Context: an optimization exercise on an open-source flow, tuned for small area, a short achievable clock period and few clock cycles. The choices shown serve that exercise and are no tape-out recipe. RTL that was checked went through simulation tests only; none was proved equivalent to the original. Some runs may be left out. An edit can pass the tests and still lose a function that they never use. Function not checked in runs 2 to 9: the RTL went through the layout flow alone.

**flow/config.mk**
```make
export PLATFORM = sky130hd
export DESIGN_NAME = seq_gcd
export DESIGN_NICKNAME = seq_gcd
export VERILOG_FILES = /design/flow/design.v
export SDC_FILE = /design/flow/constraint.sdc
export NUM_CORES = 4
export LEC_CHECK = 0
export CAP_MARGIN = 20
export CORE_MARGIN = 2
export CORE_UTILIZATION = 40
export PLACE_DENSITY = 0.6
export SLEW_MARGIN = 20
```
**flow/constraint.sdc**
```tcl
create_clock -name core_clock -period 70.0 [get_ports {clk}]
set_input_delay 14.0000 -clock core_clock [delete_from_list [all_inputs] [get_ports {clk}]]
set_output_delay 14.0000 -clock core_clock [all_outputs]
set_load 0.01 [all_outputs]
```
**flow/design.v**
```verilog
`default_nettype none
module seq_gcd (
        clk,
        rst_n,        
	la_write_a,
	la_write_b,
        a_i,
        b_i,
        gcd_o,
	rdata,        
	ready
);
        input wire clk;
        input wire rst_n;        
	input wire [31:0] la_write_a;
	input wire [31:0] la_write_b;
        input wire [31:0] a_i;
        input wire [31:0] b_i;
        output reg [31:0] gcd_o;
	output reg [31:0] rdata;        
	output reg ready;
        reg [31:0] a_q;
        reg [31:0] b_q;
        wire [31:0] a_muxed;
        wire [31:0] b_muxed;
	wire la_load;
	reg done_o;
        reg CS;
        reg NS;
        reg load_int;		
        always @(posedge clk or negedge rst_n) begin : proc_seq
                if (~rst_n) begin
                        a_q <= 0;
                        b_q <= 0;
			gcd_o <= 0;
			rdata <= 0;
			ready <= 0;
                end
                else begin
                        a_q <= a_muxed;
                        b_q <= b_muxed;
			if (done_o) gcd_o <= a_q;
			ready <= done_o;  
                end
        end
	assign la_load = (&la_write_a)&(&la_write_b);
        assign a_muxed = (load_int ? a_i : b_q);
        assign b_muxed = (load_int ? b_i : a_q % b_q);		
        always @(posedge clk or negedge rst_n) begin : proc_update_state
                if (~rst_n)
                        CS <= 1'd0;
                else
                        CS <= NS;				
        end
        always @(*) begin : proc_compute_NS
                load_int = 1'b0;
                done_o = 1'b0;
                case (CS)
                        1'd0: begin
                                done_o = 1'b0;
                                load_int = la_load;
                                if (la_load)
                                        NS = 1'd1;
                                else
                                        NS = 1'd0;
                        end
                        1'd1: begin
                                load_int = 1'b0;
                                done_o = b_q == 0;
                                if (b_q == 0)
                                        NS = 1'd0;
                                else
                                        NS = 1'd1;
                        end
                endcase
        end
endmodule   
`default_nettype wire
```
**flow/run.sh**
```bash
#!/bin/bash
# synth_recipe.tcl (not shown) runs the flow's synth.tcl, then flattens the netlist and writes it again
# the make line also repeats each setting of config.mk as NAME=value (left out here)
make -C /OpenROAD-flow-scripts/flow DESIGN_CONFIG=/design/flow/config.mk WORK_HOME=/design/flow/orfs CLKGATE_MAP_FILE= SYNTH_SCRIPT=/design/flow/synth_recipe.tcl finish
```
run_1/final_congestion.png
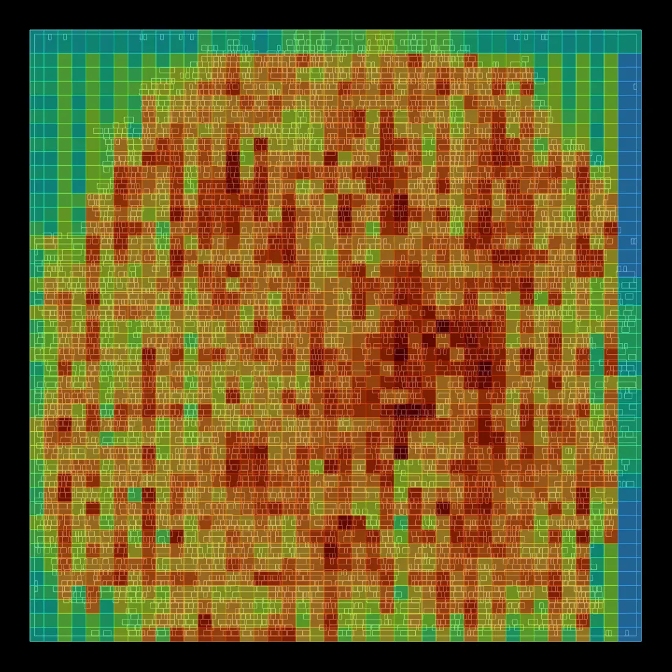
M1 GR Usage: 49.65%
met3 track demand over resource: 5.893%
All-Layer GR Usage: 35.80%
Most Crowded Layer GR: met2
routed len/inst: 23.68 um

run_1/pins.png
Drawn at 1 px/um. Pins as bars across the die edge, other pins in gray.
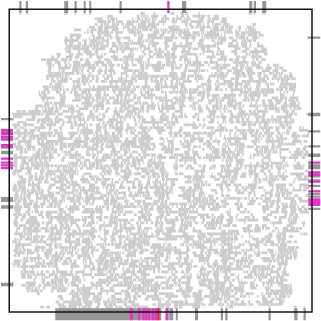
Magenta marks `a_i`, pins 32, direction input, edge 11 left, 10 bottom, 10 right, 1 top. Red marks `rst_n`, pins 1, direction input, edge bottom.
All pins by edge: 128 bottom, 27 right, 24 left, 16 top.

run_1/drive_strength.png
Drawn at 2 px/um.
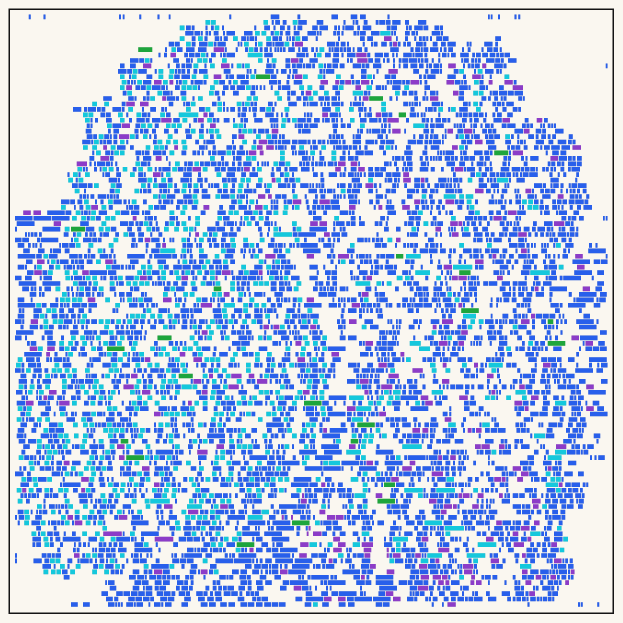
Cyan marks drive 3 to 4, cells 981. Green marks drive 6 and up, cells 24. Purple marks drive 2, cells 339. Blue marks drive 1 or less, cells 4619.

run_1/metal_stack.png
Drawn at 1 px/um.
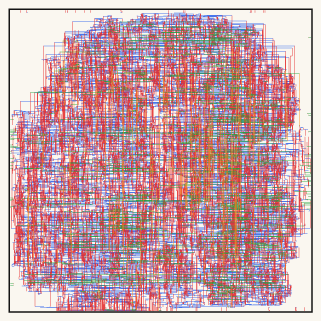
Blue marks met1, wire length 73.9 mm. Orange marks met4, wire length 7370 um. Green marks met3, wire length 15400 um. Red marks met2, wire length 72.1 mm.

==> impl_metrics.env, run 1 <==
export IMPL_status="timing/DRC/antenna clean"
export IMPL_io_pins=195
export IMPL_yosysUniqueCellTypes=128
export IMPL_ant_nets=0
export IMPL_die_w_um=301.3
export IMPL_n_clock_buffer=9
export IMPL_core_area_um2=87970
export IMPL_cts_buffers=9
export IMPL_final_common_cell="buf_4"
export IMPL_layout_setup_ws_ps=3139
export IMPL_max_freq_ghz=0.01496
export IMPL_vias=43650
export IMPL_syn_area_per_cell_um2=7.054
export IMPL_clkTransAtPathRegs_ps=110
export IMPL_clock_skew_ps=30.35
export IMPL_clock_path_buffers=2
export IMPL_dp_slack_ps=-2817
export IMPL_initial_core_util_pct=40.19
export IMPL_seq_area_share_pct=5.340
export IMPL_grt_pass1_wl_um=249800
export IMPL_cts_tree="yes"
export IMPL_critPathMaxStageDelay_ps=670
export IMPL_synth_seq_area_share_pct=6.936
export IMPL_drc=0
export IMPL_dpl_hpwl_um=136500
export IMPL_drtPass1Iterations=6
export IMPL_layout_nets=6618
export IMPL_fp_dieArea_um2=90780
export IMPL_final_area_um2=45970
export IMPL_routed_via_density=6.123
export IMPL_multi_input_area_um2=32280
export IMPL_gp_congestion=1.076
export IMPL_drt_iter0_markers=4421
export IMPL_reg2regPathDepth=291
export IMPL_num_nonclk_inverters=216
export IMPL_clk_share_pct=0.6668
export IMPL_min_period_ps=66860
export IMPL_drive_above_1_share_pct=22.54
export IMPL_largest_class="multi-input gates"
export IMPL_dpl_cell_area_um2=44490
export IMPL_cp_common_cell="ha_1"
export IMPL_grt_max_degree=82
export IMPL_antenna_cells=1
export IMPL_synthCells=5012
export IMPL_clkLatencyLatePin_ps=440
export IMPL_critPathCaptureType="flop"
export IMPL_utilization_pct=52.26
export IMPL_ys_ff_latch=98
export IMPL_n_sequential_cell=98
export IMPL_syn_area_um2=35360
export IMPL_async_flop_share_pct=100.0
export IMPL_finalSetupViolations=0
export IMPL_cp_max_fo=17
export IMPL_multi_input_area_share_pct=70.21
export IMPL_reg2reg_from="b_q[8]"
export IMPL_multi_input_gates=4546
export IMPL_worstMarginPinSlew_ps=1188
export IMPL_placedCellCount=7077
export IMPL_use_met2_pct=55.13
export IMPL_area_sequential_um2=2455
export IMPL_antenna_found_initial=4
export IMPL_ys_warnings_count=1
export IMPL_crit_family="compound AO/OA/AOI/OAI gates"
export IMPL_crit_slowest_cell="or4b_2"
export IMPL_layout_common_cells="buf_4, nand2_1, ha_1"
export IMPL_io_buffers=162
export IMPL_drv_cap=0
export IMPL_final_cells=7129
export IMPL_tapCellCount=1165
export IMPL_hold_class="flop to flop"
export IMPL_htreeDepth=3
export IMPL_hold_viol_final=0
export IMPL_worstSetupStartpointType="flop"
export IMPL_cp_required_ps=70280
export IMPL_slew_limit_headroom_pct=19.80
export IMPL_core_rowCount=109
export IMPL_path_buf_inv=28
export IMPL_syn_to_final_growth_pct=30.03
export IMPL_buf_share_pct=18.84
export IMPL_cts_sinks=98
export IMPL_fp_dieH_um=301.3
export IMPL_ys_flop_type="dfrtp_1"
export IMPL_grt_pass1_vias=40530
export IMPL_hold_buffers=0
export IMPL_holdPathEnd="gcd_o[10]"
export IMPL_post_route_period_util_pct=95.52
export IMPL_tns_ps=0
export IMPL_overflow=0
export IMPL_synth_edf_count=0
export IMPL_crit_arrival_ps=67140
export IMPL_drt_wl_total_um=168800
export IMPL_cts_root_buf="clkbuf_16"
export IMPL_reg2reg_slack_ps=3140
export IMPL_crit_type="flop to flop"
export IMPL_min_path_cells=2
export IMPL_num_nonclk_buffers=1087
export IMPL_nFillCells=8727
export IMPL_drv_slew=0
export IMPL_fin_hold_ws_ps=486.9
export IMPL_min_from="gcd_o[10]"
export IMPL_r2r_end="b_q[15]"
Testbench counts for the RTL of run 1, summed over its fixed seeds: cycles 37,963.
==> run 1: logic make-up (layout without fill, tap and decap cells) <==
kind of cell | Yosys count | after routing | synth area share, %
buffers and inverters | 399 | 1319 | 4.792
adder cells (fa/ha/maj) | 530 | 530 | 18.78
AO/OA/AOI/OAI | 1735 | 1735 | 33.34
other | 1 | 33 | 0.01061
multiplexers | 93 | 93 | 2.881
flip-flops | 98 | 98 | 6.936
AND/OR/NAND/NOR | 1805 | 1805 | 24.57
XOR/XNOR | 351 | 351 | 8.695
==> run 1: synthesized netlist by cell type, drive strengths merged (31+ instances only) <==
cell,instances,area [um2]
mux2,64,728.2
xnor2,208,1822
nor3,146,769.5
a211oi,69,548.0
o31ai,50,399.1
nor2b,46,287.8
or2,44,275.3
o211ai,75,578.1
a21oi,448,2276
a21boi,31,236.5
nor2,440,1654
clkbuf,108,405.4
and3,60,380.4
nand2b,45,281.5
a21o,168,1264
a31oi,72,481.7
inv,216,810.8
and2,39,246.5
ha,529,6619
dfrtp,98,2452
o21ai,336,1712
o21bai,49,379.1
nor4,48,376.6
nand2,590,2220
nand4,86,538.0
or3,62,392.9
xor2,143,1252
nand3,124,645.6
buf,75,478.0
o21a,149,1126
==> run 1: worst register-to-register path: cells and delay by family (launching register included) <==
kind	cells	cell delay, ps
buffers and inverters	28	4770
adder cells (fa/ha/maj)	31	9480
AND/OR/NAND/NOR	90	18580
multiplexers	6	2150
AO/OA/AOI/OAI	135	30950
XOR/XNOR	1	270
flip-flops	1	530
==> run 1: worst max path at each step <==
stage / start / endpoint / slack, ps / cells past startpoint
after floorplan: b_q[22] / b_q[24] / 3740 / 299
after global placement: b_q[31] / b_q[15] / -2000 / 293
after detailed placement: b_q[31] / b_q[15] / -2820 / 293
after CTS: b_q[8] / b_q[31] / 7 / 299
after global routing: b_q[28] / b_q[31] / -450 / 300
final: b_q[8] / b_q[15] / 3140 / 291
==> run 1: layer usage <==
metal / part of all wire [%] / routed length [um]
met5: 0 / 0
met4: 4.4 / 7371
met3: 9.1 / 15400
met2: 43 / 72130
met1: 44 / 73940
==> run 1: repair_timing <==
action / CTS / global route
endpoints found under the setup margin: 32 / 32
pin swaps: 5 / 36
buffers inserted: 6 / 29
gates resized for setup: 28 / 188
==> run 1: flip-flops by register name, indices dropped and copies added (netlist names) <==
signal  count
CS          1
a_q        32
b_q        32
ready       1
gcd_o      32
--- run 2 (diff from run 1) ---
==> flow/design.v (replaced) <==
`default_nettype none
module seq_gcd (
	input  wire        clk,
	input  wire        rst_n,
	input  wire [31:0] la_write_a,
	input  wire [31:0] la_write_b,
	input  wire [31:0] a_i,
	input  wire [31:0] b_i,
	output wire [31:0] gcd_o,
	output wire [31:0] rdata,
	output reg         ready
);
	reg [31:0] a_q;
	reg [31:0] b_q;
	reg        busy;
	wire la_load = (&la_write_a) & (&la_write_b);
	function [4:0] tz32;
		input [31:0] v;
		integer i;
		begin
			tz32 = 5'd0;
			for (i = 31; i >= 0; i = i - 1)
				if (v[i]) tz32 = i[4:0];
		end
	endfunction
	wire [31:0] ab   = a_q | b_q;
	wire [31:0] low  = ab & (~ab + 32'd1);
	wire [4:0]  k    = tz32(ab);
	wire        a_lo = |(a_q & low);
	wire        b_lo = |(b_q & low);
	wire        a_z  = ~|a_q;
	wire        b_z  = ~|b_q;
	wire        pre_a = ~a_lo;           
	wire        pre_b = ~b_lo;
	wire [32:0] diff = {1'b0, a_q} - {1'b0, b_q};
	wire        lt   = diff[32];
	wire [31:0] mn   = lt ? a_q : b_q;
	wire [31:0] dd   = lt ? (b_q - a_q) : diff[31:0];
	wire        c4   = |((a_q ^ b_q) & {low[30:0], 1'b0});
	wire [32:0] sum  = {1'b0, a_q} + {1'b0, b_q};
	wire [32:0] s    = c4 ? sum : {1'b0, dd};
	wire [32:0] v    = pre_a ? {1'b0, a_q} : pre_b ? {1'b0, b_q} : s;
	wire [5:0]  tzv  = v[31:0] == 32'd0 ? 6'd32 : {1'b0, tz32(v[31:0])};
	wire [5:0]  amt  = tzv - {1'b0, k};
	wire [32:0] n    = v >> amt;
	wire        step_done = (dd == 32'd0) | (n[31:0] == mn);
	always @(posedge clk or negedge rst_n) begin
		if (~rst_n) begin
			busy  <= 1'b0;
			ready <= 1'b0;
		end else begin
			if (~busy) begin
				busy  <= la_load;
				ready <= 1'b0;
			end else if (a_z | b_z) begin
				busy  <= 1'b0;
				ready <= 1'b1;
			end else if (pre_a | pre_b) begin
				ready <= 1'b0;
			end else begin
				busy  <= ~step_done;
				ready <= step_done;
			end
		end
	end
	always @(posedge clk) begin
		if (~busy) begin
			a_q <= a_i;
			b_q <= b_i;
		end else if (a_z | b_z) begin
			a_q <= ab;
		end else if (pre_a) begin
			a_q <= n[31:0];
		end else if (pre_b) begin
			b_q <= n[31:0];
		end else begin
			a_q <= mn;
			b_q <= n[31:0];
		end
	end
	assign gcd_o = a_q;
	assign rdata = 32'd0;
endmodule
`default_nettype wire
--- a/flow/config.mk
+++ b/flow/config.mk
@@ -7,6 +7,7 @@
 export LEC_CHECK = 0
+export ABC_AREA = 1
 export CAP_MARGIN = 20
 export CORE_MARGIN = 2
-export CORE_UTILIZATION = 40
-export PLACE_DENSITY = 0.6
+export CORE_UTILIZATION = 50
+export PLACE_DENSITY = 0.7
 export SLEW_MARGIN = 20
==> run 2 against run 1 <==
Wire length shrank 53%. Via count shrank 52%. Non-clock buffer count is 907 lower. Still clean. Synthesized area is 54% lower. Setup slack gained 51000 ps. Utilization is 4.1 points higher. Highest routed layer unchanged. Maximum frequency increased to 4.3 times the previous value. Sequential share of layout area increased by 5.5 points.
==> impl_metrics.env, run 2 <==
export IMPL_final_cells=3375
export IMPL_min_path_cells=3
export IMPL_synth_area_leader_cell="nand2_1"
export IMPL_min_from="busy"
export IMPL_ys_flop_type="edfxtp_1"
export IMPL_finalSetupViolations=0
export IMPL_antenna_cells=0
export IMPL_critPathCaptureType="output pin"
export IMPL_hold_buffers=0
export IMPL_overflow=0
export IMPL_worstSetupStartpointType="flop"
export IMPL_slew_limit_headroom_pct=32.41
export IMPL_synthCells=2854
export IMPL_drt_wl_total_um=78930
export IMPL_reg2reg_from="b_q[0]"
export IMPL_drc=0
export IMPL_gp_congestion=1.127
export IMPL_placedCellCount=3358
export IMPL_syn_area_per_cell_um2=5.726
export IMPL_syn_area_um2=16340
export IMPL_hold_viol_final=0
export IMPL_cts_tree="yes"
export IMPL_io_buffers=162
export IMPL_biggestRegsByFlops="a_q (32), b_q (32)"
export IMPL_htreeDepth=3
export IMPL_routed_via_density=6.236
export IMPL_worstMarginPinSlew_ps=1008
export IMPL_cts_root_buf="clkbuf_16"
export IMPL_post_drt_wl_per_cell_um=23.39
export IMPL_fp_dieArea_um2=34140
export IMPL_r2r_end="busy"
export IMPL_cts_buffers=9
export IMPL_reg2reg_slack_ps=59340
export IMPL_drv_cap=0
export IMPL_drive_above_1_share_pct=5.660
export IMPL_layout_common_cells="nand2_1, inv_1, nor2_1"
export IMPL_crit_family="flip-flops"
export IMPL_crit_arrival_ps=1660
export IMPL_netlist_area_leader_share_pct=20.12
export IMPL_clock_path_buffers=2
export IMPL_antenna_found_initial=0
export IMPL_io_pins=195
export IMPL_max_freq_ghz=0.06385
export IMPL_fp_dieH_um=184.8
export IMPL_cts_sinks=66
export IMPL_grt_pass1_vias=19620
export IMPL_clkTransAtPathRegs_ps=60
export IMPL_grt_max_degree=83
export IMPL_async_flop_share_pct=3.030
export IMPL_vias=21050
export IMPL_path_buf_inv=1
export IMPL_ant_nets=0
export IMPL_final_common_cell="nand2_1"
export IMPL_drtPass1Iterations=9
export IMPL_use_met2_pct=70.25
export IMPL_min_period_ps=15660
export IMPL_status="timing/DRC/antenna clean"
export IMPL_grt_pass1_wl_um=116100
export IMPL_cp_required_ps=56000
export IMPL_core_rowCount=66
export IMPL_drt_iter0_markers=3148
export IMPL_clock_skew_ps=6.196
export IMPL_cp_max_fo=7
export IMPL_crit_slowest_cell="edfxtp_1"
export IMPL_ys_warnings_count=1
export IMPL_clkLatencyLatePin_ps=350
export IMPL_critPathMaxStageDelay_ps=670
export IMPL_yosysMostFrequentCell="nand2_1"
export IMPL_cts_resized=0
export IMPL_ys_ff_latch=66
export IMPL_post_route_period_util_pct=22.38
export IMPL_holdPathEnd="busy"
export IMPL_synth_seq_area_share_pct=12.07
export IMPL_core_area_um2=32370
export IMPL_synthTopCellsByCount="nand2_1, inv_1, nand3_1, nor2_1, o21ai_0"
export IMPL_crit_type="flop to output pin"
export IMPL_drv_slew=0
export IMPL_die_w_um=184.8
export IMPL_dpl_hpwl_um=64260
export IMPL_initial_core_util_pct=50.48
==> run 2: cell families after synthesis <==
| logic type | Yosys count | share of synthesized area [%] |
|---|---|---|
| adder cells (fa/ha/maj) | 140 | 10.90 |
| buffers and inverters | 462 | 12.47 |
| multiplexers | 4 | 0.2450 |
| flip-flops | 66 | 12.07 |
| AO/OA/AOI/OAI | 557 | 19.41 |
| other | 1 | 0.02295 |
| AND/OR/NAND/NOR | 1570 | 41.98 |
| XOR/XNOR | 54 | 2.894 |
==> run 2: cell type report <==
cell class | count | area, um2
clock inverters | 7 | 68.82
well taps | 442 | 553.0
fillers | 3354 | 14130
multi-input cells | 2357 | 12480
clock buffers | 9 | 225.2
flip-flops and latches | 66 | 1972
inverters | 314 | 1181
repair buffers | 180 | 1760
==> run 2: how the worst max path moves through the flow <==
stage	start	end	slack [ps]	depth (start not counted)
floorplan	la_write_b[6]	busy	55170	5
global placement	la_write_b[23]	busy	54100	6
detailed placement	la_write_b[18]	busy	54130	6
CTS	a_q[20]	gcd_o[20]	54380	1
global route	a_q[1]	gcd_o[1]	54360	1
finish	a_q[15]	gcd_o[15]	54340	1
==> run 2: stage by stage <==
stage,hold slack (ps),instance area [um2],util [%],worst slack (ps)
floorplan,736.4,16460,-,55170
global placement,792.4,17930,55.40,54100
detailed placement,817.1,17930,55.40,54130
CTS,826.4,18230,56.31,54380
global route,860.3,18240,56.34,54360
finish,831.8,18240,56.34,54340
==> run 2: layer usage <==
layer / vias up / share of wire, %
met1: 9622 / 38
met4: 0 / 8.0
met2: 1550 / 42
li1: 9553 / -
met5: - / 0
met3: 322 / 12
run_2/final_congestion.png
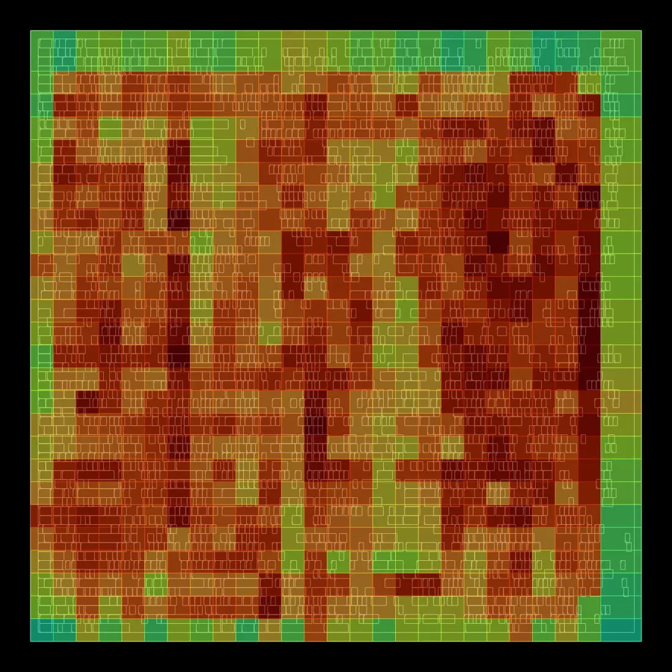
met3 track demand over resource: 9.516%
M1 GR Usage: 57.26%
All-Layer GR Usage: 45.52%
Util after Layout: 56.34%

run_2/pins.png
Drawn at 2 px/um. Pins as bars across the die edge, other pins in gray.
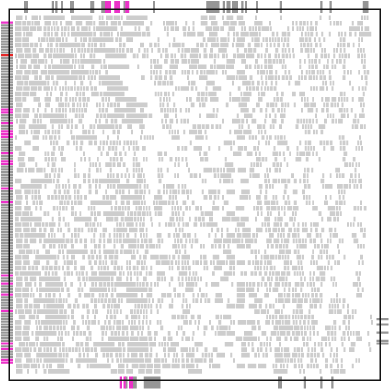
Magenta marks `a_i`, pins 32, direction input, edge 20 left, 8 top, 4 bottom. Red marks `rst_n`, pins 1, direction input, edge left.

--- run 3 (diff from run 2) ---
==> flow/design.v (replaced) <==
`default_nettype none
module seq_gcd (
	input  wire        clk,
	input  wire        rst_n,
	input  wire [31:0] la_write_a,
	input  wire [31:0] la_write_b,
	input  wire [31:0] a_i,
	input  wire [31:0] b_i,
	output wire [31:0] gcd_o,
	output wire [31:0] rdata,
	output reg         ready
);
	localparam L = 3;   
	reg [31:0] a_q;
	reg [31:0] b_q;
	reg        busy;
	wire la_load = (&la_write_a) & (&la_write_b);
	function [4:0] enc;
		input [31:0] t;
		integer i;
		begin
			enc = 5'd0;
			for (i = 1; i < 32; i = i + 1)
				if (!t[i]) enc = i[4:0];
		end
	endfunction
	wire [31:0] ab = a_q | b_q;
	wire [31:0] hk;
	genvar g;
	assign hk[0] = 1'b0;
	generate for (g = 1; g < 32; g = g + 1) begin : g_hk
		assign hk[g] = hk[g-1] | ab[g-1];
	end endgenerate
	wire [31:0] low    = ab & ~hk;
	wire [4:0]  k      = enc(hk);
	wire        a_lo   = |(a_q & low);
	wire        b_lo   = |(b_q & low);
	wire        a_zero = ~|a_q;
	wire        pre    = ~(a_lo & b_lo);
	wire        sel_b = a_lo | a_zero;
	wire [31:0] x     = a_q & ~{32{pre & sel_b}};
	wire [31:0] y     = b_q & ~{32{pre & ~sel_b}};
	wire [32:0] c;
	wire [32:0] v;
	assign c[0] = 1'b1;
	generate for (g = 0; g < 32; g = g + 1) begin : g_sub
		assign v[g]   = x[g] ^ ~y[g] ^ c[g];
		assign c[g+1] = (x[g] & ~y[g]) | ((x[g] ^ ~y[g]) & c[g]);
	end endgenerate
	assign v[32] = ~c[32];
	wire        neg   = v[32];
	wire [33:0] hv;    
	assign hv[0] = 1'b0;
	generate for (g = 1; g < 34; g = g + 1) begin : g_hv
		assign hv[g] = hv[g-1] | v[g-1];
	end endgenerate
	wire        vzero = ~hv[33];
	wire [31:0] u     = v[31:0] ^ (hv[31:0] & {32{neg}});
	wire [4:0]  tzv   = enc(hv[31:0]);
	wire [4:0]  amt   = tzv - k;
	wire [L-1:0] sh   = (|amt[4:L]) ? {L{1'b1}} : amt[L-1:0];
	wire [31:0] n     = u >> sh;
	wire to_a  = pre ? ~a_lo : ~neg & ~vzero;
	wire done  = pre ? (vzero | a_zero) : vzero;
	always @(posedge clk or negedge rst_n) begin
		if (~rst_n) begin
			busy  <= 1'b0;
			ready <= 1'b0;
		end else begin
			busy  <= busy ? ~done : la_load;
			ready <= busy & done;
		end
	end
	always @(posedge clk) begin
		if (~busy | to_a)  a_q <= busy ? n : a_i;
		if (~busy | ~to_a) b_q <= busy ? n : b_i;
	end
	assign gcd_o = a_q;
	assign rdata = 32'd0;
endmodule
`default_nettype wire
==> run 3 against run 2 <==
Non-clock buffer count decreased by 10. Design area decreased by 49%. Register-to-register slack got worse by 7800 ps.
==> impl_metrics.env, run 3 <==
export IMPL_crit_type="flop to flop"
export IMPL_synth_edf_count=64
export IMPL_io_buffers=162
export IMPL_drtPass1Iterations=5
export IMPL_cp_required_ps=70210
export IMPL_final_area_um2=9321
export IMPL_yosysUniqueCellTypes=45
export IMPL_nFillCells=1394
export IMPL_ys_flop_type="edfxtp_1"
export IMPL_hold_class="flop to flop"
export IMPL_slew_limit_headroom_pct=36.98
export IMPL_placedCellCount=1366
export IMPL_initial_core_util_pct=51.05
export IMPL_layout_setup_ws_ps=51540
export IMPL_drt_iter0_markers=732
export IMPL_antenna_cells=0
export IMPL_fp_dieH_um=125.6
export IMPL_antenna_found_initial=0
export IMPL_crit_arrival_ps=18680
export IMPL_yosysMostFrequentCell="nand2_1"
export IMPL_clock_skew_ps=6.595
export IMPL_tns_ps=0
export IMPL_cts_root_buf="clkbuf_16"
export IMPL_critPathCaptureType="flop"
export IMPL_drc=0
export IMPL_post_cts_buffers=0
export IMPL_core_area_um2=14480
export IMPL_ys_ff_latch=66
export IMPL_synthTopCellsByCount="nand2_1, inv_1, nand3_1, nor2_1, edfxtp_1"
export IMPL_critPathMaxStageDelay_ps=790
export IMPL_post_route_period_util_pct=26.37
export IMPL_max_freq_ghz=0.05417
export IMPL_gp_congestion=0.9216
export IMPL_htreeDepth=3
export IMPL_clkLatencyLatePin_ps=350
export IMPL_crit_family="adder cells"
export IMPL_grt_max_degree=67
export IMPL_ys_warnings_count=1
export IMPL_cp_common_cell="fa_1"
export IMPL_syn_to_final_growth_pct=26.10
export IMPL_async_flop_share_pct=3.030
export IMPL_drive_above_1_share_pct=6.427
export IMPL_syn_area_per_cell_um2=7.074
export IMPL_reg2reg_slack_ps=51540
export IMPL_drv_slew=0
export IMPL_ant_nets=0
export IMPL_yosys_top_cells_area="edfxtp_1, nand2_1, fa_1"
export IMPL_clkTransAtPathRegs_ps=60
export IMPL_biggestRegsByFlops="a_q (32), b_q (32)"
export IMPL_syn_area_um2=7392
export IMPL_cts_tree="yes"
export IMPL_synth_area_leader_cell="edfxtp_1"
export IMPL_final_cells=1382
export IMPL_dpl_cell_area_um2=9035
export IMPL_dp_slack_ps=51660
export IMPL_io_pins=195
export IMPL_cp_max_fo=23
export IMPL_hold_viol_final=0
export IMPL_cts_sinks=66
export IMPL_netlist_area_leader_share_pct=26.00
export IMPL_finalSetupViolations=0
export IMPL_cts_resized=0
export IMPL_drt_wl_total_um=22490
export IMPL_clock_path_buffers=2
export IMPL_core_rowCount=44
export IMPL_drv_cap=0
export IMPL_status="timing/DRC/antenna clean"
export IMPL_grt_pass1_wl_um=36050
export IMPL_grt_pass1_vias=7237
export IMPL_worstSetupStartpointType="flop"
export IMPL_routed_via_density=5.448
export IMPL_die_w_um=125.6
export IMPL_crit_slowest_cell="inv_1"
export IMPL_worstMarginPinSlew_ps=944.3
export IMPL_cts_buffers=9
export IMPL_hold_buffers=0
export IMPL_min_period_ps=18460
export IMPL_fp_dieArea_um2=15770
export IMPL_dpl_hpwl_um=17490
export IMPL_vias=7529
## run 3: changes by cell type after synthesis, moves of 131 or more
| cell | delta |
|---|---|
| nand2_1 | -581 |
| o21ai_0 | -152 |
| nor2_1 | -142 |
| inv_1 | -137 |
| ha_1 | -131 |
| a21oi_1 | -155 |
## run 3: per-stage QoR
step | util [%] | hold slack [ps]
finish | 64.38 | 972.2
global route | 64.38 | 1033
CTS | 64.38 | 986.8
detailed placement | 62.40 | 966.7
global placement | 62.40 | 951.3
floorplan | - | 780.1
## run 3: path summary, 6_finish.rpt
kind                              from       to  depth (start not counted)
worst max register to register  b_q[0]  b_q[23]                         87
worst min register to register    busy   b_q[2]                          2
max in group asynchronous        rst_n     busy                          1
worst max-delay path            b_q[0]  b_q[23]                         87
min in group asynchronous        rst_n    ready                          1
worst min-delay path              busy   b_q[2]                          2
## run 3: layout make-up
class	instances	area [um2]	share of cell area, %
inverters	138	519.2	5.570
clock inverters	6	57.56	0.6174
clock buffers	10	229.0	2.456
flip-flops and latches	66	1972	21.15
multi-input cells	808	4632	49.69
well taps	184	230.2	2.470
repair buffers	170	1682	18.04
## run 3: worst register-to-register path: cells and delay by family, from the launching register on
| family | cells | cell delay (ps) |
|---|---|---|
| compound gates | 3 | 440 |
| xor+xnor | 1 | 170 |
| fa+ha+maj | 33 | 10260 |
| buf+inv | 24 | 2480 |
| flops | 1 | 430 |
| simple gates | 26 | 4570 |
## run 3: kinds of logic (layout without fill, tap and decap cells)
kind of cell,count (synthesis),count (layout),synth area share [%]
and+or+nand+nor,604,604,39.35
buffers and inverters,202,324,12.27
AOI/OAI and AO/OA,100,100,7.922
DFF,66,66,26.68
adders and majority gates,37,37,9.512
xor gates and xnor gates,31,31,3.673
muxes,4,4,0.5417
other,1,32,0.05073
## run 3: layer usage
layer / routed length (um) / track usage, % / part of all wire [%]
met1: 9536 / 38.75 / 42
met2: 10570 / 46.30 / 47
met3: 1705 / 4.579 / 7.6
met4: 679 / 12.09 / 3.0
met5: 0 / 0 / 0
run_3/final_congestion.png
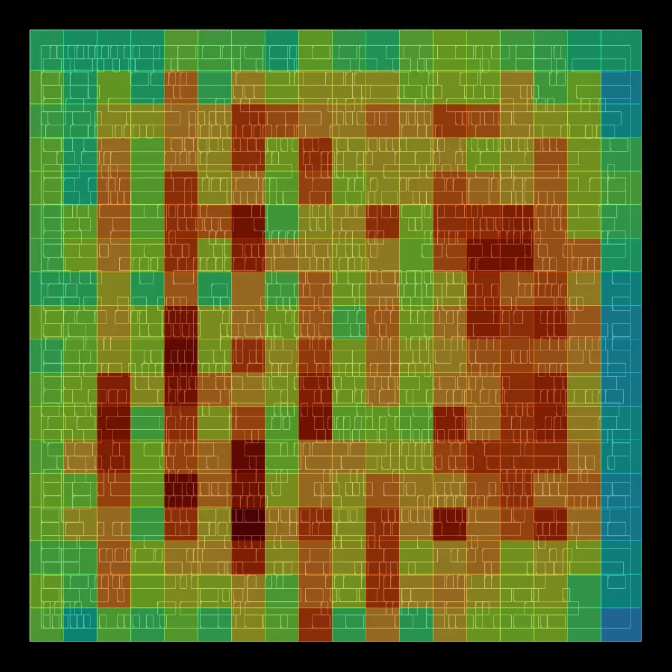
GR Util met2: 46.30%
All-Layer GR Usage: 28.81%

run_3/drive_strength.png
Drawn at 6 px/um.
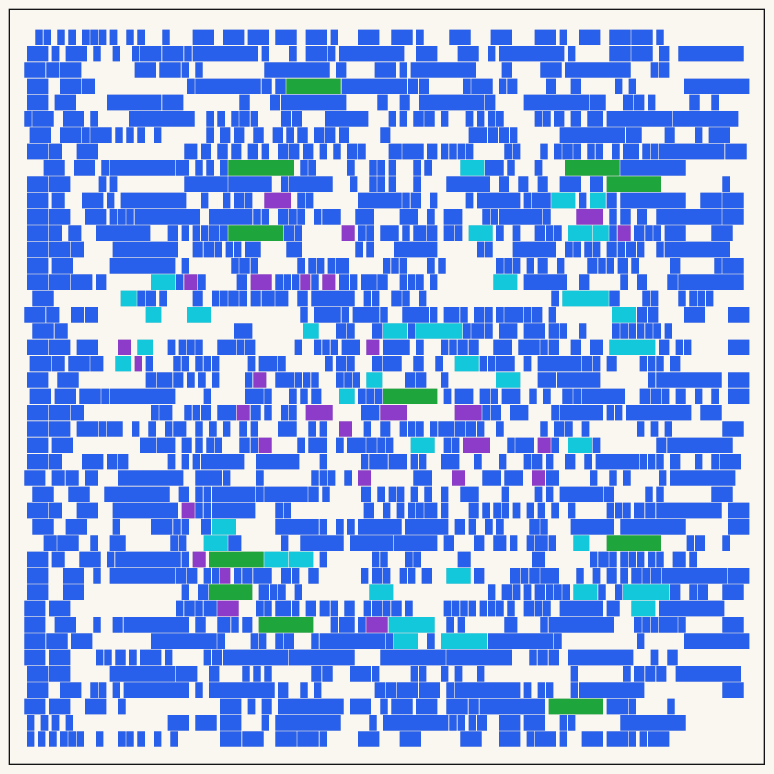
Cyan marks drive 3 to 4, cells 38. Green marks drive 6 and up, cells 11. Purple marks drive 2, cells 28. Blue marks drive 1 or less, cells 1121.

--- run 4 (diff from run 3) ---
==> flow/flow/run.sh (new file) <==
#!/bin/bash
# The standard layout, with the port buffers made from the smallest buffer
# cell (buf_1) instead of buffer_ports' default choice.
set -euo pipefail
export BUFFER_PORTS_ARGS="-buffer_cell sky130_fd_sc_hd__buf_1"
bash standard.sh > flow.log 2>&1
==> flow/standard.sh (new file) <==
#!/bin/bash
# synth_recipe.tcl (not shown) runs the flow's synth.tcl, then flattens the netlist and writes it again
# the make line also repeats each setting of config.mk as NAME=value (left out here)
make -C /OpenROAD-flow-scripts/flow DESIGN_CONFIG=/design/flow/config.mk WORK_HOME=/design/flow/orfs CLKGATE_MAP_FILE= SYNTH_SCRIPT=/design/flow/synth_recipe.tcl "${@:-finish}"
removed: flow/run.sh
==> run 4 against run 3 <==
Setup slack gained 99 ps. Maximum frequency grew 0.54%. Synthesized cell count is the same. Design area shrank 11%. Non-clock buffer count is the same. Largest cell class unchanged. Critical path type unchanged.
==> impl_metrics.env, run 4 <==
export IMPL_initial_core_util_pct=51.05
export IMPL_reg2reg_from="a_q[0]"
export IMPL_dpl_hpwl_um=16660
export IMPL_async_flop_share_pct=3.030
export IMPL_die_w_um=125.6
export IMPL_min_period_ps=18360
export IMPL_max_freq_ghz=0.05446
export IMPL_holdPathEnd="ready"
export IMPL_hold_buffers=0
export IMPL_reg2regPathDepth=88
export IMPL_clkTransAtPathRegs_ps=50
export IMPL_ys_flop_type="edfxtp_1"
export IMPL_drv_cap=0
export IMPL_io_buffers=162
export IMPL_syn_area_um2=7392
export IMPL_ys_warnings_count=1
export IMPL_hold_viol_final=0
export IMPL_critPathCaptureType="flop"
export IMPL_hold_class="flop to flop"
export IMPL_clkLatencyLatePin_ps=350
export IMPL_drc=0
export IMPL_min_path_cells=5
export IMPL_yosysUniqueCellTypes=45
export IMPL_worstSetupStartpointType="flop"
export IMPL_synth_seq_area_share_pct=26.68
export IMPL_fp_dieH_um=125.6
export IMPL_core_rowCount=44
export IMPL_cts_tree="yes"
export IMPL_layout_common_cells="nand2_1, buf_1, inv_1"
export IMPL_worstMarginPinSlew_ps=936.4
export IMPL_slew_limit_headroom_pct=37.51
export IMPL_drtPass1Iterations=6
export IMPL_post_route_period_util_pct=26.23
export IMPL_status="timing/DRC/antenna clean"
export IMPL_dp_slack_ps=51700
export IMPL_routed_via_density=5.392
export IMPL_cp_max_fo=32
export IMPL_gp_congestion=0.9070
export IMPL_cts_root_buf="clkbuf_16"
export IMPL_r2r_end="b_q[19]"
export IMPL_placedCellCount=1366
export IMPL_crit_arrival_ps=18570
export IMPL_synth_edf_count=64
export IMPL_drv_slew=0
export IMPL_drive_above_1_share_pct=6.266
export IMPL_layout_nets=1360
export IMPL_crit_type="flop to flop"
export IMPL_ys_ff_latch=66
export IMPL_cp_common_cell="fa_1"
export IMPL_tns_ps=0
export IMPL_grt_pass1_vias=6976
export IMPL_synth_area_leader_cell="edfxtp_1"
export IMPL_clock_skew_ps=5.131
export IMPL_yosys_top_cells_area="edfxtp_1, nand2_1, fa_1"
export IMPL_core_area_um2=14480
export IMPL_crit_slowest_cell="inv_1"
export IMPL_grt_pass1_wl_um=35270
export IMPL_clock_path_buffers=2
export IMPL_io_pins=195
export IMPL_cts_sinks=66
export IMPL_antenna_cells=0
export IMPL_crit_path_start="a_q[0]"
export IMPL_syn_area_per_cell_um2=7.074
export IMPL_reg2reg_slack_ps=51640
export IMPL_min_from="b_q[31]"
export IMPL_cp_required_ps=70210
export IMPL_ant_nets=0
export IMPL_synthCells=1045
export IMPL_dpl_cell_area_um2=8021
export IMPL_htreeDepth=3
export IMPL_yosysMostFrequentCell="nand2_1"
export IMPL_biggestRegsByFlops="a_q (32), b_q (32)"
export IMPL_drt_iter0_markers=704
run 4: cell counts after synthesis:
No cell type changed its count.
run 4: layer usage:
metal  share of wire [%]  vias to the layer above  track usage, %
met5                   0                        -               0
met4                 2.8                        0           11.18
met3                 7.6                       41           4.964
met2                  46                      364           44.61
met1                  44                     3374           38.96
li1                    -                     3667               -
run 4: area by class of cell:
class | instances | share of cell area [%]
multi-input cells | 808 | 55.66
flip-flops and latches | 66 | 23.70
repair buffers | 170 | 8.029
inverters | 138 | 6.240
clock buffers | 11 | 2.797
well taps | 184 | 2.767
clock inverters | 4 | 0.8119
run 4: worst max path at each step:
stage,to,slack [ps],cells after the start
CTS,b_q[19],51650,88
global placement,b_q[10],52180,91
finish,b_q[19],51640,88
floorplan,a_q[23],53590,91
global route,a_q[10],50330,91
detailed placement,b_q[10],51700,91
run 4: per-stage QoR:
step	hold WS (ps)	util (%)
final	925.9	57.47
after global placement	936.1	55.40
after CTS	934.1	57.47
after floorplan	780.1	-
after detailed placement	927.3	55.40
after global routing	1022	57.47
run 4: worst max-delay path, delay by kind of cell, from the launching register on:
family	cells	cell delay (ps)
compound gates	4	730
xor+xnor	1	180
fa+ha+maj	33	10320
buf+inv	25	2760
flops	1	460
simple gates	25	3770
run 4: cells by family (layout without fill, tap and decap cells):
family,Yosys count,in the layout,synth area share [%]
muxes,4,4,0.5417
and+or+nand+nor,604,604,39.35
DFF,66,66,26.68
other,1,32,0.05073
xor gates and xnor gates,31,31,3.673
buffers and inverters,202,323,12.27
AOI/OAI and AO/OA,100,100,7.922
adders and majority gates,37,37,9.512
run_4/metal_stack.png
Drawn at 3 px/um.
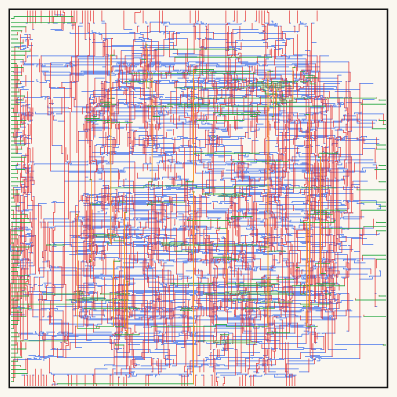
Post-Route WL: 21960 um
All-Layer GR Usage: 28.35%
Via Count: 7446
routed len/inst: 15.90 um

run_4/drive_strength.png
Drawn at 6 px/um.
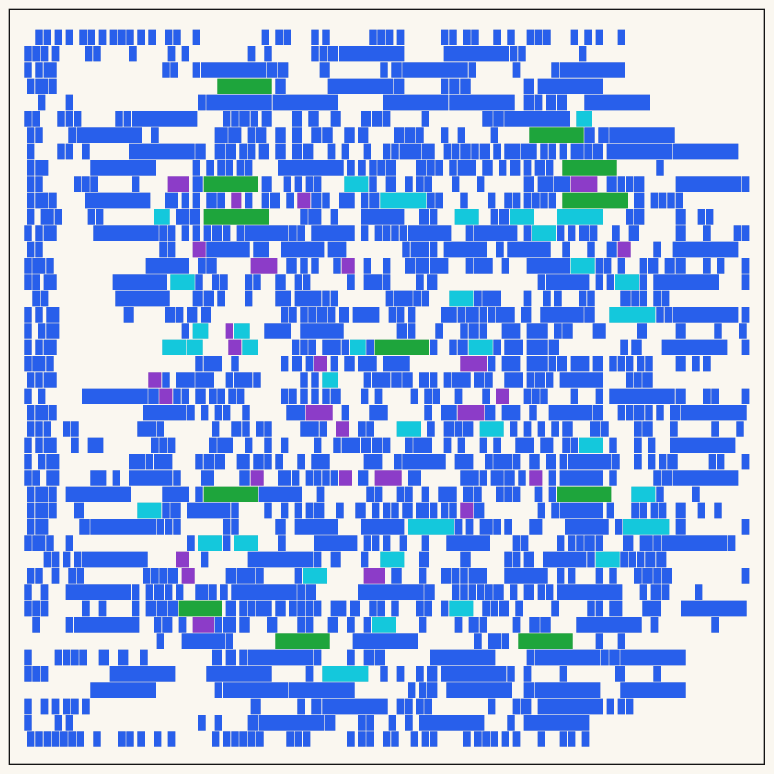
final worst slack: 51640 ps
Area Growth Syn to Fin: 12.58%
Design Area, Final: 8322 um2

## Run 5: files that changed since run 4, shown whole
==> flow/design.v <==
`default_nettype none
module seq_gcd (
	input  wire        clk,
	input  wire        rst_n,
	input  wire [31:0] la_write_a,
	input  wire [31:0] la_write_b,
	input  wire [31:0] a_i,
	input  wire [31:0] b_i,
	output wire [31:0] gcd_o,
	output wire [31:0] rdata,
	output reg         ready
);
	reg [31:0] a_q;
	reg [31:0] b_q;
	reg        busy;
	wire la_load = (&la_write_a) & (&la_write_b);
	genvar g;
	function [4:0] enc;
		input [31:0] t;
		integer i;
		begin
			enc = 5'd0;
			for (i = 1; i < 32; i = i + 1)
				if (!t[i]) enc = i[4:0];
		end
	endfunction
	wire [31:0] ab = a_q | b_q;
	wire [32:0] hk;
	wire [31:0] hk_s0 = ab[31:0];
	wire [31:0] hk_s1 = {hk_s0[31] | hk_s0[30], hk_s0[30], hk_s0[29] | hk_s0[28], hk_s0[28], hk_s0[27] | hk_s0[26], hk_s0[26], hk_s0[25] | hk_s0[24], hk_s0[24], hk_s0[23] | hk_s0[22], hk_s0[22], hk_s0[21] | hk_s0[20], hk_s0[20], hk_s0[19] | hk_s0[18], hk_s0[18], hk_s0[17] | hk_s0[16], hk_s0[16], hk_s0[15] | hk_s0[14], hk_s0[14], hk_s0[13] | hk_s0[12], hk_s0[12], hk_s0[11] | hk_s0[10], hk_s0[10], hk_s0[9] | hk_s0[8], hk_s0[8], hk_s0[7] | hk_s0[6], hk_s0[6], hk_s0[5] | hk_s0[4], hk_s0[4], hk_s0[3] | hk_s0[2], hk_s0[2], hk_s0[1] | hk_s0[0], hk_s0[0]};
	wire [31:0] hk_s2 = {hk_s1[31] | hk_s1[29], hk_s1[30] | hk_s1[29], hk_s1[29], hk_s1[28], hk_s1[27] | hk_s1[25], hk_s1[26] | hk_s1[25], hk_s1[25], hk_s1[24], hk_s1[23] | hk_s1[21], hk_s1[22] | hk_s1[21], hk_s1[21], hk_s1[20], hk_s1[19] | hk_s1[17], hk_s1[18] | hk_s1[17], hk_s1[17], hk_s1[16], hk_s1[15] | hk_s1[13], hk_s1[14] | hk_s1[13], hk_s1[13], hk_s1[12], hk_s1[11] | hk_s1[9], hk_s1[10] | hk_s1[9], hk_s1[9], hk_s1[8], hk_s1[7] | hk_s1[5], hk_s1[6] | hk_s1[5], hk_s1[5], hk_s1[4], hk_s1[3] | hk_s1[1], hk_s1[2] | hk_s1[1], hk_s1[1], hk_s1[0]};
	wire [31:0] hk_s3 = {hk_s2[31] | hk_s2[27], hk_s2[30] | hk_s2[27], hk_s2[29] | hk_s2[27], hk_s2[28] | hk_s2[27], hk_s2[27], hk_s2[26], hk_s2[25], hk_s2[24], hk_s2[23] | hk_s2[19], hk_s2[22] | hk_s2[19], hk_s2[21] | hk_s2[19], hk_s2[20] | hk_s2[19], hk_s2[19], hk_s2[18], hk_s2[17], hk_s2[16], hk_s2[15] | hk_s2[11], hk_s2[14] | hk_s2[11], hk_s2[13] | hk_s2[11], hk_s2[12] | hk_s2[11], hk_s2[11], hk_s2[10], hk_s2[9], hk_s2[8], hk_s2[7] | hk_s2[3], hk_s2[6] | hk_s2[3], hk_s2[5] | hk_s2[3], hk_s2[4] | hk_s2[3], hk_s2[3], hk_s2[2], hk_s2[1], hk_s2[0]};
	wire [31:0] hk_s4 = {hk_s3[31] | hk_s3[23], hk_s3[30] | hk_s3[23], hk_s3[29] | hk_s3[23], hk_s3[28] | hk_s3[23], hk_s3[27] | hk_s3[23], hk_s3[26] | hk_s3[23], hk_s3[25] | hk_s3[23], hk_s3[24] | hk_s3[23], hk_s3[23], hk_s3[22], hk_s3[21], hk_s3[20], hk_s3[19], hk_s3[18], hk_s3[17], hk_s3[16], hk_s3[15] | hk_s3[7], hk_s3[14] | hk_s3[7], hk_s3[13] | hk_s3[7], hk_s3[12] | hk_s3[7], hk_s3[11] | hk_s3[7], hk_s3[10] | hk_s3[7], hk_s3[9] | hk_s3[7], hk_s3[8] | hk_s3[7], hk_s3[7], hk_s3[6], hk_s3[5], hk_s3[4], hk_s3[3], hk_s3[2], hk_s3[1], hk_s3[0]};
	wire [31:0] hk_s5 = {hk_s4[31] | hk_s4[15], hk_s4[30] | hk_s4[15], hk_s4[29] | hk_s4[15], hk_s4[28] | hk_s4[15], hk_s4[27] | hk_s4[15], hk_s4[26] | hk_s4[15], hk_s4[25] | hk_s4[15], hk_s4[24] | hk_s4[15], hk_s4[23] | hk_s4[15], hk_s4[22] | hk_s4[15], hk_s4[21] | hk_s4[15], hk_s4[20] | hk_s4[15], hk_s4[19] | hk_s4[15], hk_s4[18] | hk_s4[15], hk_s4[17] | hk_s4[15], hk_s4[16] | hk_s4[15], hk_s4[15], hk_s4[14], hk_s4[13], hk_s4[12], hk_s4[11], hk_s4[10], hk_s4[9], hk_s4[8], hk_s4[7], hk_s4[6], hk_s4[5], hk_s4[4], hk_s4[3], hk_s4[2], hk_s4[1], hk_s4[0]};
	assign hk = {hk_s5, 1'b0};
	wire [31:0] low    = ab & ~hk[31:0];
	wire [4:0]  k      = enc(hk[31:0]);
	wire        a_lo   = |(a_q & low);
	wire        b_lo   = |(b_q & low);
	wire        a_zero = ~|a_q;
	wire        pre    = ~(a_lo & b_lo);
	wire        sel_b = a_lo | a_zero;
	wire [31:0] x0    = a_q & ~{32{pre & sel_b}};
	wire [31:0] y0    = b_q & ~{32{pre & ~sel_b}};
	wire [32:0] s0_v;
	wire [16:0] s0_c0;
	assign s0_c0[0] = 1'b1;
	generate for (g = 0; g < 16; g = g + 1) begin : g_s0_b0
		assign s0_v[g] = x0[g] ^ ~y0[g] ^ s0_c0[g];
		assign s0_c0[g+1] = (x0[g] & ~y0[g]) | ((x0[g] ^ ~y0[g]) & s0_c0[g]);
	end endgenerate
	wire s0_co0 = s0_c0[16];
	wire [16:0] s0_b1_0_c;
	wire [15:0] s0_b1_0_s;
	assign s0_b1_0_c[0] = 1'b0;
	generate for (g = 0; g < 16; g = g + 1) begin : g_s0_b1_0
		assign s0_b1_0_s[g] = x0[16+g] ^ ~y0[16+g] ^ s0_b1_0_c[g];
		assign s0_b1_0_c[g+1] = (x0[16+g] & ~y0[16+g]) | ((x0[16+g] ^ ~y0[16+g]) & s0_b1_0_c[g]);
	end endgenerate
	wire [16:0] s0_b1_1_c;
	wire [15:0] s0_b1_1_s;
	assign s0_b1_1_c[0] = 1'b1;
	generate for (g = 0; g < 16; g = g + 1) begin : g_s0_b1_1
		assign s0_b1_1_s[g] = x0[16+g] ^ ~y0[16+g] ^ s0_b1_1_c[g];
		assign s0_b1_1_c[g+1] = (x0[16+g] & ~y0[16+g]) | ((x0[16+g] ^ ~y0[16+g]) & s0_b1_1_c[g]);
	end endgenerate
	assign s0_v[31:16] = s0_co0 ? s0_b1_1_s : s0_b1_0_s;
	wire s0_co1 = s0_co0 ? s0_b1_1_c[16] : s0_b1_0_c[16];
	assign s0_v[32] = ~s0_co1;
	wire s0_neg = s0_v[32];
	wire [33:0] s0_h;
	wire [32:0] s0_h_s0 = s0_v[32:0];
	wire [32:0] s0_h_s1 = {s0_h_s0[32], s0_h_s0[31] | s0_h_s0[30], s0_h_s0[30], s0_h_s0[29] | s0_h_s0[28], s0_h_s0[28], s0_h_s0[27] | s0_h_s0[26], s0_h_s0[26], s0_h_s0[25] | s0_h_s0[24], s0_h_s0[24], s0_h_s0[23] | s0_h_s0[22], s0_h_s0[22], s0_h_s0[21] | s0_h_s0[20], s0_h_s0[20], s0_h_s0[19] | s0_h_s0[18], s0_h_s0[18], s0_h_s0[17] | s0_h_s0[16], s0_h_s0[16], s0_h_s0[15] | s0_h_s0[14], s0_h_s0[14], s0_h_s0[13] | s0_h_s0[12], s0_h_s0[12], s0_h_s0[11] | s0_h_s0[10], s0_h_s0[10], s0_h_s0[9] | s0_h_s0[8], s0_h_s0[8], s0_h_s0[7] | s0_h_s0[6], s0_h_s0[6], s0_h_s0[5] | s0_h_s0[4], s0_h_s0[4], s0_h_s0[3] | s0_h_s0[2], s0_h_s0[2], s0_h_s0[1] | s0_h_s0[0], s0_h_s0[0]};
	wire [32:0] s0_h_s2 = {s0_h_s1[32], s0_h_s1[31] | s0_h_s1[29], s0_h_s1[30] | s0_h_s1[29], s0_h_s1[29], s0_h_s1[28], s0_h_s1[27] | s0_h_s1[25], s0_h_s1[26] | s0_h_s1[25], s0_h_s1[25], s0_h_s1[24], s0_h_s1[23] | s0_h_s1[21], s0_h_s1[22] | s0_h_s1[21], s0_h_s1[21], s0_h_s1[20], s0_h_s1[19] | s0_h_s1[17], s0_h_s1[18] | s0_h_s1[17], s0_h_s1[17], s0_h_s1[16], s0_h_s1[15] | s0_h_s1[13], s0_h_s1[14] | s0_h_s1[13], s0_h_s1[13], s0_h_s1[12], s0_h_s1[11] | s0_h_s1[9], s0_h_s1[10] | s0_h_s1[9], s0_h_s1[9], s0_h_s1[8], s0_h_s1[7] | s0_h_s1[5], s0_h_s1[6] | s0_h_s1[5], s0_h_s1[5], s0_h_s1[4], s0_h_s1[3] | s0_h_s1[1], s0_h_s1[2] | s0_h_s1[1], s0_h_s1[1], s0_h_s1[0]};
	wire [32:0] s0_h_s3 = {s0_h_s2[32], s0_h_s2[31] | s0_h_s2[27], s0_h_s2[30] | s0_h_s2[27], s0_h_s2[29] | s0_h_s2[27], s0_h_s2[28] | s0_h_s2[27], s0_h_s2[27], s0_h_s2[26], s0_h_s2[25], s0_h_s2[24], s0_h_s2[23] | s0_h_s2[19], s0_h_s2[22] | s0_h_s2[19], s0_h_s2[21] | s0_h_s2[19], s0_h_s2[20] | s0_h_s2[19], s0_h_s2[19], s0_h_s2[18], s0_h_s2[17], s0_h_s2[16], s0_h_s2[15] | s0_h_s2[11], s0_h_s2[14] | s0_h_s2[11], s0_h_s2[13] | s0_h_s2[11], s0_h_s2[12] | s0_h_s2[11], s0_h_s2[11], s0_h_s2[10], s0_h_s2[9], s0_h_s2[8], s0_h_s2[7] | s0_h_s2[3], s0_h_s2[6] | s0_h_s2[3], s0_h_s2[5] | s0_h_s2[3], s0_h_s2[4] | s0_h_s2[3], s0_h_s2[3], s0_h_s2[2], s0_h_s2[1], s0_h_s2[0]};
	wire [32:0] s0_h_s4 = {s0_h_s3[32], s0_h_s3[31] | s0_h_s3[23], s0_h_s3[30] | s0_h_s3[23], s0_h_s3[29] | s0_h_s3[23], s0_h_s3[28] | s0_h_s3[23], s0_h_s3[27] | s0_h_s3[23], s0_h_s3[26] | s0_h_s3[23], s0_h_s3[25] | s0_h_s3[23], s0_h_s3[24] | s0_h_s3[23], s0_h_s3[23], s0_h_s3[22], s0_h_s3[21], s0_h_s3[20], s0_h_s3[19], s0_h_s3[18], s0_h_s3[17], s0_h_s3[16], s0_h_s3[15] | s0_h_s3[7], s0_h_s3[14] | s0_h_s3[7], s0_h_s3[13] | s0_h_s3[7], s0_h_s3[12] | s0_h_s3[7], s0_h_s3[11] | s0_h_s3[7], s0_h_s3[10] | s0_h_s3[7], s0_h_s3[9] | s0_h_s3[7], s0_h_s3[8] | s0_h_s3[7], s0_h_s3[7], s0_h_s3[6], s0_h_s3[5], s0_h_s3[4], s0_h_s3[3], s0_h_s3[2], s0_h_s3[1], s0_h_s3[0]};
	wire [32:0] s0_h_s5 = {s0_h_s4[32], s0_h_s4[31] | s0_h_s4[15], s0_h_s4[30] | s0_h_s4[15], s0_h_s4[29] | s0_h_s4[15], s0_h_s4[28] | s0_h_s4[15], s0_h_s4[27] | s0_h_s4[15], s0_h_s4[26] | s0_h_s4[15], s0_h_s4[25] | s0_h_s4[15], s0_h_s4[24] | s0_h_s4[15], s0_h_s4[23] | s0_h_s4[15], s0_h_s4[22] | s0_h_s4[15], s0_h_s4[21] | s0_h_s4[15], s0_h_s4[20] | s0_h_s4[15], s0_h_s4[19] | s0_h_s4[15], s0_h_s4[18] | s0_h_s4[15], s0_h_s4[17] | s0_h_s4[15], s0_h_s4[16] | s0_h_s4[15], s0_h_s4[15], s0_h_s4[14], s0_h_s4[13], s0_h_s4[12], s0_h_s4[11], s0_h_s4[10], s0_h_s4[9], s0_h_s4[8], s0_h_s4[7], s0_h_s4[6], s0_h_s4[5], s0_h_s4[4], s0_h_s4[3], s0_h_s4[2], s0_h_s4[1], s0_h_s4[0]};
	wire [32:0] s0_h_s6 = {s0_h_s5[32] | s0_h_s5[31], s0_h_s5[31], s0_h_s5[30], s0_h_s5[29], s0_h_s5[28], s0_h_s5[27], s0_h_s5[26], s0_h_s5[25], s0_h_s5[24], s0_h_s5[23], s0_h_s5[22], s0_h_s5[21], s0_h_s5[20], s0_h_s5[19], s0_h_s5[18], s0_h_s5[17], s0_h_s5[16], s0_h_s5[15], s0_h_s5[14], s0_h_s5[13], s0_h_s5[12], s0_h_s5[11], s0_h_s5[10], s0_h_s5[9], s0_h_s5[8], s0_h_s5[7], s0_h_s5[6], s0_h_s5[5], s0_h_s5[4], s0_h_s5[3], s0_h_s5[2], s0_h_s5[1], s0_h_s5[0]};
	assign s0_h = {s0_h_s6, 1'b0};
	wire        s0_zero = ~s0_h[33];
	wire [31:0] s0_u   = s0_v[31:0] ^ (s0_h[31:0] & {32{s0_neg}});
	wire [4:0]  s0_amt = enc(s0_h[31:0]) - k;
	wire [2:0]  s0_sh  = (|s0_amt[4:3]) ? {3{1'b1}} : s0_amt[2:0];
	wire [31:0] s0_n   = s0_u >> s0_sh;
	wire        s0_to_a = pre ? ~a_lo : ~s0_neg & ~s0_zero;
	wire        s0_done = pre ? (s0_zero | a_zero) : s0_zero;
	wire        act1    = ~s0_done;
	wire done = s0_done;
	always @(posedge clk) begin
		if (~busy | s0_to_a)  a_q <= busy ? s0_n : a_i;
		if (~busy | ~s0_to_a) b_q <= busy ? s0_n : b_i;
	end
	always @(posedge clk or negedge rst_n) begin
		if (~rst_n) begin
			busy  <= 1'b0;
			ready <= 1'b0;
		end else begin
			busy  <= busy ? ~done : la_load;
			ready <= busy & done;
		end
	end
	assign gcd_o = a_q;
	assign rdata = 32'd0;
endmodule
`default_nettype wire
==> run 5 against run 4 <==
Clock skew grew 2.1 ps. Count of clock-buffer cells in the layout is the same. Global-route usage grew 2.6 points. Highest routed layer unchanged. Synthesized cell count grew 2.5%. Maximum frequency shrank 11%. Final cell count grew 1.6%. Utilization shrank 0.28 points.
==> impl_metrics.env, run 5 <==
export IMPL_cts_root_buf="clkbuf_16"
export IMPL_max_freq_ghz=0.04823
export IMPL_synth_mux_area_share_pct=0
export IMPL_grt_pass1_wl_um=38190
export IMPL_yosysUniqueCellTypes=50
export IMPL_gp_congestion=0.9575
export IMPL_synthCells=1071
export IMPL_synth_simple_area_share_pct=39.81
export IMPL_die_w_um=126.1
export IMPL_synth_edf_count=64
export IMPL_yosys_top_cells_area="edfxtp_1, nand2_1, nand3_1"
export IMPL_drive_above_1_share_pct=5.419
export IMPL_hold_buffers=0
export IMPL_clock_skew_ps=7.225
export IMPL_crit_arrival_ps=20820
export IMPL_ys_warnings_count=1
export IMPL_io_buffers=162
export IMPL_fp_dieH_um=126.1
export IMPL_drtPass1Iterations=6
export IMPL_grt_pass1_vias=7437
export IMPL_cts_sinks=66
export IMPL_ys_ff_latch=66
export IMPL_syn_to_final_growth_pct=11.50
export IMPL_clkLatencyLatePin_ps=340
export IMPL_netlist_area_leader_share_pct=25.78
export IMPL_ys_flop_type="edfxtp_1"
export IMPL_cp_common_cell="fa_1"
export IMPL_hold_class="flop to flop"
export IMPL_synth_compound_area_share_pct=8.726
export IMPL_async_flop_share_pct=3.030
export IMPL_drt_iter0_markers=801
export IMPL_worstSetupStartpointType="flop"
export IMPL_clock_path_buffers=2
export IMPL_synth_seq_area_share_pct=26.45
export IMPL_fp_dieArea_um2=15910
export IMPL_slew_limit_headroom_pct=28.46
export IMPL_biggestRegsByFlops="a_q (32), b_q (32)"
export IMPL_cts_buffers=9
export IMPL_crit_type="flop to flop"
export IMPL_synth_top_family_by_area="simple AND/OR/NAND/NOR gates"
export IMPL_synth_area_leader_cell="edfxtp_1"
export IMPL_overflow=0
export IMPL_synthAdderAreaFrac_pct=9.498
export IMPL_drt_wl_total_um=24760
export IMPL_synth_xor_area_share_pct=4.095
export IMPL_clkTransAtPathRegs_ps=60
export IMPL_hold_viol_final=0
export IMPL_track_usage_pct=30.91
export IMPL_crit_slowest_cell="inv_2"
export IMPL_status="timing/DRC/antenna clean"
export IMPL_drc=0
export IMPL_core_rowCount=44
export IMPL_grt_max_degree=68
export IMPL_post_route_period_util_pct=29.62
export IMPL_cp_required_ps=70090
export IMPL_antenna_found_initial=1
export IMPL_layout_nets=1381
export IMPL_routed_via_density=5.760
export IMPL_final_cells=1403
export IMPL_io_pins=195
export IMPL_core_area_um2=14530
export IMPL_dpl_hpwl_um=19750
export IMPL_placedCellCount=1386
export IMPL_syn_area_um2=7456
[run 5: cell types whose count changed after synthesis, moves of 9 or more]
cell      change
inv_2         +9
o22ai_1      +10
nand3_1      +79
o21ai_0      -21
a21oi_1      +22
buf_2        +15
nor2_1       -35
clkbuf_1     -13
inv_1        -31
xnor2_1      +10
nor2_4        -9
[run 5: worst max-delay path, delay by kind of cell (launching register included)]
family	cells	cell delay (ps)
fa+ha+maj	32	14390
buf+inv	3	1100
simple gates	23	3370
flops	1	480
xor+xnor	2	490
compound gates	5	560
[run 5: path summary, 6_finish.rpt]
| check | from | endpoint | slack (ps) | cells past startpoint |
|---|---|---|---|---|
| max in group asynchronous | rst_n | busy | 56410 | 1 |
| hold / removal | busy | b_q[26] | 880 | 2 |
| hold reg to reg | busy | b_q[26] | 880 | 2 |
| min in group asynchronous | rst_n | ready | 13450 | 1 |
| setup reg to reg | a_q[0] | a_q[21] | 49260 | 65 |
| setup / recovery | a_q[0] | a_q[21] | 49260 | 65 |
[run 5: area by class of cell]
| type | instances | area (um2) |
|---|---|---|
| fill | 1485 | 6221 |
| multi-input combinational | 853 | 4755 |
| sequential | 66 | 1972 |
| timing repair buffer | 169 | 660.6 |
| inverter | 114 | 429.2 |
| clock buffer | 11 | 232.7 |
| tap | 184 | 230.2 |
| clock inverter | 5 | 31.28 |
| antenna | 1 | 2.502 |
[run 5: through the flow]
stage / setup slack [ps] / util (%) / instance area, um2
floorplan: 51480 / - / 7572
global placement: 49700 / 55.35 / 8045
detailed placement: 49330 / 55.35 / 8045
CTS: 49340 / 57.17 / 8309
global route: 48320 / 57.20 / 8313
finish: 49260 / 57.20 / 8313
[run 5: logic make-up (layout without fill, tap and decap cells)]
group	after synthesis	in the layout
buffers and inverters	183	299
xor gates and xnor gates	34	34
and+or+nand+nor	637	637
DFF	66	66
other	1	33
AOI/OAI and AO/OA	112	112
adders and majority gates	38	38
[run 5: routing by layer]
metal / wire length (um) / share of wire, % / GRT usage (%) / vias to the layer above
li1: - / - / - / 3846
met1: 9763 / 39 / 41.41 / 3735
met2: 11470 / 46 / 49.97 / 466
met3: 2963 / 12 / 7.222 / 34
met4: 556 / 2.2 / 9.502 / 0
met5: 0 / 0 / 0 / -
run_5/metal_stack.png
Drawn at 3 px/um.
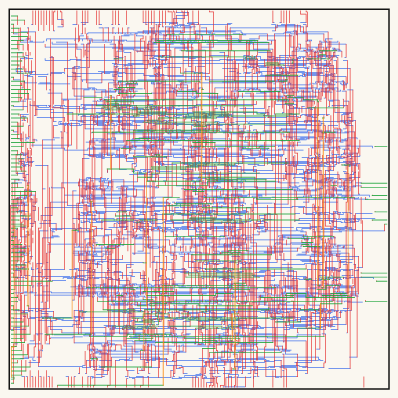
Via Count: 8081
routed len/inst: 17.65 um

run_5/drive_strength.png
Drawn at 6 px/um.
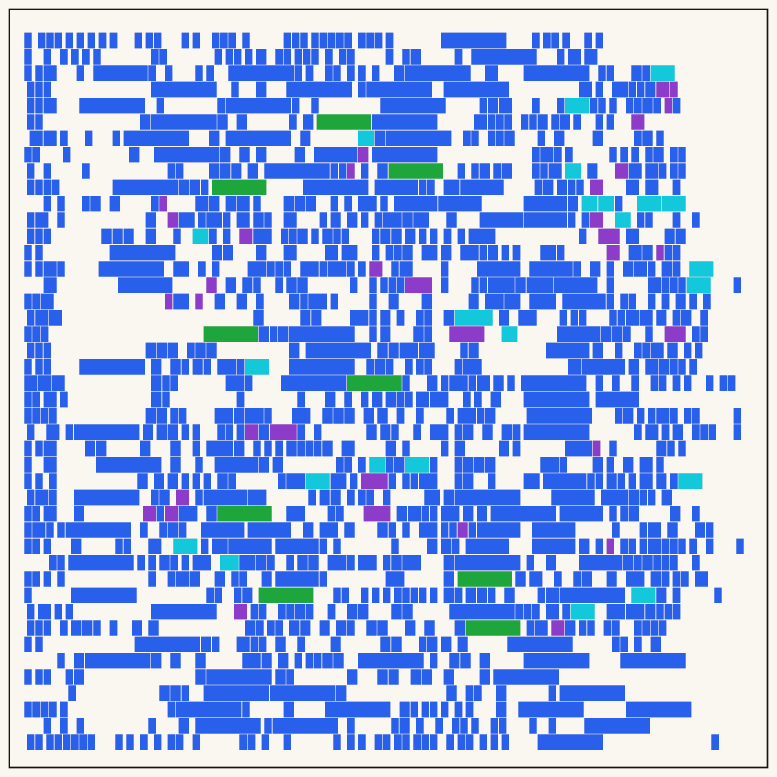
Purple marks drive 2, cells 34. Green marks drive 6 and up, cells 9. Blue marks drive 1 or less, cells 1152. Cyan marks drive 3 to 4, cells 23.

--- run 6: outline of the changes from run 5 ---
flow/design.v: 105 -> 339 lines; modules unchanged: 0
  seq_gcd: edited, 103 -> 337 lines
==> flow/flow/run.sh (replaced) <==
#!/bin/bash
# The standard layout with two changes: port buffers use the smallest buffer
# cell (buf_1) instead of buffer_ports' default choice, and clock tree
# synthesis adds no dummy loads.
set -euo pipefail
export BUFFER_PORTS_ARGS="-buffer_cell sky130_fd_sc_hd__buf_1"
export CTS_ARGS="-sink_clustering_enable -repair_clock_nets -dont_use_dummy_load"
bash standard.sh > flow.log 2>&1
==> run 6 against run 5 <==
Still clean. Worst hold slack got worse by 160 ps. Count of clock-buffer cells in the layout decreased by 2. Global-route usage increased by 1.0 points. Die area increased by 64%. Maximum frequency increased by 38%. Critical endpoint is now gcd_o[12].
==> impl_metrics.env, run 6 <==
export IMPL_status="timing/DRC/antenna clean"
export IMPL_layout_nets=2491
export IMPL_synth_xor_area_share_pct=2.463
export IMPL_critPathMaxStageDelay_ps=430
export IMPL_clkTransAtPathRegs_ps=60
export IMPL_drv_slew=0
export IMPL_synthAdderAreaFrac_pct=13.37
export IMPL_biggestRegsByFlops="a_q (32), b_q (32)"
export IMPL_synth_simple_area_share_pct=54.83
export IMPL_critPathCaptureType="output pin"
export IMPL_synthCells=2157
export IMPL_drv_cap=0
export IMPL_antenna_found_initial=0
export IMPL_layout_common_cells="nand2_1, nand3_1, inv_1"
export IMPL_syn_area_um2=12390
export IMPL_synth_seq_area_share_pct=10.74
export IMPL_cts_sinks=66
export IMPL_yosysUniqueCellTypes=53
export IMPL_crit_slowest_cell="dfxtp_1"
export IMPL_finalSetupViolations=0
export IMPL_yosysMostFrequentCell="nand2_1"
export IMPL_io_buffers=162
export IMPL_grt_pass1_wl_um=67070
export IMPL_crit_family="flip-flops"
export IMPL_drtPass1Iterations=6
export IMPL_synthTopCellsByCount="nand2_1, nand3_1, inv_1, nor2_1, nand4_1"
export IMPL_post_route_period_util_pct=21.52
export IMPL_cts_root_buf="clkbuf_16"
export IMPL_dpl_cell_area_um2=12910
export IMPL_final_area_um2=13140
export IMPL_async_flop_share_pct=3.030
export IMPL_post_cts_buffers=0
export IMPL_htreeDepth=3
export IMPL_worstMarginPinSlew_ps=1051
export IMPL_core_area_um2=24320
export IMPL_clkLatencyLatePin_ps=350
export IMPL_clock_path_buffers=2
export IMPL_ant_nets=0
export IMPL_slew_limit_headroom_pct=29.74
export IMPL_ys_flop_type="dfxtp_1"
export IMPL_final_common_cell="nand2_1"
export IMPL_crit_type="flop to output pin"
export IMPL_cts_buffers=9
export IMPL_path_buf_inv=1
export IMPL_worstSetupStartpointType="flop"
export IMPL_fp_dieH_um=161.4
export IMPL_hold_buffers=0
export IMPL_fin_hold_ws_ps=715.8
export IMPL_clock_skew_ps=10.25
export IMPL_cp_cell_sequence="buf_1"
export IMPL_crit_arrival_ps=1060
export IMPL_gp_congestion=0.9662
export IMPL_syn_area_per_cell_um2=5.746
export IMPL_hold_class="flop to flop"
export IMPL_yosys_top_cells_area="nand2_1, nand3_1, dfxtp_1"
export IMPL_antenna_cells=0
export IMPL_grt_pass1_vias=13080
export IMPL_cp_max_fo=5
export IMPL_cp_required_ps=56000
export IMPL_fp_dieArea_um2=26060
export IMPL_synth_edf_count=0
export IMPL_max_freq_ghz=0.06639
export IMPL_min_period_ps=15060
export IMPL_routed_via_density=5.801
export IMPL_hold_viol_final=0
export IMPL_overflow=0
export IMPL_synth_area_leader_cell="nand2_1"
export IMPL_drt_iter0_markers=1792
export IMPL_cts_resized=0
export IMPL_core_rowCount=57
export IMPL_initial_core_util_pct=50.96
export IMPL_cts_tree="yes"
export IMPL_ys_ff_latch=66
export IMPL_syn_to_final_growth_pct=6.007
export IMPL_drive_above_1_share_pct=3.649
export IMPL_dpl_hpwl_um=34490
export IMPL_grt_setup_unrepaired="false"
export IMPL_netlist_area_leader_share_pct=20.11
export IMPL_io_pins=195
export IMPL_synth_top_family_by_area="simple AND/OR/NAND/NOR gates"
export IMPL_die_w_um=161.4
export IMPL_ys_warnings_count=1
export IMPL_tns_ps=0
export IMPL_synth_mux_area_share_pct=0
export IMPL_drc=0
export IMPL_synth_compound_area_share_pct=6.925
export IMPL_grt_max_degree=68
-- run 6: cell count changes in the layout (fill, tap and decap cells not counted), sizes merged, moves of 31 or more --
cell    delta
dfxtp     +64
edfxtp    -64
ha        +71
inv       +88
nand2    +382
nand3    +289
nand3b    +31
nand4     +58
nor2      +61
-- run 6: worst paths after layout --
kind / start / endpoint / slack [ps] / cells after the start
min: a_q[28] / a_q[28] / 720 / 4
min in group asynchronous: rst_n / busy / 13430 / 1
max: a_q[12] / gcd_o[12] / 54940 / 1
min reg2reg: a_q[28] / a_q[28] / 720 / 4
max reg2reg: b_q[2] / b_q[27] / 54940 / 74
max in group asynchronous: rst_n / busy / 56440 / 1
-- run 6: worst reg2reg max path: cells and delay by family (launching register included) --
kind            cells  cell delay [ps]
buf+inv             8             2310
simple gates       52             9160
fa+ha+maj           6             1900
xor+xnor            1              190
flops               1              390
compound gates      7              980
-- run 6: layer usage --
metal	global-route usage, %	vias up	routed length, um
met5	0	-	0
met4	7.143	0	785
met3	5.829	59	4987
met2	46.62	830	17600
met1	48.37	6715	19280
li1	-	7311	-
-- run 6: kinds of logic (layout without fill, tap and decap cells) --
kind of cell,after synthesis,in the layout
buf+inv,321,380
flops,66,66
other cells,1,32
compound gates,146,146
simple gates,1477,1477
xor+xnor,34,34
fa+ha+maj,112,112
-- run 6: final cells by class --
| class | instances | area, um2 |
|---|---|---|
| sequential | 66 | 1331 |
| clock buffer | 9 | 225.2 |
| multi-input combinational | 1801 | 9754 |
| timing repair buffer | 170 | 668.1 |
| fill | 2611 | 11180 |
| inverter | 201 | 754.5 |
| tap | 324 | 405.4 |
-- run 6: metrics by stage --
stage	instances	worst slack, ps
final	2571	54940
after CTS	2571	54970
after floorplan	2188	55350
after detailed placement	2562	55090
after global placement	2562	55120
after global routing	2571	53680
run_6/final_congestion.png
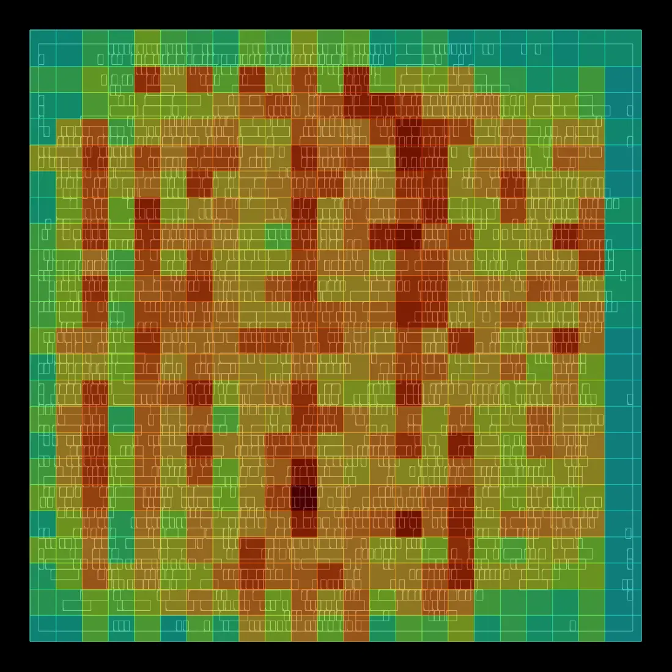
Most Crowded Layer GR: met1
GR Util met2: 46.62%
M1 GR Usage: 48.37%
All-Layer GR Usage: 31.95%
Util after Layout: 54.03%

run_6/metal_stack.png
Drawn at 2 px/um.
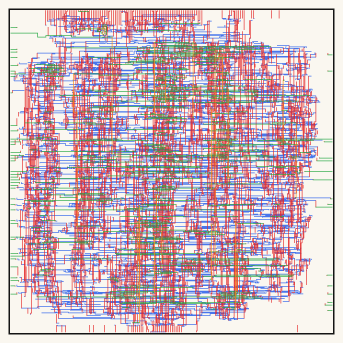
Orange marks met4, wire length 786 um. Blue marks met1, wire length 19300 um. Red marks met2, wire length 17600 um. Green marks met3, wire length 4990 um.
Via Count: 14920
routed len/inst: 16.59 um
Post-Route WL: 42650 um

--- run 7 (diff from run 6) ---
--- a/flow/design.v
+++ b/flow/design.v
@@ -18,8 +18,10 @@
 	function [4:0] enc;
-		input [31:0] t;
-		integer i;
+		input [31:0] oh;
+		integer i, j;
 		begin
-			enc = 5'd0;
-			for (i = 1; i < 32; i = i + 1)
-				if (!t[i]) enc = i[4:0];
+			for (j = 0; j < 5; j = j + 1) begin
+				enc[j] = 1'b0;
+				for (i = 0; i < 32; i = i + 1)
+					if ((i >> j) & 1) enc[j] = enc[j] | oh[i];
+			end
 		end
@@ -36,3 +38,3 @@
 	wire [31:0] low    = ab & ~hk[31:0];
-	wire [4:0]  k      = enc(hk[31:0]);
+	wire [4:0]  k      = enc(low);
 	wire        a_lo   = |(a_q & low);
@@ -176,3 +178,3 @@
 	wire [31:0] s0_u   = s0_v[31:0] ^ (s0_h[31:0] & {32{s0_neg}});
-	wire [4:0]  s0_amt = enc(s0_h[31:0]) - k;
+	wire [4:0]  s0_amt = enc(s0_xy[31:0] & ~s0_h[31:0]) - k;
 	wire [2:0]  s0_sh  = (|s0_amt[4:3]) ? {3{1'b1}} : s0_amt[2:0];
@@ -314,3 +316,3 @@
 	wire [31:0] s1_u   = s1_v[31:0] ^ (s1_h[31:0] & {32{s1_neg}});
-	wire [4:0]  s1_amt = enc(s1_h[31:0]) - k;
+	wire [4:0]  s1_amt = enc(s1_xy[31:0] & ~s1_h[31:0]) - k;
 	wire [2:0]  s1_sh  = (|s1_amt[4:3]) ? {3{1'b1}} : s1_amt[2:0];
==> flow/flow/run.sh (replaced) <==
#!/bin/bash
# The standard layout with two changes: port buffers use the smallest buffer
# cell (buf_1) instead of buffer_ports' default choice, and clock tree
# synthesis uses small clock buffers and adds no dummy loads.
set -euo pipefail
export BUFFER_PORTS_ARGS="-buffer_cell sky130_fd_sc_hd__buf_1"
export CTS_ARGS="-sink_clustering_enable -repair_clock_nets -dont_use_dummy_load -buf_list sky130_fd_sc_hd__clkbuf_4 -root_buf sky130_fd_sc_hd__clkbuf_8"
bash standard.sh > flow.log 2>&1
==> run 7 against run 6 <==
Register-to-register slack worse by 370 ps. First-iteration DRC count shrank 18%. Largest cell class unchanged. Final cell count shrank 3.3%. Critical path type is now flop to flop.
==> impl_metrics.env, run 7 <==
export IMPL_clock_skew_ps=19.41
export IMPL_post_cts_buffers=0
export IMPL_synth_edf_count=0
export IMPL_routed_via_density=5.878
export IMPL_cts_resized=0
export IMPL_antenna_found_initial=0
export IMPL_cp_max_fo=34
export IMPL_drt_wl_total_um=47060
export IMPL_critPathMaxStageDelay_ps=660
export IMPL_ys_ff_latch=66
export IMPL_die_w_um=161.2
export IMPL_crit_type="flop to flop"
export IMPL_tns_ps=0
export IMPL_hold_buffers=0
export IMPL_io_pins=195
export IMPL_clkLatencyLatePin_ps=360
export IMPL_reg2reg_slack_ps=54570
export IMPL_grt_setup_unrepaired="false"
export IMPL_reg2reg_from="b_q[4]"
export IMPL_synth_area_leader_cell="nand3_1"
export IMPL_grt_pass1_vias=13130
export IMPL_fp_dieArea_um2=26000
export IMPL_final_common_cell="nand2_1"
export IMPL_synthCells=2070
export IMPL_vias=14620
export IMPL_reg2regPathDepth=68
export IMPL_synthTopCellsByCount="nand2_1, nand3_1, inv_1, nor2_1, nand4_1"
export IMPL_cts_root_buf="clkbuf_8"
export IMPL_yosys_top_cells_area="nand3_1, nand2_1, dfxtp_1"
export IMPL_fp_dieH_um=161.2
export IMPL_syn_to_final_growth_pct=4.909
export IMPL_clkTransAtPathRegs_ps=70
export IMPL_antenna_cells=0
export IMPL_min_period_ps=15430
export IMPL_htreeDepth=3
export IMPL_ys_flop_type="dfxtp_1"
export IMPL_io_buffers=162
export IMPL_cts_buffers=9
export IMPL_drt_iter0_markers=1464
export IMPL_fin_hold_ws_ps=803.8
export IMPL_grt_max_degree=42
export IMPL_slew_limit_headroom_pct=29.14
export IMPL_drv_cap=0
export IMPL_cts_sinks=66
export IMPL_ys_warnings_count=1
export IMPL_crit_arrival_ps=15660
export IMPL_drtPass1Iterations=9
export IMPL_crit_slowest_cell="inv_2"
export IMPL_biggestRegsByFlops="a_q (32), b_q (32)"
export IMPL_layout_common_cells="nand2_1, nand3_1, inv_1"
export IMPL_min_path_cells=3
export IMPL_syn_area_per_cell_um2=5.971
export IMPL_worstMarginPinSlew_ps=1063
export IMPL_worstSetupStartpointType="flop"
export IMPL_ant_nets=0
export IMPL_dpl_hpwl_um=38570
export IMPL_hold_viol_final=0
export IMPL_grt_pass1_wl_um=72540
export IMPL_post_route_period_util_pct=22.04
export IMPL_hold_class="flop to flop"
export IMPL_gp_congestion=0.9950
export IMPL_critPathCaptureType="flop"
export IMPL_overflow=0
export IMPL_async_flop_share_pct=3.030
export IMPL_netlist_area_leader_share_pct=17.25
export IMPL_drive_above_1_share_pct=3.560
export IMPL_initial_core_util_pct=50.83
export IMPL_cts_tree="yes"
export IMPL_nFillCells=2628
export IMPL_syn_area_um2=12360
export IMPL_yosysMostFrequentCell="nand2_1"
export IMPL_holdPathEnd="ready"
export IMPL_core_rowCount=57
export IMPL_r2r_end="b_q[22]"
export IMPL_synth_seq_area_share_pct=10.77
export IMPL_post_drt_wl_per_cell_um=18.92
export IMPL_clock_path_buffers=2
export IMPL_status="timing/DRC/antenna clean"
export IMPL_core_area_um2=24320
export IMPL_yosysUniqueCellTypes=62
export IMPL_drv_slew=0
export IMPL_finalSetupViolations=0
export IMPL_layout_nets=2407
export IMPL_cp_required_ps=70230
export IMPL_max_freq_ghz=0.06480
export IMPL_drc=0
export IMPL_min_from="busy"
[run 7: cell count changes in the layout (fill, tap and decap cells not counted), sizes merged, moves of 20 or more]
cell	delta
nand3b	-27
xor2	+40
nand3	-62
nor2	+59
o22ai	+23
nand2	-168
xnor2	+20
[run 7: critical path: cells and delay by family, from the launching register on]
family                     cells  cell delay (ps)
and+or+nand+nor               48             9350
buffers and inverters         10             2810
adders and majority gates      6             2240
DFF                            1              410
AOI/OAI and AO/OA              4              390
[run 7: logic make-up (layout without fill, tap and decap cells)]
| logic type | count (synthesis) | count (layout) | share of synthesized area (%) |
|---|---|---|---|
| flip-flops | 66 | 66 | 10.77 |
| other | 1 | 32 | 0.03034 |
| AND/OR/NAND/NOR | 1293 | 1293 | 48.56 |
| AO/OA/AOI/OAI | 165 | 165 | 8.058 |
| buffers and inverters | 339 | 401 | 12.52 |
| adder cells (fa/ha/maj) | 112 | 112 | 13.40 |
| XOR/XNOR | 94 | 94 | 6.661 |
[run 7: worst max-delay path by stage]
stage | startpoint | to | cells past startpoint
2_1_floorplan | la_write_b[22] | busy | 4
3_3_place_gp | la_write_a[22] | busy | 5
3_5_place_dp | b_q[4] | b_q[10] | 68
4_1_cts | a_q[27] | gcd_o[27] | 1
5_1_grt | b_q[0] | b_q[1] | 69
6_report | b_q[4] | b_q[22] | 68
[run 7: metal layers]
layer,global-route usage [%],wire length [um]
met2,52.65,19650
met5,0,0
met4,9.984,1251
met3,5.367,4393
met1,52.65,21760
[run 7: per-stage QoR]
stage	util [%]	cells	instance area (um2)	setup WS, ps
after floorplan	-	2101	12480	55350
after global placement	52.81	2478	12840	55010
after detailed placement	52.81	2478	12840	54900
after CTS	53.32	2487	12970	54810
after global routing	53.32	2487	12970	53270
final	53.32	2487	12970	54570
[run 7: cell type report]
class                   instances  area (um2)  share of cell area, %
repair buffers                171       675.6                  5.210
multi-input cells            1696        9598                  74.02
inverters                     221       833.3                  6.426
well taps                     324       405.4                  3.126
flip-flops and latches         66        1331                  10.27
clock buffers                   9       123.9                 0.9552
run_7/final_congestion.png
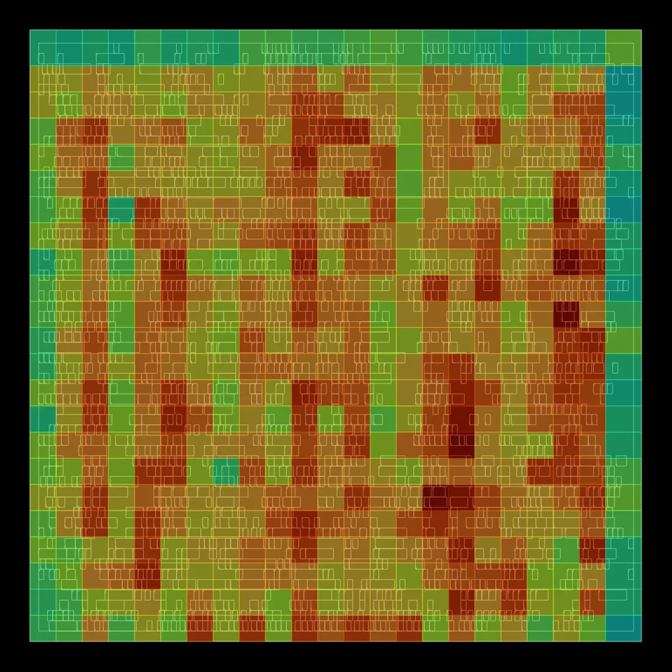
All-Layer GR Usage: 35.36%
M1 GR Usage: 52.65%

run_7/metal_stack.png
Drawn at 2 px/um.
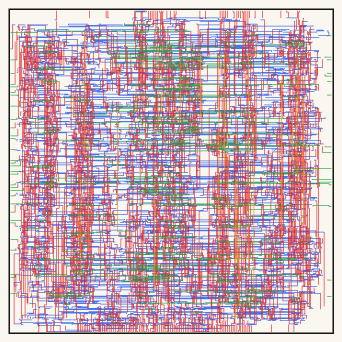
Green marks met3, wire length 4390 um. Blue marks met1, wire length 21.8 mm. Red marks met2, wire length 19700 um. Orange marks met4, wire length 1250 um.

--- run 8 (diff from run 7) ---
--- a/flow/config.mk
+++ b/flow/config.mk
@@ -10,4 +10,5 @@
 export CORE_MARGIN = 2
-export CORE_UTILIZATION = 50
-export PLACE_DENSITY = 0.7
+export CORE_UTILIZATION = 60
+export GPL_TIMING_DRIVEN = 1
+export PLACE_DENSITY = 0.75
 export SLEW_MARGIN = 20
==> run 8 against run 7 <==
Non-clock buffer count fell by 3. Global-route usage increased by 5.3 points. Highest routed layer unchanged. Largest cell class unchanged. Critical path depth grew 8. Synthesized cell count stayed put.
==> impl_metrics.env, run 8 <==
export IMPL_routed_via_density=6.230
export IMPL_fp_dieH_um=147.5
export IMPL_ys_flop_type="dfxtp_1"
export IMPL_status="timing/DRC/antenna clean"
export IMPL_initial_core_util_pct=61.09
export IMPL_synth_area_leader_cell="nand3_1"
export IMPL_drv_cap=0
export IMPL_path_depth=76
export IMPL_hold_buffers=0
export IMPL_fin_hold_ws_ps=726.0
export IMPL_layout_nets=2404
export IMPL_antenna_found_initial=0
export IMPL_post_cts_buffers=0
export IMPL_async_flop_share_pct=3.030
export IMPL_cts_resized=0
export IMPL_clkLatencyLatePin_ps=390
export IMPL_clkTransAtPathRegs_ps=80
export IMPL_multi_input_area_um2=9605
export IMPL_layout_common_cells="nand2_1, nand3_1, inv_1"
export IMPL_ys_warnings_count=1
export IMPL_reg2reg_slack_ps=54490
export IMPL_use_met2_pct=61.28
export IMPL_min_path_cells=4
export IMPL_final_area_um2=12880
export IMPL_yosys_top_cells_area="nand3_1, nand2_1, dfxtp_1"
export IMPL_cp_common_cell="nor2_2"
export IMPL_clock_path_buffers=2
export IMPL_finalSetupViolations=0
export IMPL_synthCells=2070
export IMPL_biggestRegsByFlops="a_q (32), b_q (32)"
export IMPL_area_sequential_um2=1331
export IMPL_worstMarginPinSlew_ps=1054
export IMPL_yosysMostFrequentCell="nand2_1"
export IMPL_critPathMaxStageDelay_ps=670
export IMPL_crit_arrival_ps=15710
export IMPL_post_route_period_util_pct=22.16
export IMPL_hold_viol_final=0
export IMPL_yosysUniqueCellTypes=62
export IMPL_drive_above_1_share_pct=3.472
export IMPL_io_buffers=162
export IMPL_syn_area_per_cell_um2=5.971
export IMPL_die_w_um=147.5
export IMPL_drtPass1Iterations=8
export IMPL_grt_pass1_wl_um=70610
export IMPL_drt_iter0_markers=1854
export IMPL_tns_ps=0
export IMPL_synth_seq_area_share_pct=10.77
export IMPL_drc=0
export IMPL_max_freq_ghz=0.06447
export IMPL_crit_slowest_cell="inv_2"
export IMPL_cp_max_fo=34
export IMPL_final_common_cell="nand2_1"
export IMPL_grt_busiest_layer="met2"
export IMPL_synth_edf_count=0
export IMPL_syn_area_um2=12360
export IMPL_grt_max_degree=69
export IMPL_path_buf_inv=11
export IMPL_synthTopCellsByCount="nand2_1, nand3_1, inv_1, nor2_1, nand4_1"
export IMPL_placedCellCount=2421
export IMPL_core_area_um2=20230
export IMPL_cts_buffers=9
export IMPL_crit_type="flop to flop"
export IMPL_dpl_hpwl_um=36720
-- run 8: cell types whose count changed in the layout (fill, tap and decap cells not counted), sizes merged --
cell	before	now
buf	171	168
-- run 8: stage by stage --
stage | util, % | setup WS (ps)
floorplan | - | 55350
global placement | 63.03 | 55080
detailed placement | 63.05 | 55010
CTS | 63.67 | 54840
global route | 63.68 | 53280
finish | 63.68 | 54490
-- run 8: area by class of cell --
class	count	share of cell area, %
multi-input combinational	1696	74.55
clock buffer	9	0.9614
inverter	221	6.467
sequential	66	10.33
tap	270	2.622
timing repair buffer	168	5.069
-- run 8: worst register-to-register path: cells and delay by family, from the launching register on --
kind,cells,cell delay (ps)
flops,1,430
buf+inv,11,2850
fa+ha+maj,4,1590
compound gates,5,550
simple gates,56,9950
-- run 8: kinds of logic after synthesis --
group,after synthesis,share of synthesized area [%]
simple gates,1293,48.56
buf+inv,339,12.52
compound gates,165,8.058
fa+ha+maj,112,13.40
xor+xnor,94,6.661
flops,66,10.77
other cells,1,0.03034
-- run 8: layer usage --
metal | vias to the layer above | routed length (um) | share of wire, %
met4 | 0 | 1580 | 3.5
met5 | - | 0 | 0
met3 | 121 | 6250 | 14
met2 | 1090 | 19130 | 42
met1 | 6858 | 18570 | 41
li1 | 7070 | - | -
-- run 8: worst paths after layout --
kind                               from      end
worst max-delay path             a_q[0]   b_q[6]
max in group asynchronous         rst_n    ready
min in group asynchronous         rst_n     busy
worst min-delay path            b_q[29]  a_q[29]
worst min register to register  b_q[29]  a_q[29]
worst max register to register   a_q[0]   b_q[6]
run_8/metal_stack.png
Drawn at 2 px/um.
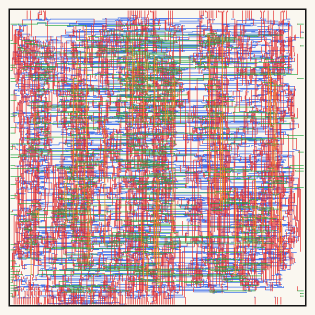
Blue marks met1, wire length 18600 um. Green marks met3, wire length 6250 um. Orange marks met4, wire length 1580 um. Red marks met2, wire length 19100 um.
Post-Route WL: 45530 um
Via Count: 15140
routed len/inst: 18.73 um
All-Layer GR Usage: 40.63%

run_8/zoom.png
Window x 61 to 86, y 61 to 86 um. Cells in gray, sequential cells in the stronger gray; small squares are vias.
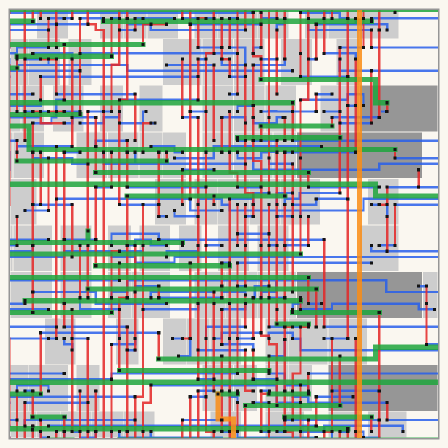
Blue marks met1. Orange marks met4. Green marks met3. Red marks met2.
Netlist names of flops here include `a_q` (4). Most frequent: nand3_1 (39), nand2_1 (22), nand4_1 (8). 84 logic cells have their middle in the window. Sequential cells in the window: 4.

--- run 9 (diff from run 8) ---
--- a/flow/config.mk
+++ b/flow/config.mk
@@ -10,5 +10,4 @@
 export CORE_MARGIN = 2
-export CORE_UTILIZATION = 60
-export GPL_TIMING_DRIVEN = 1
-export PLACE_DENSITY = 0.75
+export CORE_UTILIZATION = 70
+export PLACE_DENSITY = 0.85
 export SLEW_MARGIN = 20
==> run 9 against run 8 <==
Synthesized area is the same. Final cell count decreased by 1.8%. Count of clock-buffer cells in the layout unchanged. Worst hold slack improved by 47 ps. Die area is 14% lower. Largest cell class unchanged. Non-clock buffer count increased by 1. Wire length decreased by 6.6%. Setup slack improved by 81 ps. Global-route usage grew 4.1 points.
==> impl_metrics.env, run 9 <==
export IMPL_status="timing/DRC/antenna clean"
export IMPL_grt_pass1_wl_um=66250
export IMPL_layout_nets=2405
export IMPL_ys_ff_latch=66
export IMPL_crit_arrival_ps=15640
export IMPL_drv_cap=0
export IMPL_grt_pass1_vias=13210
export IMPL_hold_viol_final=0
export IMPL_ant_nets=0
export IMPL_layout_common_cells="nand2_1, nand3_1, inv_1"
export IMPL_die_w_um=136.9
export IMPL_critPathCaptureType="flop"
export IMPL_core_area_um2=17300
export IMPL_overflow=0
export IMPL_cts_root_buf="clkbuf_8"
export IMPL_io_pins=195
export IMPL_cp_max_fo=33
export IMPL_syn_area_um2=12360
export IMPL_synthTopCellsByCount="nand2_1, nand3_1, inv_1, nor2_1, nand4_1"
export IMPL_gp_congestion=1.103
export IMPL_synthAdderAreaFrac_pct=13.40
export IMPL_antenna_found_initial=0
export IMPL_core_rowCount=48
export IMPL_drt_wl_total_um=42520
export IMPL_crit_family="simple AND/OR/NAND/NOR gates"
export IMPL_drc=0
export IMPL_crit_type="flop to flop"
export IMPL_synth_seq_area_share_pct=10.77
export IMPL_synth_compound_area_share_pct=8.057
export IMPL_track_usage_pct=44.76
export IMPL_routed_via_density=6.316
export IMPL_grt_setup_unrepaired="false"
export IMPL_cts_buffers=9
export IMPL_synth_simple_area_share_pct=48.56
export IMPL_max_freq_ghz=0.06481
export IMPL_post_route_period_util_pct=22.04
export IMPL_synth_mux_area_share_pct=0
export IMPL_post_cts_buffers=0
export IMPL_yosysMostFrequentCell="nand2_1"
export IMPL_path_buf_inv=9
export IMPL_ys_warnings_count=1
export IMPL_worstSetupStartpointType="flop"
export IMPL_final_common_cell="nand2_1"
export IMPL_io_buffers=162
export IMPL_drv_slew=0
export IMPL_synth_area_leader_cell="nand3_1"
export IMPL_initial_core_util_pct=71.46
export IMPL_min_period_ps=15430
export IMPL_worstMarginPinSlew_ps=1045
export IMPL_antenna_cells=0
export IMPL_hold_class="flop to flop"
export IMPL_biggestRegsByFlops="a_q (32), b_q (32)"
export IMPL_slew_limit_headroom_pct=30.32
export IMPL_yosys_top_cells_area="nand3_1, nand2_1, dfxtp_1"
export IMPL_dpl_hpwl_um=34300
export IMPL_tns_ps=0
export IMPL_clkLatencyLatePin_ps=370
export IMPL_htreeDepth=3
export IMPL_placedCellCount=2377
export IMPL_cts_resized=0
export IMPL_ys_flop_type="dfxtp_1"
export IMPL_cp_required_ps=70210
export IMPL_synthCells=2070
export IMPL_drt_iter0_markers=1812
export IMPL_finalSetupViolations=0
export IMPL_post_drt_wl_per_cell_um=17.82
export IMPL_cts_sinks=66
export IMPL_drtPass1Iterations=12
export IMPL_synth_edf_count=0
export IMPL_drive_above_1_share_pct=3.471
export IMPL_netlist_area_leader_share_pct=17.25
export IMPL_synth_top_family_by_area="simple AND/OR/NAND/NOR gates"
export IMPL_fp_dieH_um=136.9
export IMPL_clock_path_buffers=2
export IMPL_yosysUniqueCellTypes=62
export IMPL_dpl_cell_area_um2=12720
export IMPL_cts_tree="yes"
export IMPL_nFillCells=1538
export IMPL_syn_area_per_cell_um2=5.971
export IMPL_critPathMaxStageDelay_ps=680
export IMPL_async_flop_share_pct=3.030
export IMPL_crit_slowest_cell="inv_2"
export IMPL_synth_xor_area_share_pct=6.661
export IMPL_grt_max_degree=70
export IMPL_final_cells=2386
export IMPL_fp_dieArea_um2=18740
export IMPL_hold_buffers=0
export IMPL_clkTransAtPathRegs_ps=80
export IMPL_vias=15070
export IMPL_clock_skew_ps=17.85
## run 9: per-stage QoR
stage	util, %	hold WS (ps)	setup WS (ps)
floorplan	-	609.7	55350
global placement	73.37	706.4	55120
detailed placement	73.52	708.8	55120
CTS	74.24	738.6	54870
global route	74.24	821.5	53340
finish	74.24	772.9	54570
## run 9: routing by layer
metal	vias to the layer above	global-route usage, %	wire [um]
met5	-	0	0
met4	0	17.87	1823
met3	158	10.63	6283
met2	1180	68.08	17820
met1	6668	60.97	16590
li1	7064	-	-
## run 9: final cells by class
class	instances	area, um2	area share [%]
clock buffers	9	123.9	0.9646
repair buffers	169	668.1	5.203
inverters	221	833.3	6.489
flip-flops and latches	66	1331	10.37
well taps	225	281.5	2.192
multi-input cells	1696	9603	74.78
## run 9: tightest hold or removal path: stages, from the launching register on
cell and delay, ps:
dfxtp_1 370, nand2_1 110, nand3_1 70, nand2_1 60, inv_1 30, nand2_1 50, nand2_1 40
## run 9: path summary, 6_finish.rpt
kind,from,end,slack [ps],cells past startpoint
max,b_q[6],b_q[19],54570,73
min,b_q[19],a_q[19],770,6
max reg2reg,b_q[6],b_q[19],54570,73
min reg2reg,b_q[19],a_q[19],770,6
max in group asynchronous,rst_n,busy,56440,1
min in group asynchronous,rst_n,ready,13410,1
## run 9: kinds of logic (layout without fill, tap and decap cells)
family                     after synthesis  count (layout)
and+or+nand+nor                       1293            1293
buffers and inverters                  339             399
AOI/OAI and AO/OA                      165             165
adders and majority gates              112             112
xor gates and xnor gates                94              94
DFF                                     66              66
other                                    1              32
run_9/final_congestion.png
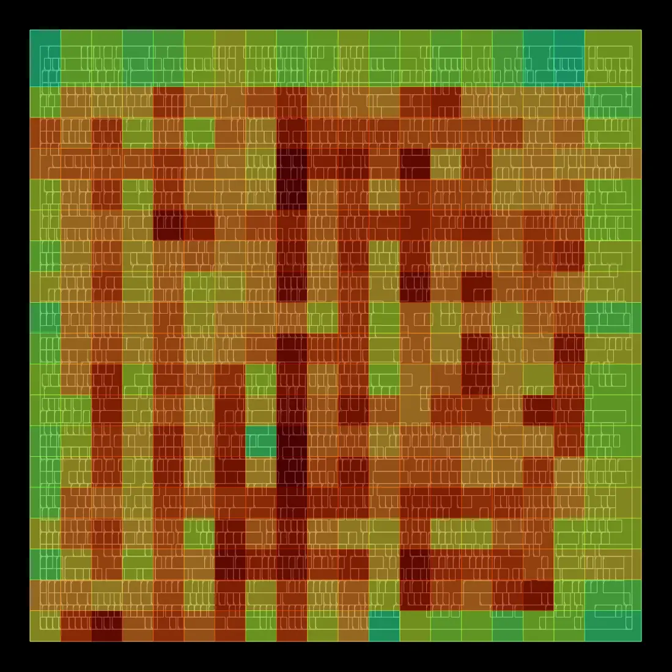
met3 track demand over resource: 10.63%
Most Crowded Layer GR: met2
Util after Layout: 74.24%

run_9/drive_strength.png
Drawn at 6 px/um.
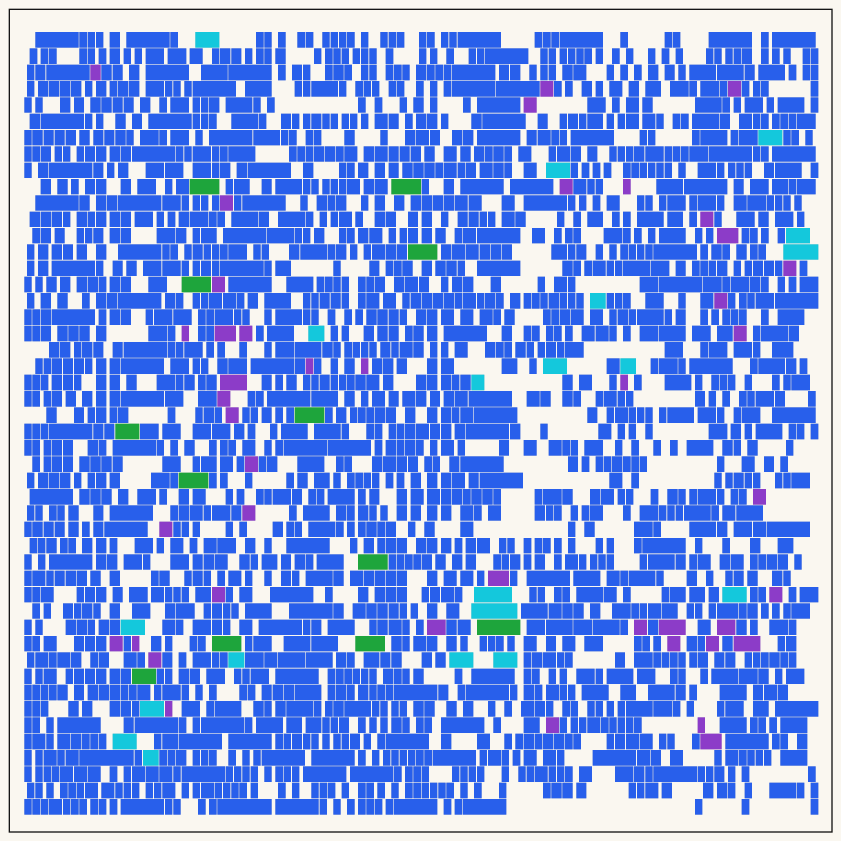
Purple marks drive 2, cells 43. Green marks drive 6 and up, cells 12. Cyan marks drive 3 to 4, cells 20. Blue marks drive 1 or less, cells 2086.
final worst slack: 54570 ps
nonclk buf count: 169
Area Growth Syn to Fin: 3.887%
Design Area, Final: 12840 um2

--- run 10: outline of the changes from run 9 ---
flow/design.v: 341 -> 333 lines; modules unchanged: 0
  seq_gcd: edited, 339 -> 331 lines
--- a/flow/config.mk
+++ b/flow/config.mk
@@ -9,5 +9,5 @@
 export CAP_MARGIN = 20
 export CORE_MARGIN = 2
-export CORE_UTILIZATION = 70
-export PLACE_DENSITY = 0.85
+export CORE_UTILIZATION = 50
+export PLACE_DENSITY = 0.7
 export SLEW_MARGIN = 20
==> run 10 against run 9 <==
Synthesized cell count is 0.63% lower. Global-route usage down 10 points. Die area is 40% higher. Worst hold slack lost 160 ps. Largest cell class unchanged.
==> impl_metrics.env, run 10 <==
export IMPL_r2r_end="b_q[22]"
export IMPL_final_common_cell="nand2_1"
export IMPL_ant_nets=0
export IMPL_grt_pass1_wl_um=71150
export IMPL_critPathCaptureType="output pin"
export IMPL_core_area_um2=24460
export IMPL_routed_via_density=5.806
export IMPL_overflow=0
export IMPL_cp_required_ps=56000
export IMPL_status="timing/DRC/antenna clean"
export IMPL_crit_path_start="a_q[8]"
export IMPL_cts_sinks=66
export IMPL_reg2reg_slack_ps=58980
export IMPL_antenna_cells=0
export IMPL_synth_area_leader_cell="nand3_1"
export IMPL_async_flop_share_pct=3.030
export IMPL_final_cells=2486
export IMPL_yosys_top_cells_area="nand3_1, nand2_1, ha_1"
export IMPL_grt_setup_unrepaired="false"
export IMPL_yosysMostFrequentCell="nand2_1"
export IMPL_grt_pass1_vias=13110
export IMPL_die_w_um=162.1
export IMPL_crit_slowest_cell="dfxtp_1"
export IMPL_clock_path_buffers=2
export IMPL_tns_ps=0
export IMPL_slew_limit_headroom_pct=28.70
export IMPL_layout_common_cells="nand2_1, nand3_1, inv_1"
export IMPL_io_buffers=162
export IMPL_placedCellCount=2477
export IMPL_max_freq_ghz=0.06621
export IMPL_cts_buffers=9
export IMPL_area_sequential_um2=1331
export IMPL_finalSetupViolations=0
export IMPL_initial_core_util_pct=51.12
export IMPL_synthCells=2057
export IMPL_reg2reg_from="b_q[5]"
export IMPL_htreeDepth=3
export IMPL_dpl_cell_area_um2=13080
export IMPL_clkTransAtPathRegs_ps=80
export IMPL_worstSetupStartpointType="flop"
export IMPL_ys_warnings_count=1
export IMPL_ys_flop_type="dfxtp_1"
export IMPL_crit_family="flip-flops"
export IMPL_syn_area_per_cell_um2=6.079
export IMPL_post_cts_buffers=0
export IMPL_vias=14430
export IMPL_drc=0
export IMPL_drv_slew=0
export IMPL_ys_ff_latch=66
export IMPL_worstMarginPinSlew_ps=1070
export IMPL_path_depth=1
export IMPL_clkLatencyLatePin_ps=380
export IMPL_cp_max_fo=6
export IMPL_cts_resized=0
export IMPL_drv_cap=0
export IMPL_synth_seq_area_share_pct=10.65
export IMPL_crit_type="flop to output pin"
export IMPL_path_buf_inv=1
export IMPL_hold_buffers=0
export IMPL_drt_wl_total_um=45800
export IMPL_reg2regPathDepth=60
export IMPL_cts_tree="yes"
export IMPL_hold_class="flop to flop"
export IMPL_io_pins=195
export IMPL_fp_dieArea_um2=26290
export IMPL_multi_input_area_um2=9712
export IMPL_min_period_ps=15100
export IMPL_synth_edf_count=0
export IMPL_drive_above_1_share_pct=4.163
export IMPL_syn_area_um2=12500
export IMPL_gp_congestion=0.9659
export IMPL_antenna_found_initial=0
export IMPL_drt_iter0_markers=1790
export IMPL_cp_cell_sequence="buf_1"
export IMPL_post_route_period_util_pct=21.58
export IMPL_grt_max_degree=85
export IMPL_crit_arrival_ps=1100
export IMPL_biggestRegsByFlops="a_q (32), b_q (32)"
export IMPL_hold_viol_final=0
export IMPL_netlist_area_leader_share_pct=15.77
export IMPL_yosysUniqueCellTypes=60
export IMPL_fp_dieH_um=162.1
export IMPL_dpl_hpwl_um=37550
export IMPL_core_rowCount=57
export IMPL_cp_endpoint="gcd_o[8]"
export IMPL_drtPass1Iterations=9
export IMPL_final_area_um2=13200
export IMPL_cts_root_buf="clkbuf_8"
export IMPL_layout_nets=2431
export IMPL_critPathMaxStageDelay_ps=530
export IMPL_nFillCells=2625
export IMPL_synthTopCellsByCount="nand2_1, nand3_1, inv_1, nor2_1, ha_1"
export IMPL_clock_skew_ps=16.07
Testbench counts for the RTL of run 10, summed over its fixed seeds: cycles 24,209.
[run 10: cells by family after synthesis]
family | count (synthesis) | synth area share (%)
AO/OA/AOI/OAI | 191 | 9.376
XOR/XNOR | 96 | 6.724
adder cells (fa/ha/maj) | 137 | 15.75
buffers and inverters | 356 | 12.63
flip-flops | 66 | 10.65
other | 1 | 0.02999
AND/OR/NAND/NOR | 1210 | 44.85
[run 10: worst min path at each step]
stage / from / to / cells past startpoint / slack [ps]
6_report: busy / a_q[29] / 2 / 610
3_5_place_dp: busy / a_q[29] / 2 / 600
5_1_grt: busy / a_q[28] / 2 / 650
3_3_place_gp: busy / a_q[29] / 2 / 590
4_1_cts: busy / a_q[29] / 2 / 610
2_1_floorplan: busy / a_q[28] / 2 / 500
[run 10: layout make-up]
type | instances | share of cell area (%)
sequential | 66 | 10.08
multi-input combinational | 1666 | 73.56
timing repair buffer | 174 | 5.288
tap | 324 | 3.071
clock buffer | 9 | 0.9382
inverter | 247 | 7.060
[run 10: stage by stage]
| step | worst slack, ps | hold slack [ps] | utilization (%) |
|---|---|---|---|
| after CTS | 54880 | 612.1 | 53.97 |
| after global placement | 55060 | 587.8 | 53.47 |
| final | 54900 | 609.3 | 53.97 |
| after global routing | 54870 | 649.2 | 53.97 |
| after detailed placement | 55070 | 596.3 | 53.47 |
| after floorplan | 55350 | 498.4 | - |
[run 10: worst min-delay path: cells and delay by family (launching register included)]
family | cells | cell delay, ps
AOI/OAI and AO/OA | 2 | 160
DFF | 1 | 410
[run 10: routing by layer]
layer	global-route usage (%)	part of all wire [%]
met1	51.97	46
met3	4.903	10
met5	0	0
met2	51.53	42
met4	8.568	2.0
run_10/drive_strength.png
Drawn at 4 px/um.
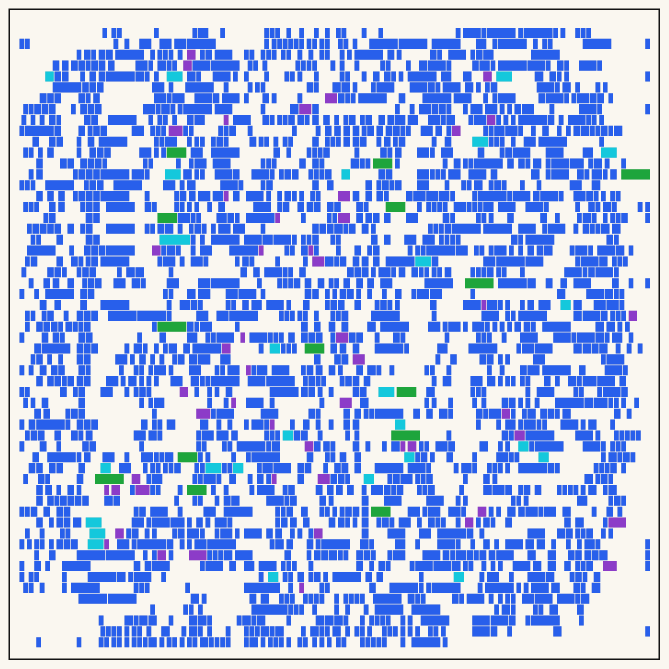
Green marks drive 6 and up, cells 14. Purple marks drive 2, cells 50. Cyan marks drive 3 to 4, cells 26. Blue marks drive 1 or less, cells 2072.
Area Growth Syn to Fin: 5.584%
final worst slack: 54900 ps

run_10/final_congestion.png
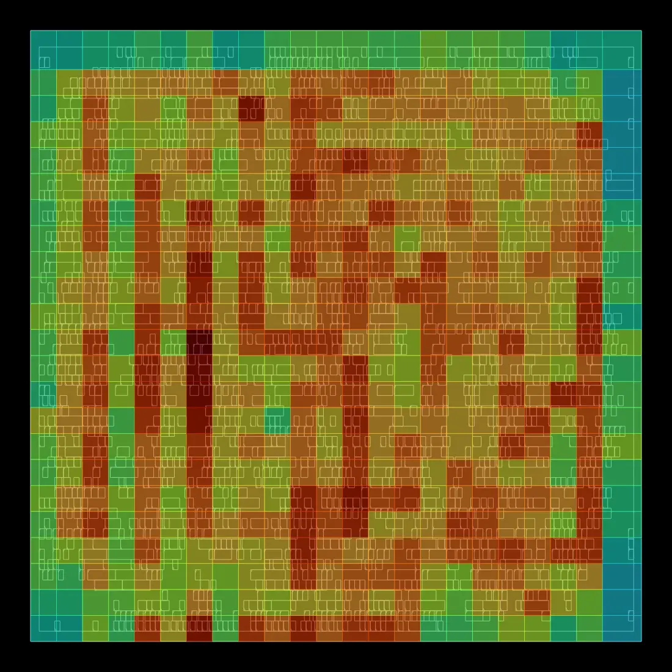
routed len/inst: 18.42 um
GR Util met2: 51.53%
All-Layer GR Usage: 34.54%
Util after Layout: 53.97%
M1 GR Usage: 51.97%

==> run 11: too many edits to list; what changed since run 10 <==
flow/design.v: 333 -> 525 lines; modules unchanged: 0
  seq_gcd: edited, 331 -> 523 lines
--- a/flow/flow/run.sh
+++ b/flow/flow/run.sh
@@ -5,4 +5,4 @@
 set -euo pipefail
 export BUFFER_PORTS_ARGS="-buffer_cell sky130_fd_sc_hd__buf_1"
-export CTS_ARGS="-sink_clustering_enable -repair_clock_nets -dont_use_dummy_load -buf_list sky130_fd_sc_hd__clkbuf_4 -root_buf sky130_fd_sc_hd__clkbuf_8"
+export CTS_ARGS="-sink_clustering_enable -sink_clustering_size 80 -sink_clustering_max_diameter 400 -repair_clock_nets -dont_use_dummy_load -buf_list sky130_fd_sc_hd__clkbuf_8 -root_buf sky130_fd_sc_hd__clkbuf_16"
 bash standard.sh > flow.log 2>&1
==> run 11 against run 10 <==
Non-clock buffer count decreased by 6. Maximum frequency increased by 0.36%. Global-route usage decreased by 0.10 points. Sequential share of layout area increased by 0.23 points. Largest cell class unchanged. Flip-flop and latch count unchanged. Synthesized area decreased by 3.0%. Setup slack improved by 54 ps. Count of clock-buffer cells in the layout unchanged. Final cell count decreased by 2.0%. Die area decreased by 2.9%.
==> impl_metrics.env, run 11 <==
export IMPL_routed_via_density=5.771
export IMPL_synth_simple_area_share_pct=45.77
export IMPL_async_flop_share_pct=3.030
export IMPL_drc=0
export IMPL_cts_resized=0
export IMPL_post_drt_wl_per_cell_um=18.59
export IMPL_path_buf_inv=1
export IMPL_biggestRegsByFlops="a_q (32), b_q (32)"
export IMPL_vias=14060
export IMPL_cts_sinks=66
export IMPL_cts_tree="yes"
export IMPL_synth_edf_count=0
export IMPL_antenna_cells=0
export IMPL_syn_area_um2=12130
export IMPL_core_rowCount=56
export IMPL_ant_nets=0
export IMPL_drive_above_1_share_pct=3.919
export IMPL_drtPass1Iterations=6
export IMPL_max_freq_ghz=0.06645
export IMPL_cts_root_buf="clkbuf_16"
export IMPL_final_common_cell="nand2_1"
export IMPL_drv_slew=0
export IMPL_syn_to_final_growth_pct=6.397
export IMPL_hold_buffers=0
export IMPL_crit_family="flip-flops"
export IMPL_critPathCaptureType="output pin"
export IMPL_layout_setup_ws_ps=54950
export IMPL_drt_iter0_markers=1597
export IMPL_synth_seq_area_share_pct=10.98
export IMPL_ys_ff_latch=66
export IMPL_cp_max_fo=6
export IMPL_grt_setup_unrepaired="false"
export IMPL_layout_nets=2385
export IMPL_clock_path_buffers=2
export IMPL_clkLatencyLatePin_ps=350
export IMPL_worstMarginPinSlew_ps=1050
export IMPL_cp_cell_sequence="buf_1"
export IMPL_tns_ps=0
export IMPL_antenna_found_initial=0
export IMPL_fp_dieArea_um2=25520
export IMPL_drv_cap=0
export IMPL_synthAdderAreaFrac_pct=15.91
export IMPL_synthTopCellsByCount="nand2_1, nand3_1, inv_1, nor2_1, ha_1"
export IMPL_ys_warnings_count=1
export IMPL_htreeDepth=3
export IMPL_status="timing/DRC/antenna clean"
export IMPL_clock_skew_ps=18.84
export IMPL_yosys_top_cells_area="nand2_1, nand3_1, ha_1"
export IMPL_clkTransAtPathRegs_ps=60
export IMPL_dp_slack_ps=55100
export IMPL_yosysMostFrequentCell="nand2_1"
export IMPL_min_period_ps=15050
export IMPL_hold_viol_final=0
export IMPL_cts_buffers=9
export IMPL_hold_class="flop to flop"
export IMPL_ys_flop_type="dfxtp_1"
export IMPL_critPathMaxStageDelay_ps=510
export IMPL_post_route_period_util_pct=21.50
export IMPL_grt_max_degree=99
export IMPL_nFillCells=2550
export IMPL_syn_area_per_cell_um2=6.009
export IMPL_gp_congestion=0.9912
export IMPL_yosysUniqueCellTypes=57
export IMPL_grt_pass1_wl_um=69650
Testbench counts for the RTL of run 11, summed over its fixed seeds: cycles 24,209.
==> run 11: worst paths after layout <==
kind	to	slack, ps	cells after the start	start
setup / recovery	gcd_o[10]	54950	1	a_q[10]
hold / removal	b_q[27]	640	2	busy
setup reg to reg	b_q[19]	57490	63	a_q[4]
hold reg to reg	b_q[27]	640	2	busy
max in group asynchronous	busy	56440	1	rst_n
min in group asynchronous	busy	13430	1	rst_n
==> run 11: cells by family (layout without fill, tap and decap cells) <==
family / Yosys count / in the layout
AND/OR/NAND/NOR: 1216 / 1216
AO/OA/AOI/OAI: 157 / 157
XOR/XNOR: 96 / 96
other: 1 / 32
buffers and inverters: 347 / 416
flip-flops: 66 / 66
adder cells (fa/ha/maj): 135 / 135
==> run 11: layout make-up <==
| cell class | count | area [um2] | share of cell area, % |
|---|---|---|---|
| Clock buffer | 9 | 225.2 | 1.746 |
| Tap cell | 319 | 399.1 | 3.093 |
| Timing Repair Buffer | 168 | 653.1 | 5.062 |
| Inverter | 239 | 900.9 | 6.982 |
| Multi-Input combinational cell | 1636 | 9393 | 72.80 |
| Sequential cell | 66 | 1331 | 10.32 |
==> run 11: through the flow <==
stage               hold WS [ps]  util (%)  cell area [um2]
floorplan                  519.6         -            12240
global placement           611.4     53.67            12670
detailed placement         612.8     53.69            12680
CTS                        627.8     54.64            12900
global route               688.3     54.64            12900
finish                     641.8     54.64            12900
==> run 11: metal layers <==
metal  wire, um  up-vias  share of wire (%)  track usage, %
met5          0        -                  0               0
met4        885        0                2.0           7.479
met3       5249       66                 12           8.052
met2      18880      732                 42           50.10
met1      20280     6439                 45           51.23
li1           -     6826                  -               -
run_11/zoom.png
Window x 67 to 92, y 67 to 92 um. Cells in gray, sequential cells in the stronger gray; small squares are vias.
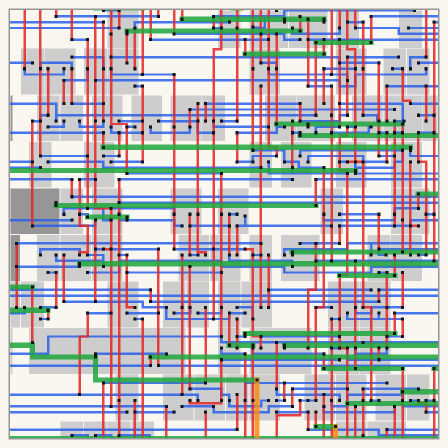
Orange marks met4. Green marks met3. Red marks met2. Blue marks met1.
Sequential cells in the window: 0. Most frequent: nand3_1 (34), nand2_1 (20), nand4_1 (6). 68 logic cells have their middle in the window.

run_11/pins.png
Drawn at 2 px/um. Pins as bars across the die edge, other pins in gray.
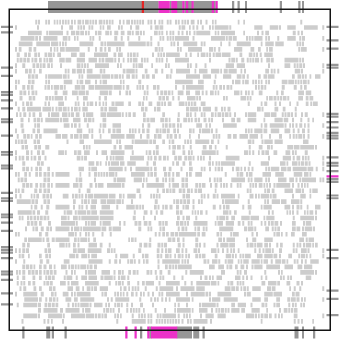
Magenta marks `a_i`, pins 32, direction input, edge 17 bottom, 14 top, 1 right. Red marks `rst_n`, pins 1, direction input, edge top.
Die X: 159.7 um
height of the die: 159.7 um
port buffer count: 162


## Gallery

Pin map.
(a)
Drawn at 2 px/um. Pins as bars across the die edge, other pins in gray.
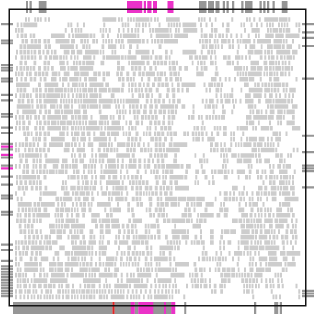
(b)
Drawn at 3 px/um. Pins as bars across the die edge, other pins in gray.
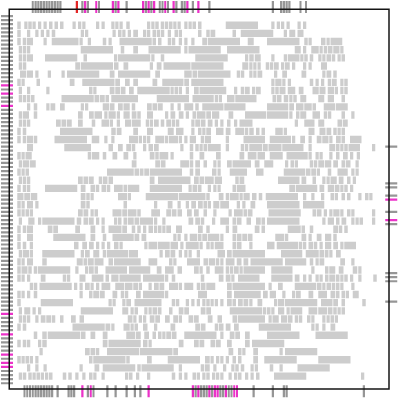
(c)
Drawn at 3 px/um. Pins as bars across the die edge, other pins in gray.
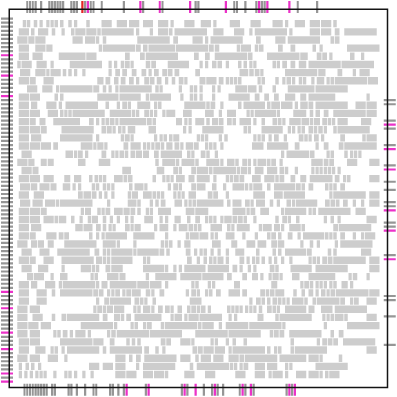
(d)
Drawn at 2 px/um. Pins as bars across the die edge, other pins in gray.
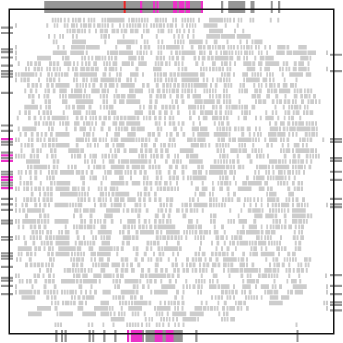
| picture | from |
|---|---|
| (b) | run 5 |
| (c) | run 3 |
| (d) | run 6 |
| (a) | run 8 |
Of these, largest die: (d)

-- what the ideal ports hide --
The flow's constraints put no driver on any port. The routed layouts listed below were extracted and timed again, unchanged, in two steps. Step 1 sets driving cells, clkbuf_16 on the clock port and buf_2 on the other inputs (assumed; they add their load-dependent delay and slew). Step 2 adds t to the input delays and takes it off the output delays; t is the mean of the earliest and latest rising clock arrival at the registers after step 1. Input paths then give back, and output paths get back, about the clock's delay inside the block. Slacks: ideal / step 1 / step 2; pairs: ideal / step 1.
run | t (ns) | setup slack, ns | slew at the worst register clock pin (ns) | pins driven straight from the clock port
run 1 | 0.462 | 3.139 / 3.139 / 3.139 | 0.11 / 0.11 | 1
run 2 | 0.395 | 54.338 / 54.289 / 54.180 | 0.06 / 0.06 | 1
run 3 | 0.390 | 51.538 / 51.538 / 51.538 | 0.06 / 0.06 | 1
run 4 | 0.390 | 51.637 / 51.637 / 51.637 | 0.06 / 0.06 | 1
run 5 | 0.380 | 49.265 / 49.265 / 49.265 | 0.06 / 0.06 | 1
run 6 | 0.395 | 54.937 / 54.892 / 54.941 | 0.06 / 0.06 | 1
run 7 | 0.390 | 54.569 / 54.569 / 54.569 | 0.08 / 0.08 | 1
run 8 | 0.409 | 54.489 / 54.489 / 54.489 | 0.09 / 0.09 | 1
run 9 | 0.396 | 54.570 / 54.570 / 54.570 | 0.08 / 0.08 | 1
run 10 | 0.416 | 54.896 / 54.850 / 55.008 | 0.08 / 0.08 | 1
run 11 | 0.392 | 54.950 / 54.902 / 55.061 | 0.06 / 0.06 | 1
After both steps setup and hold are still met in every run listed. For run 2, which loses most, drivers alone change the setup slack by -0.049 ns; drivers and shift together by -0.158 ns.
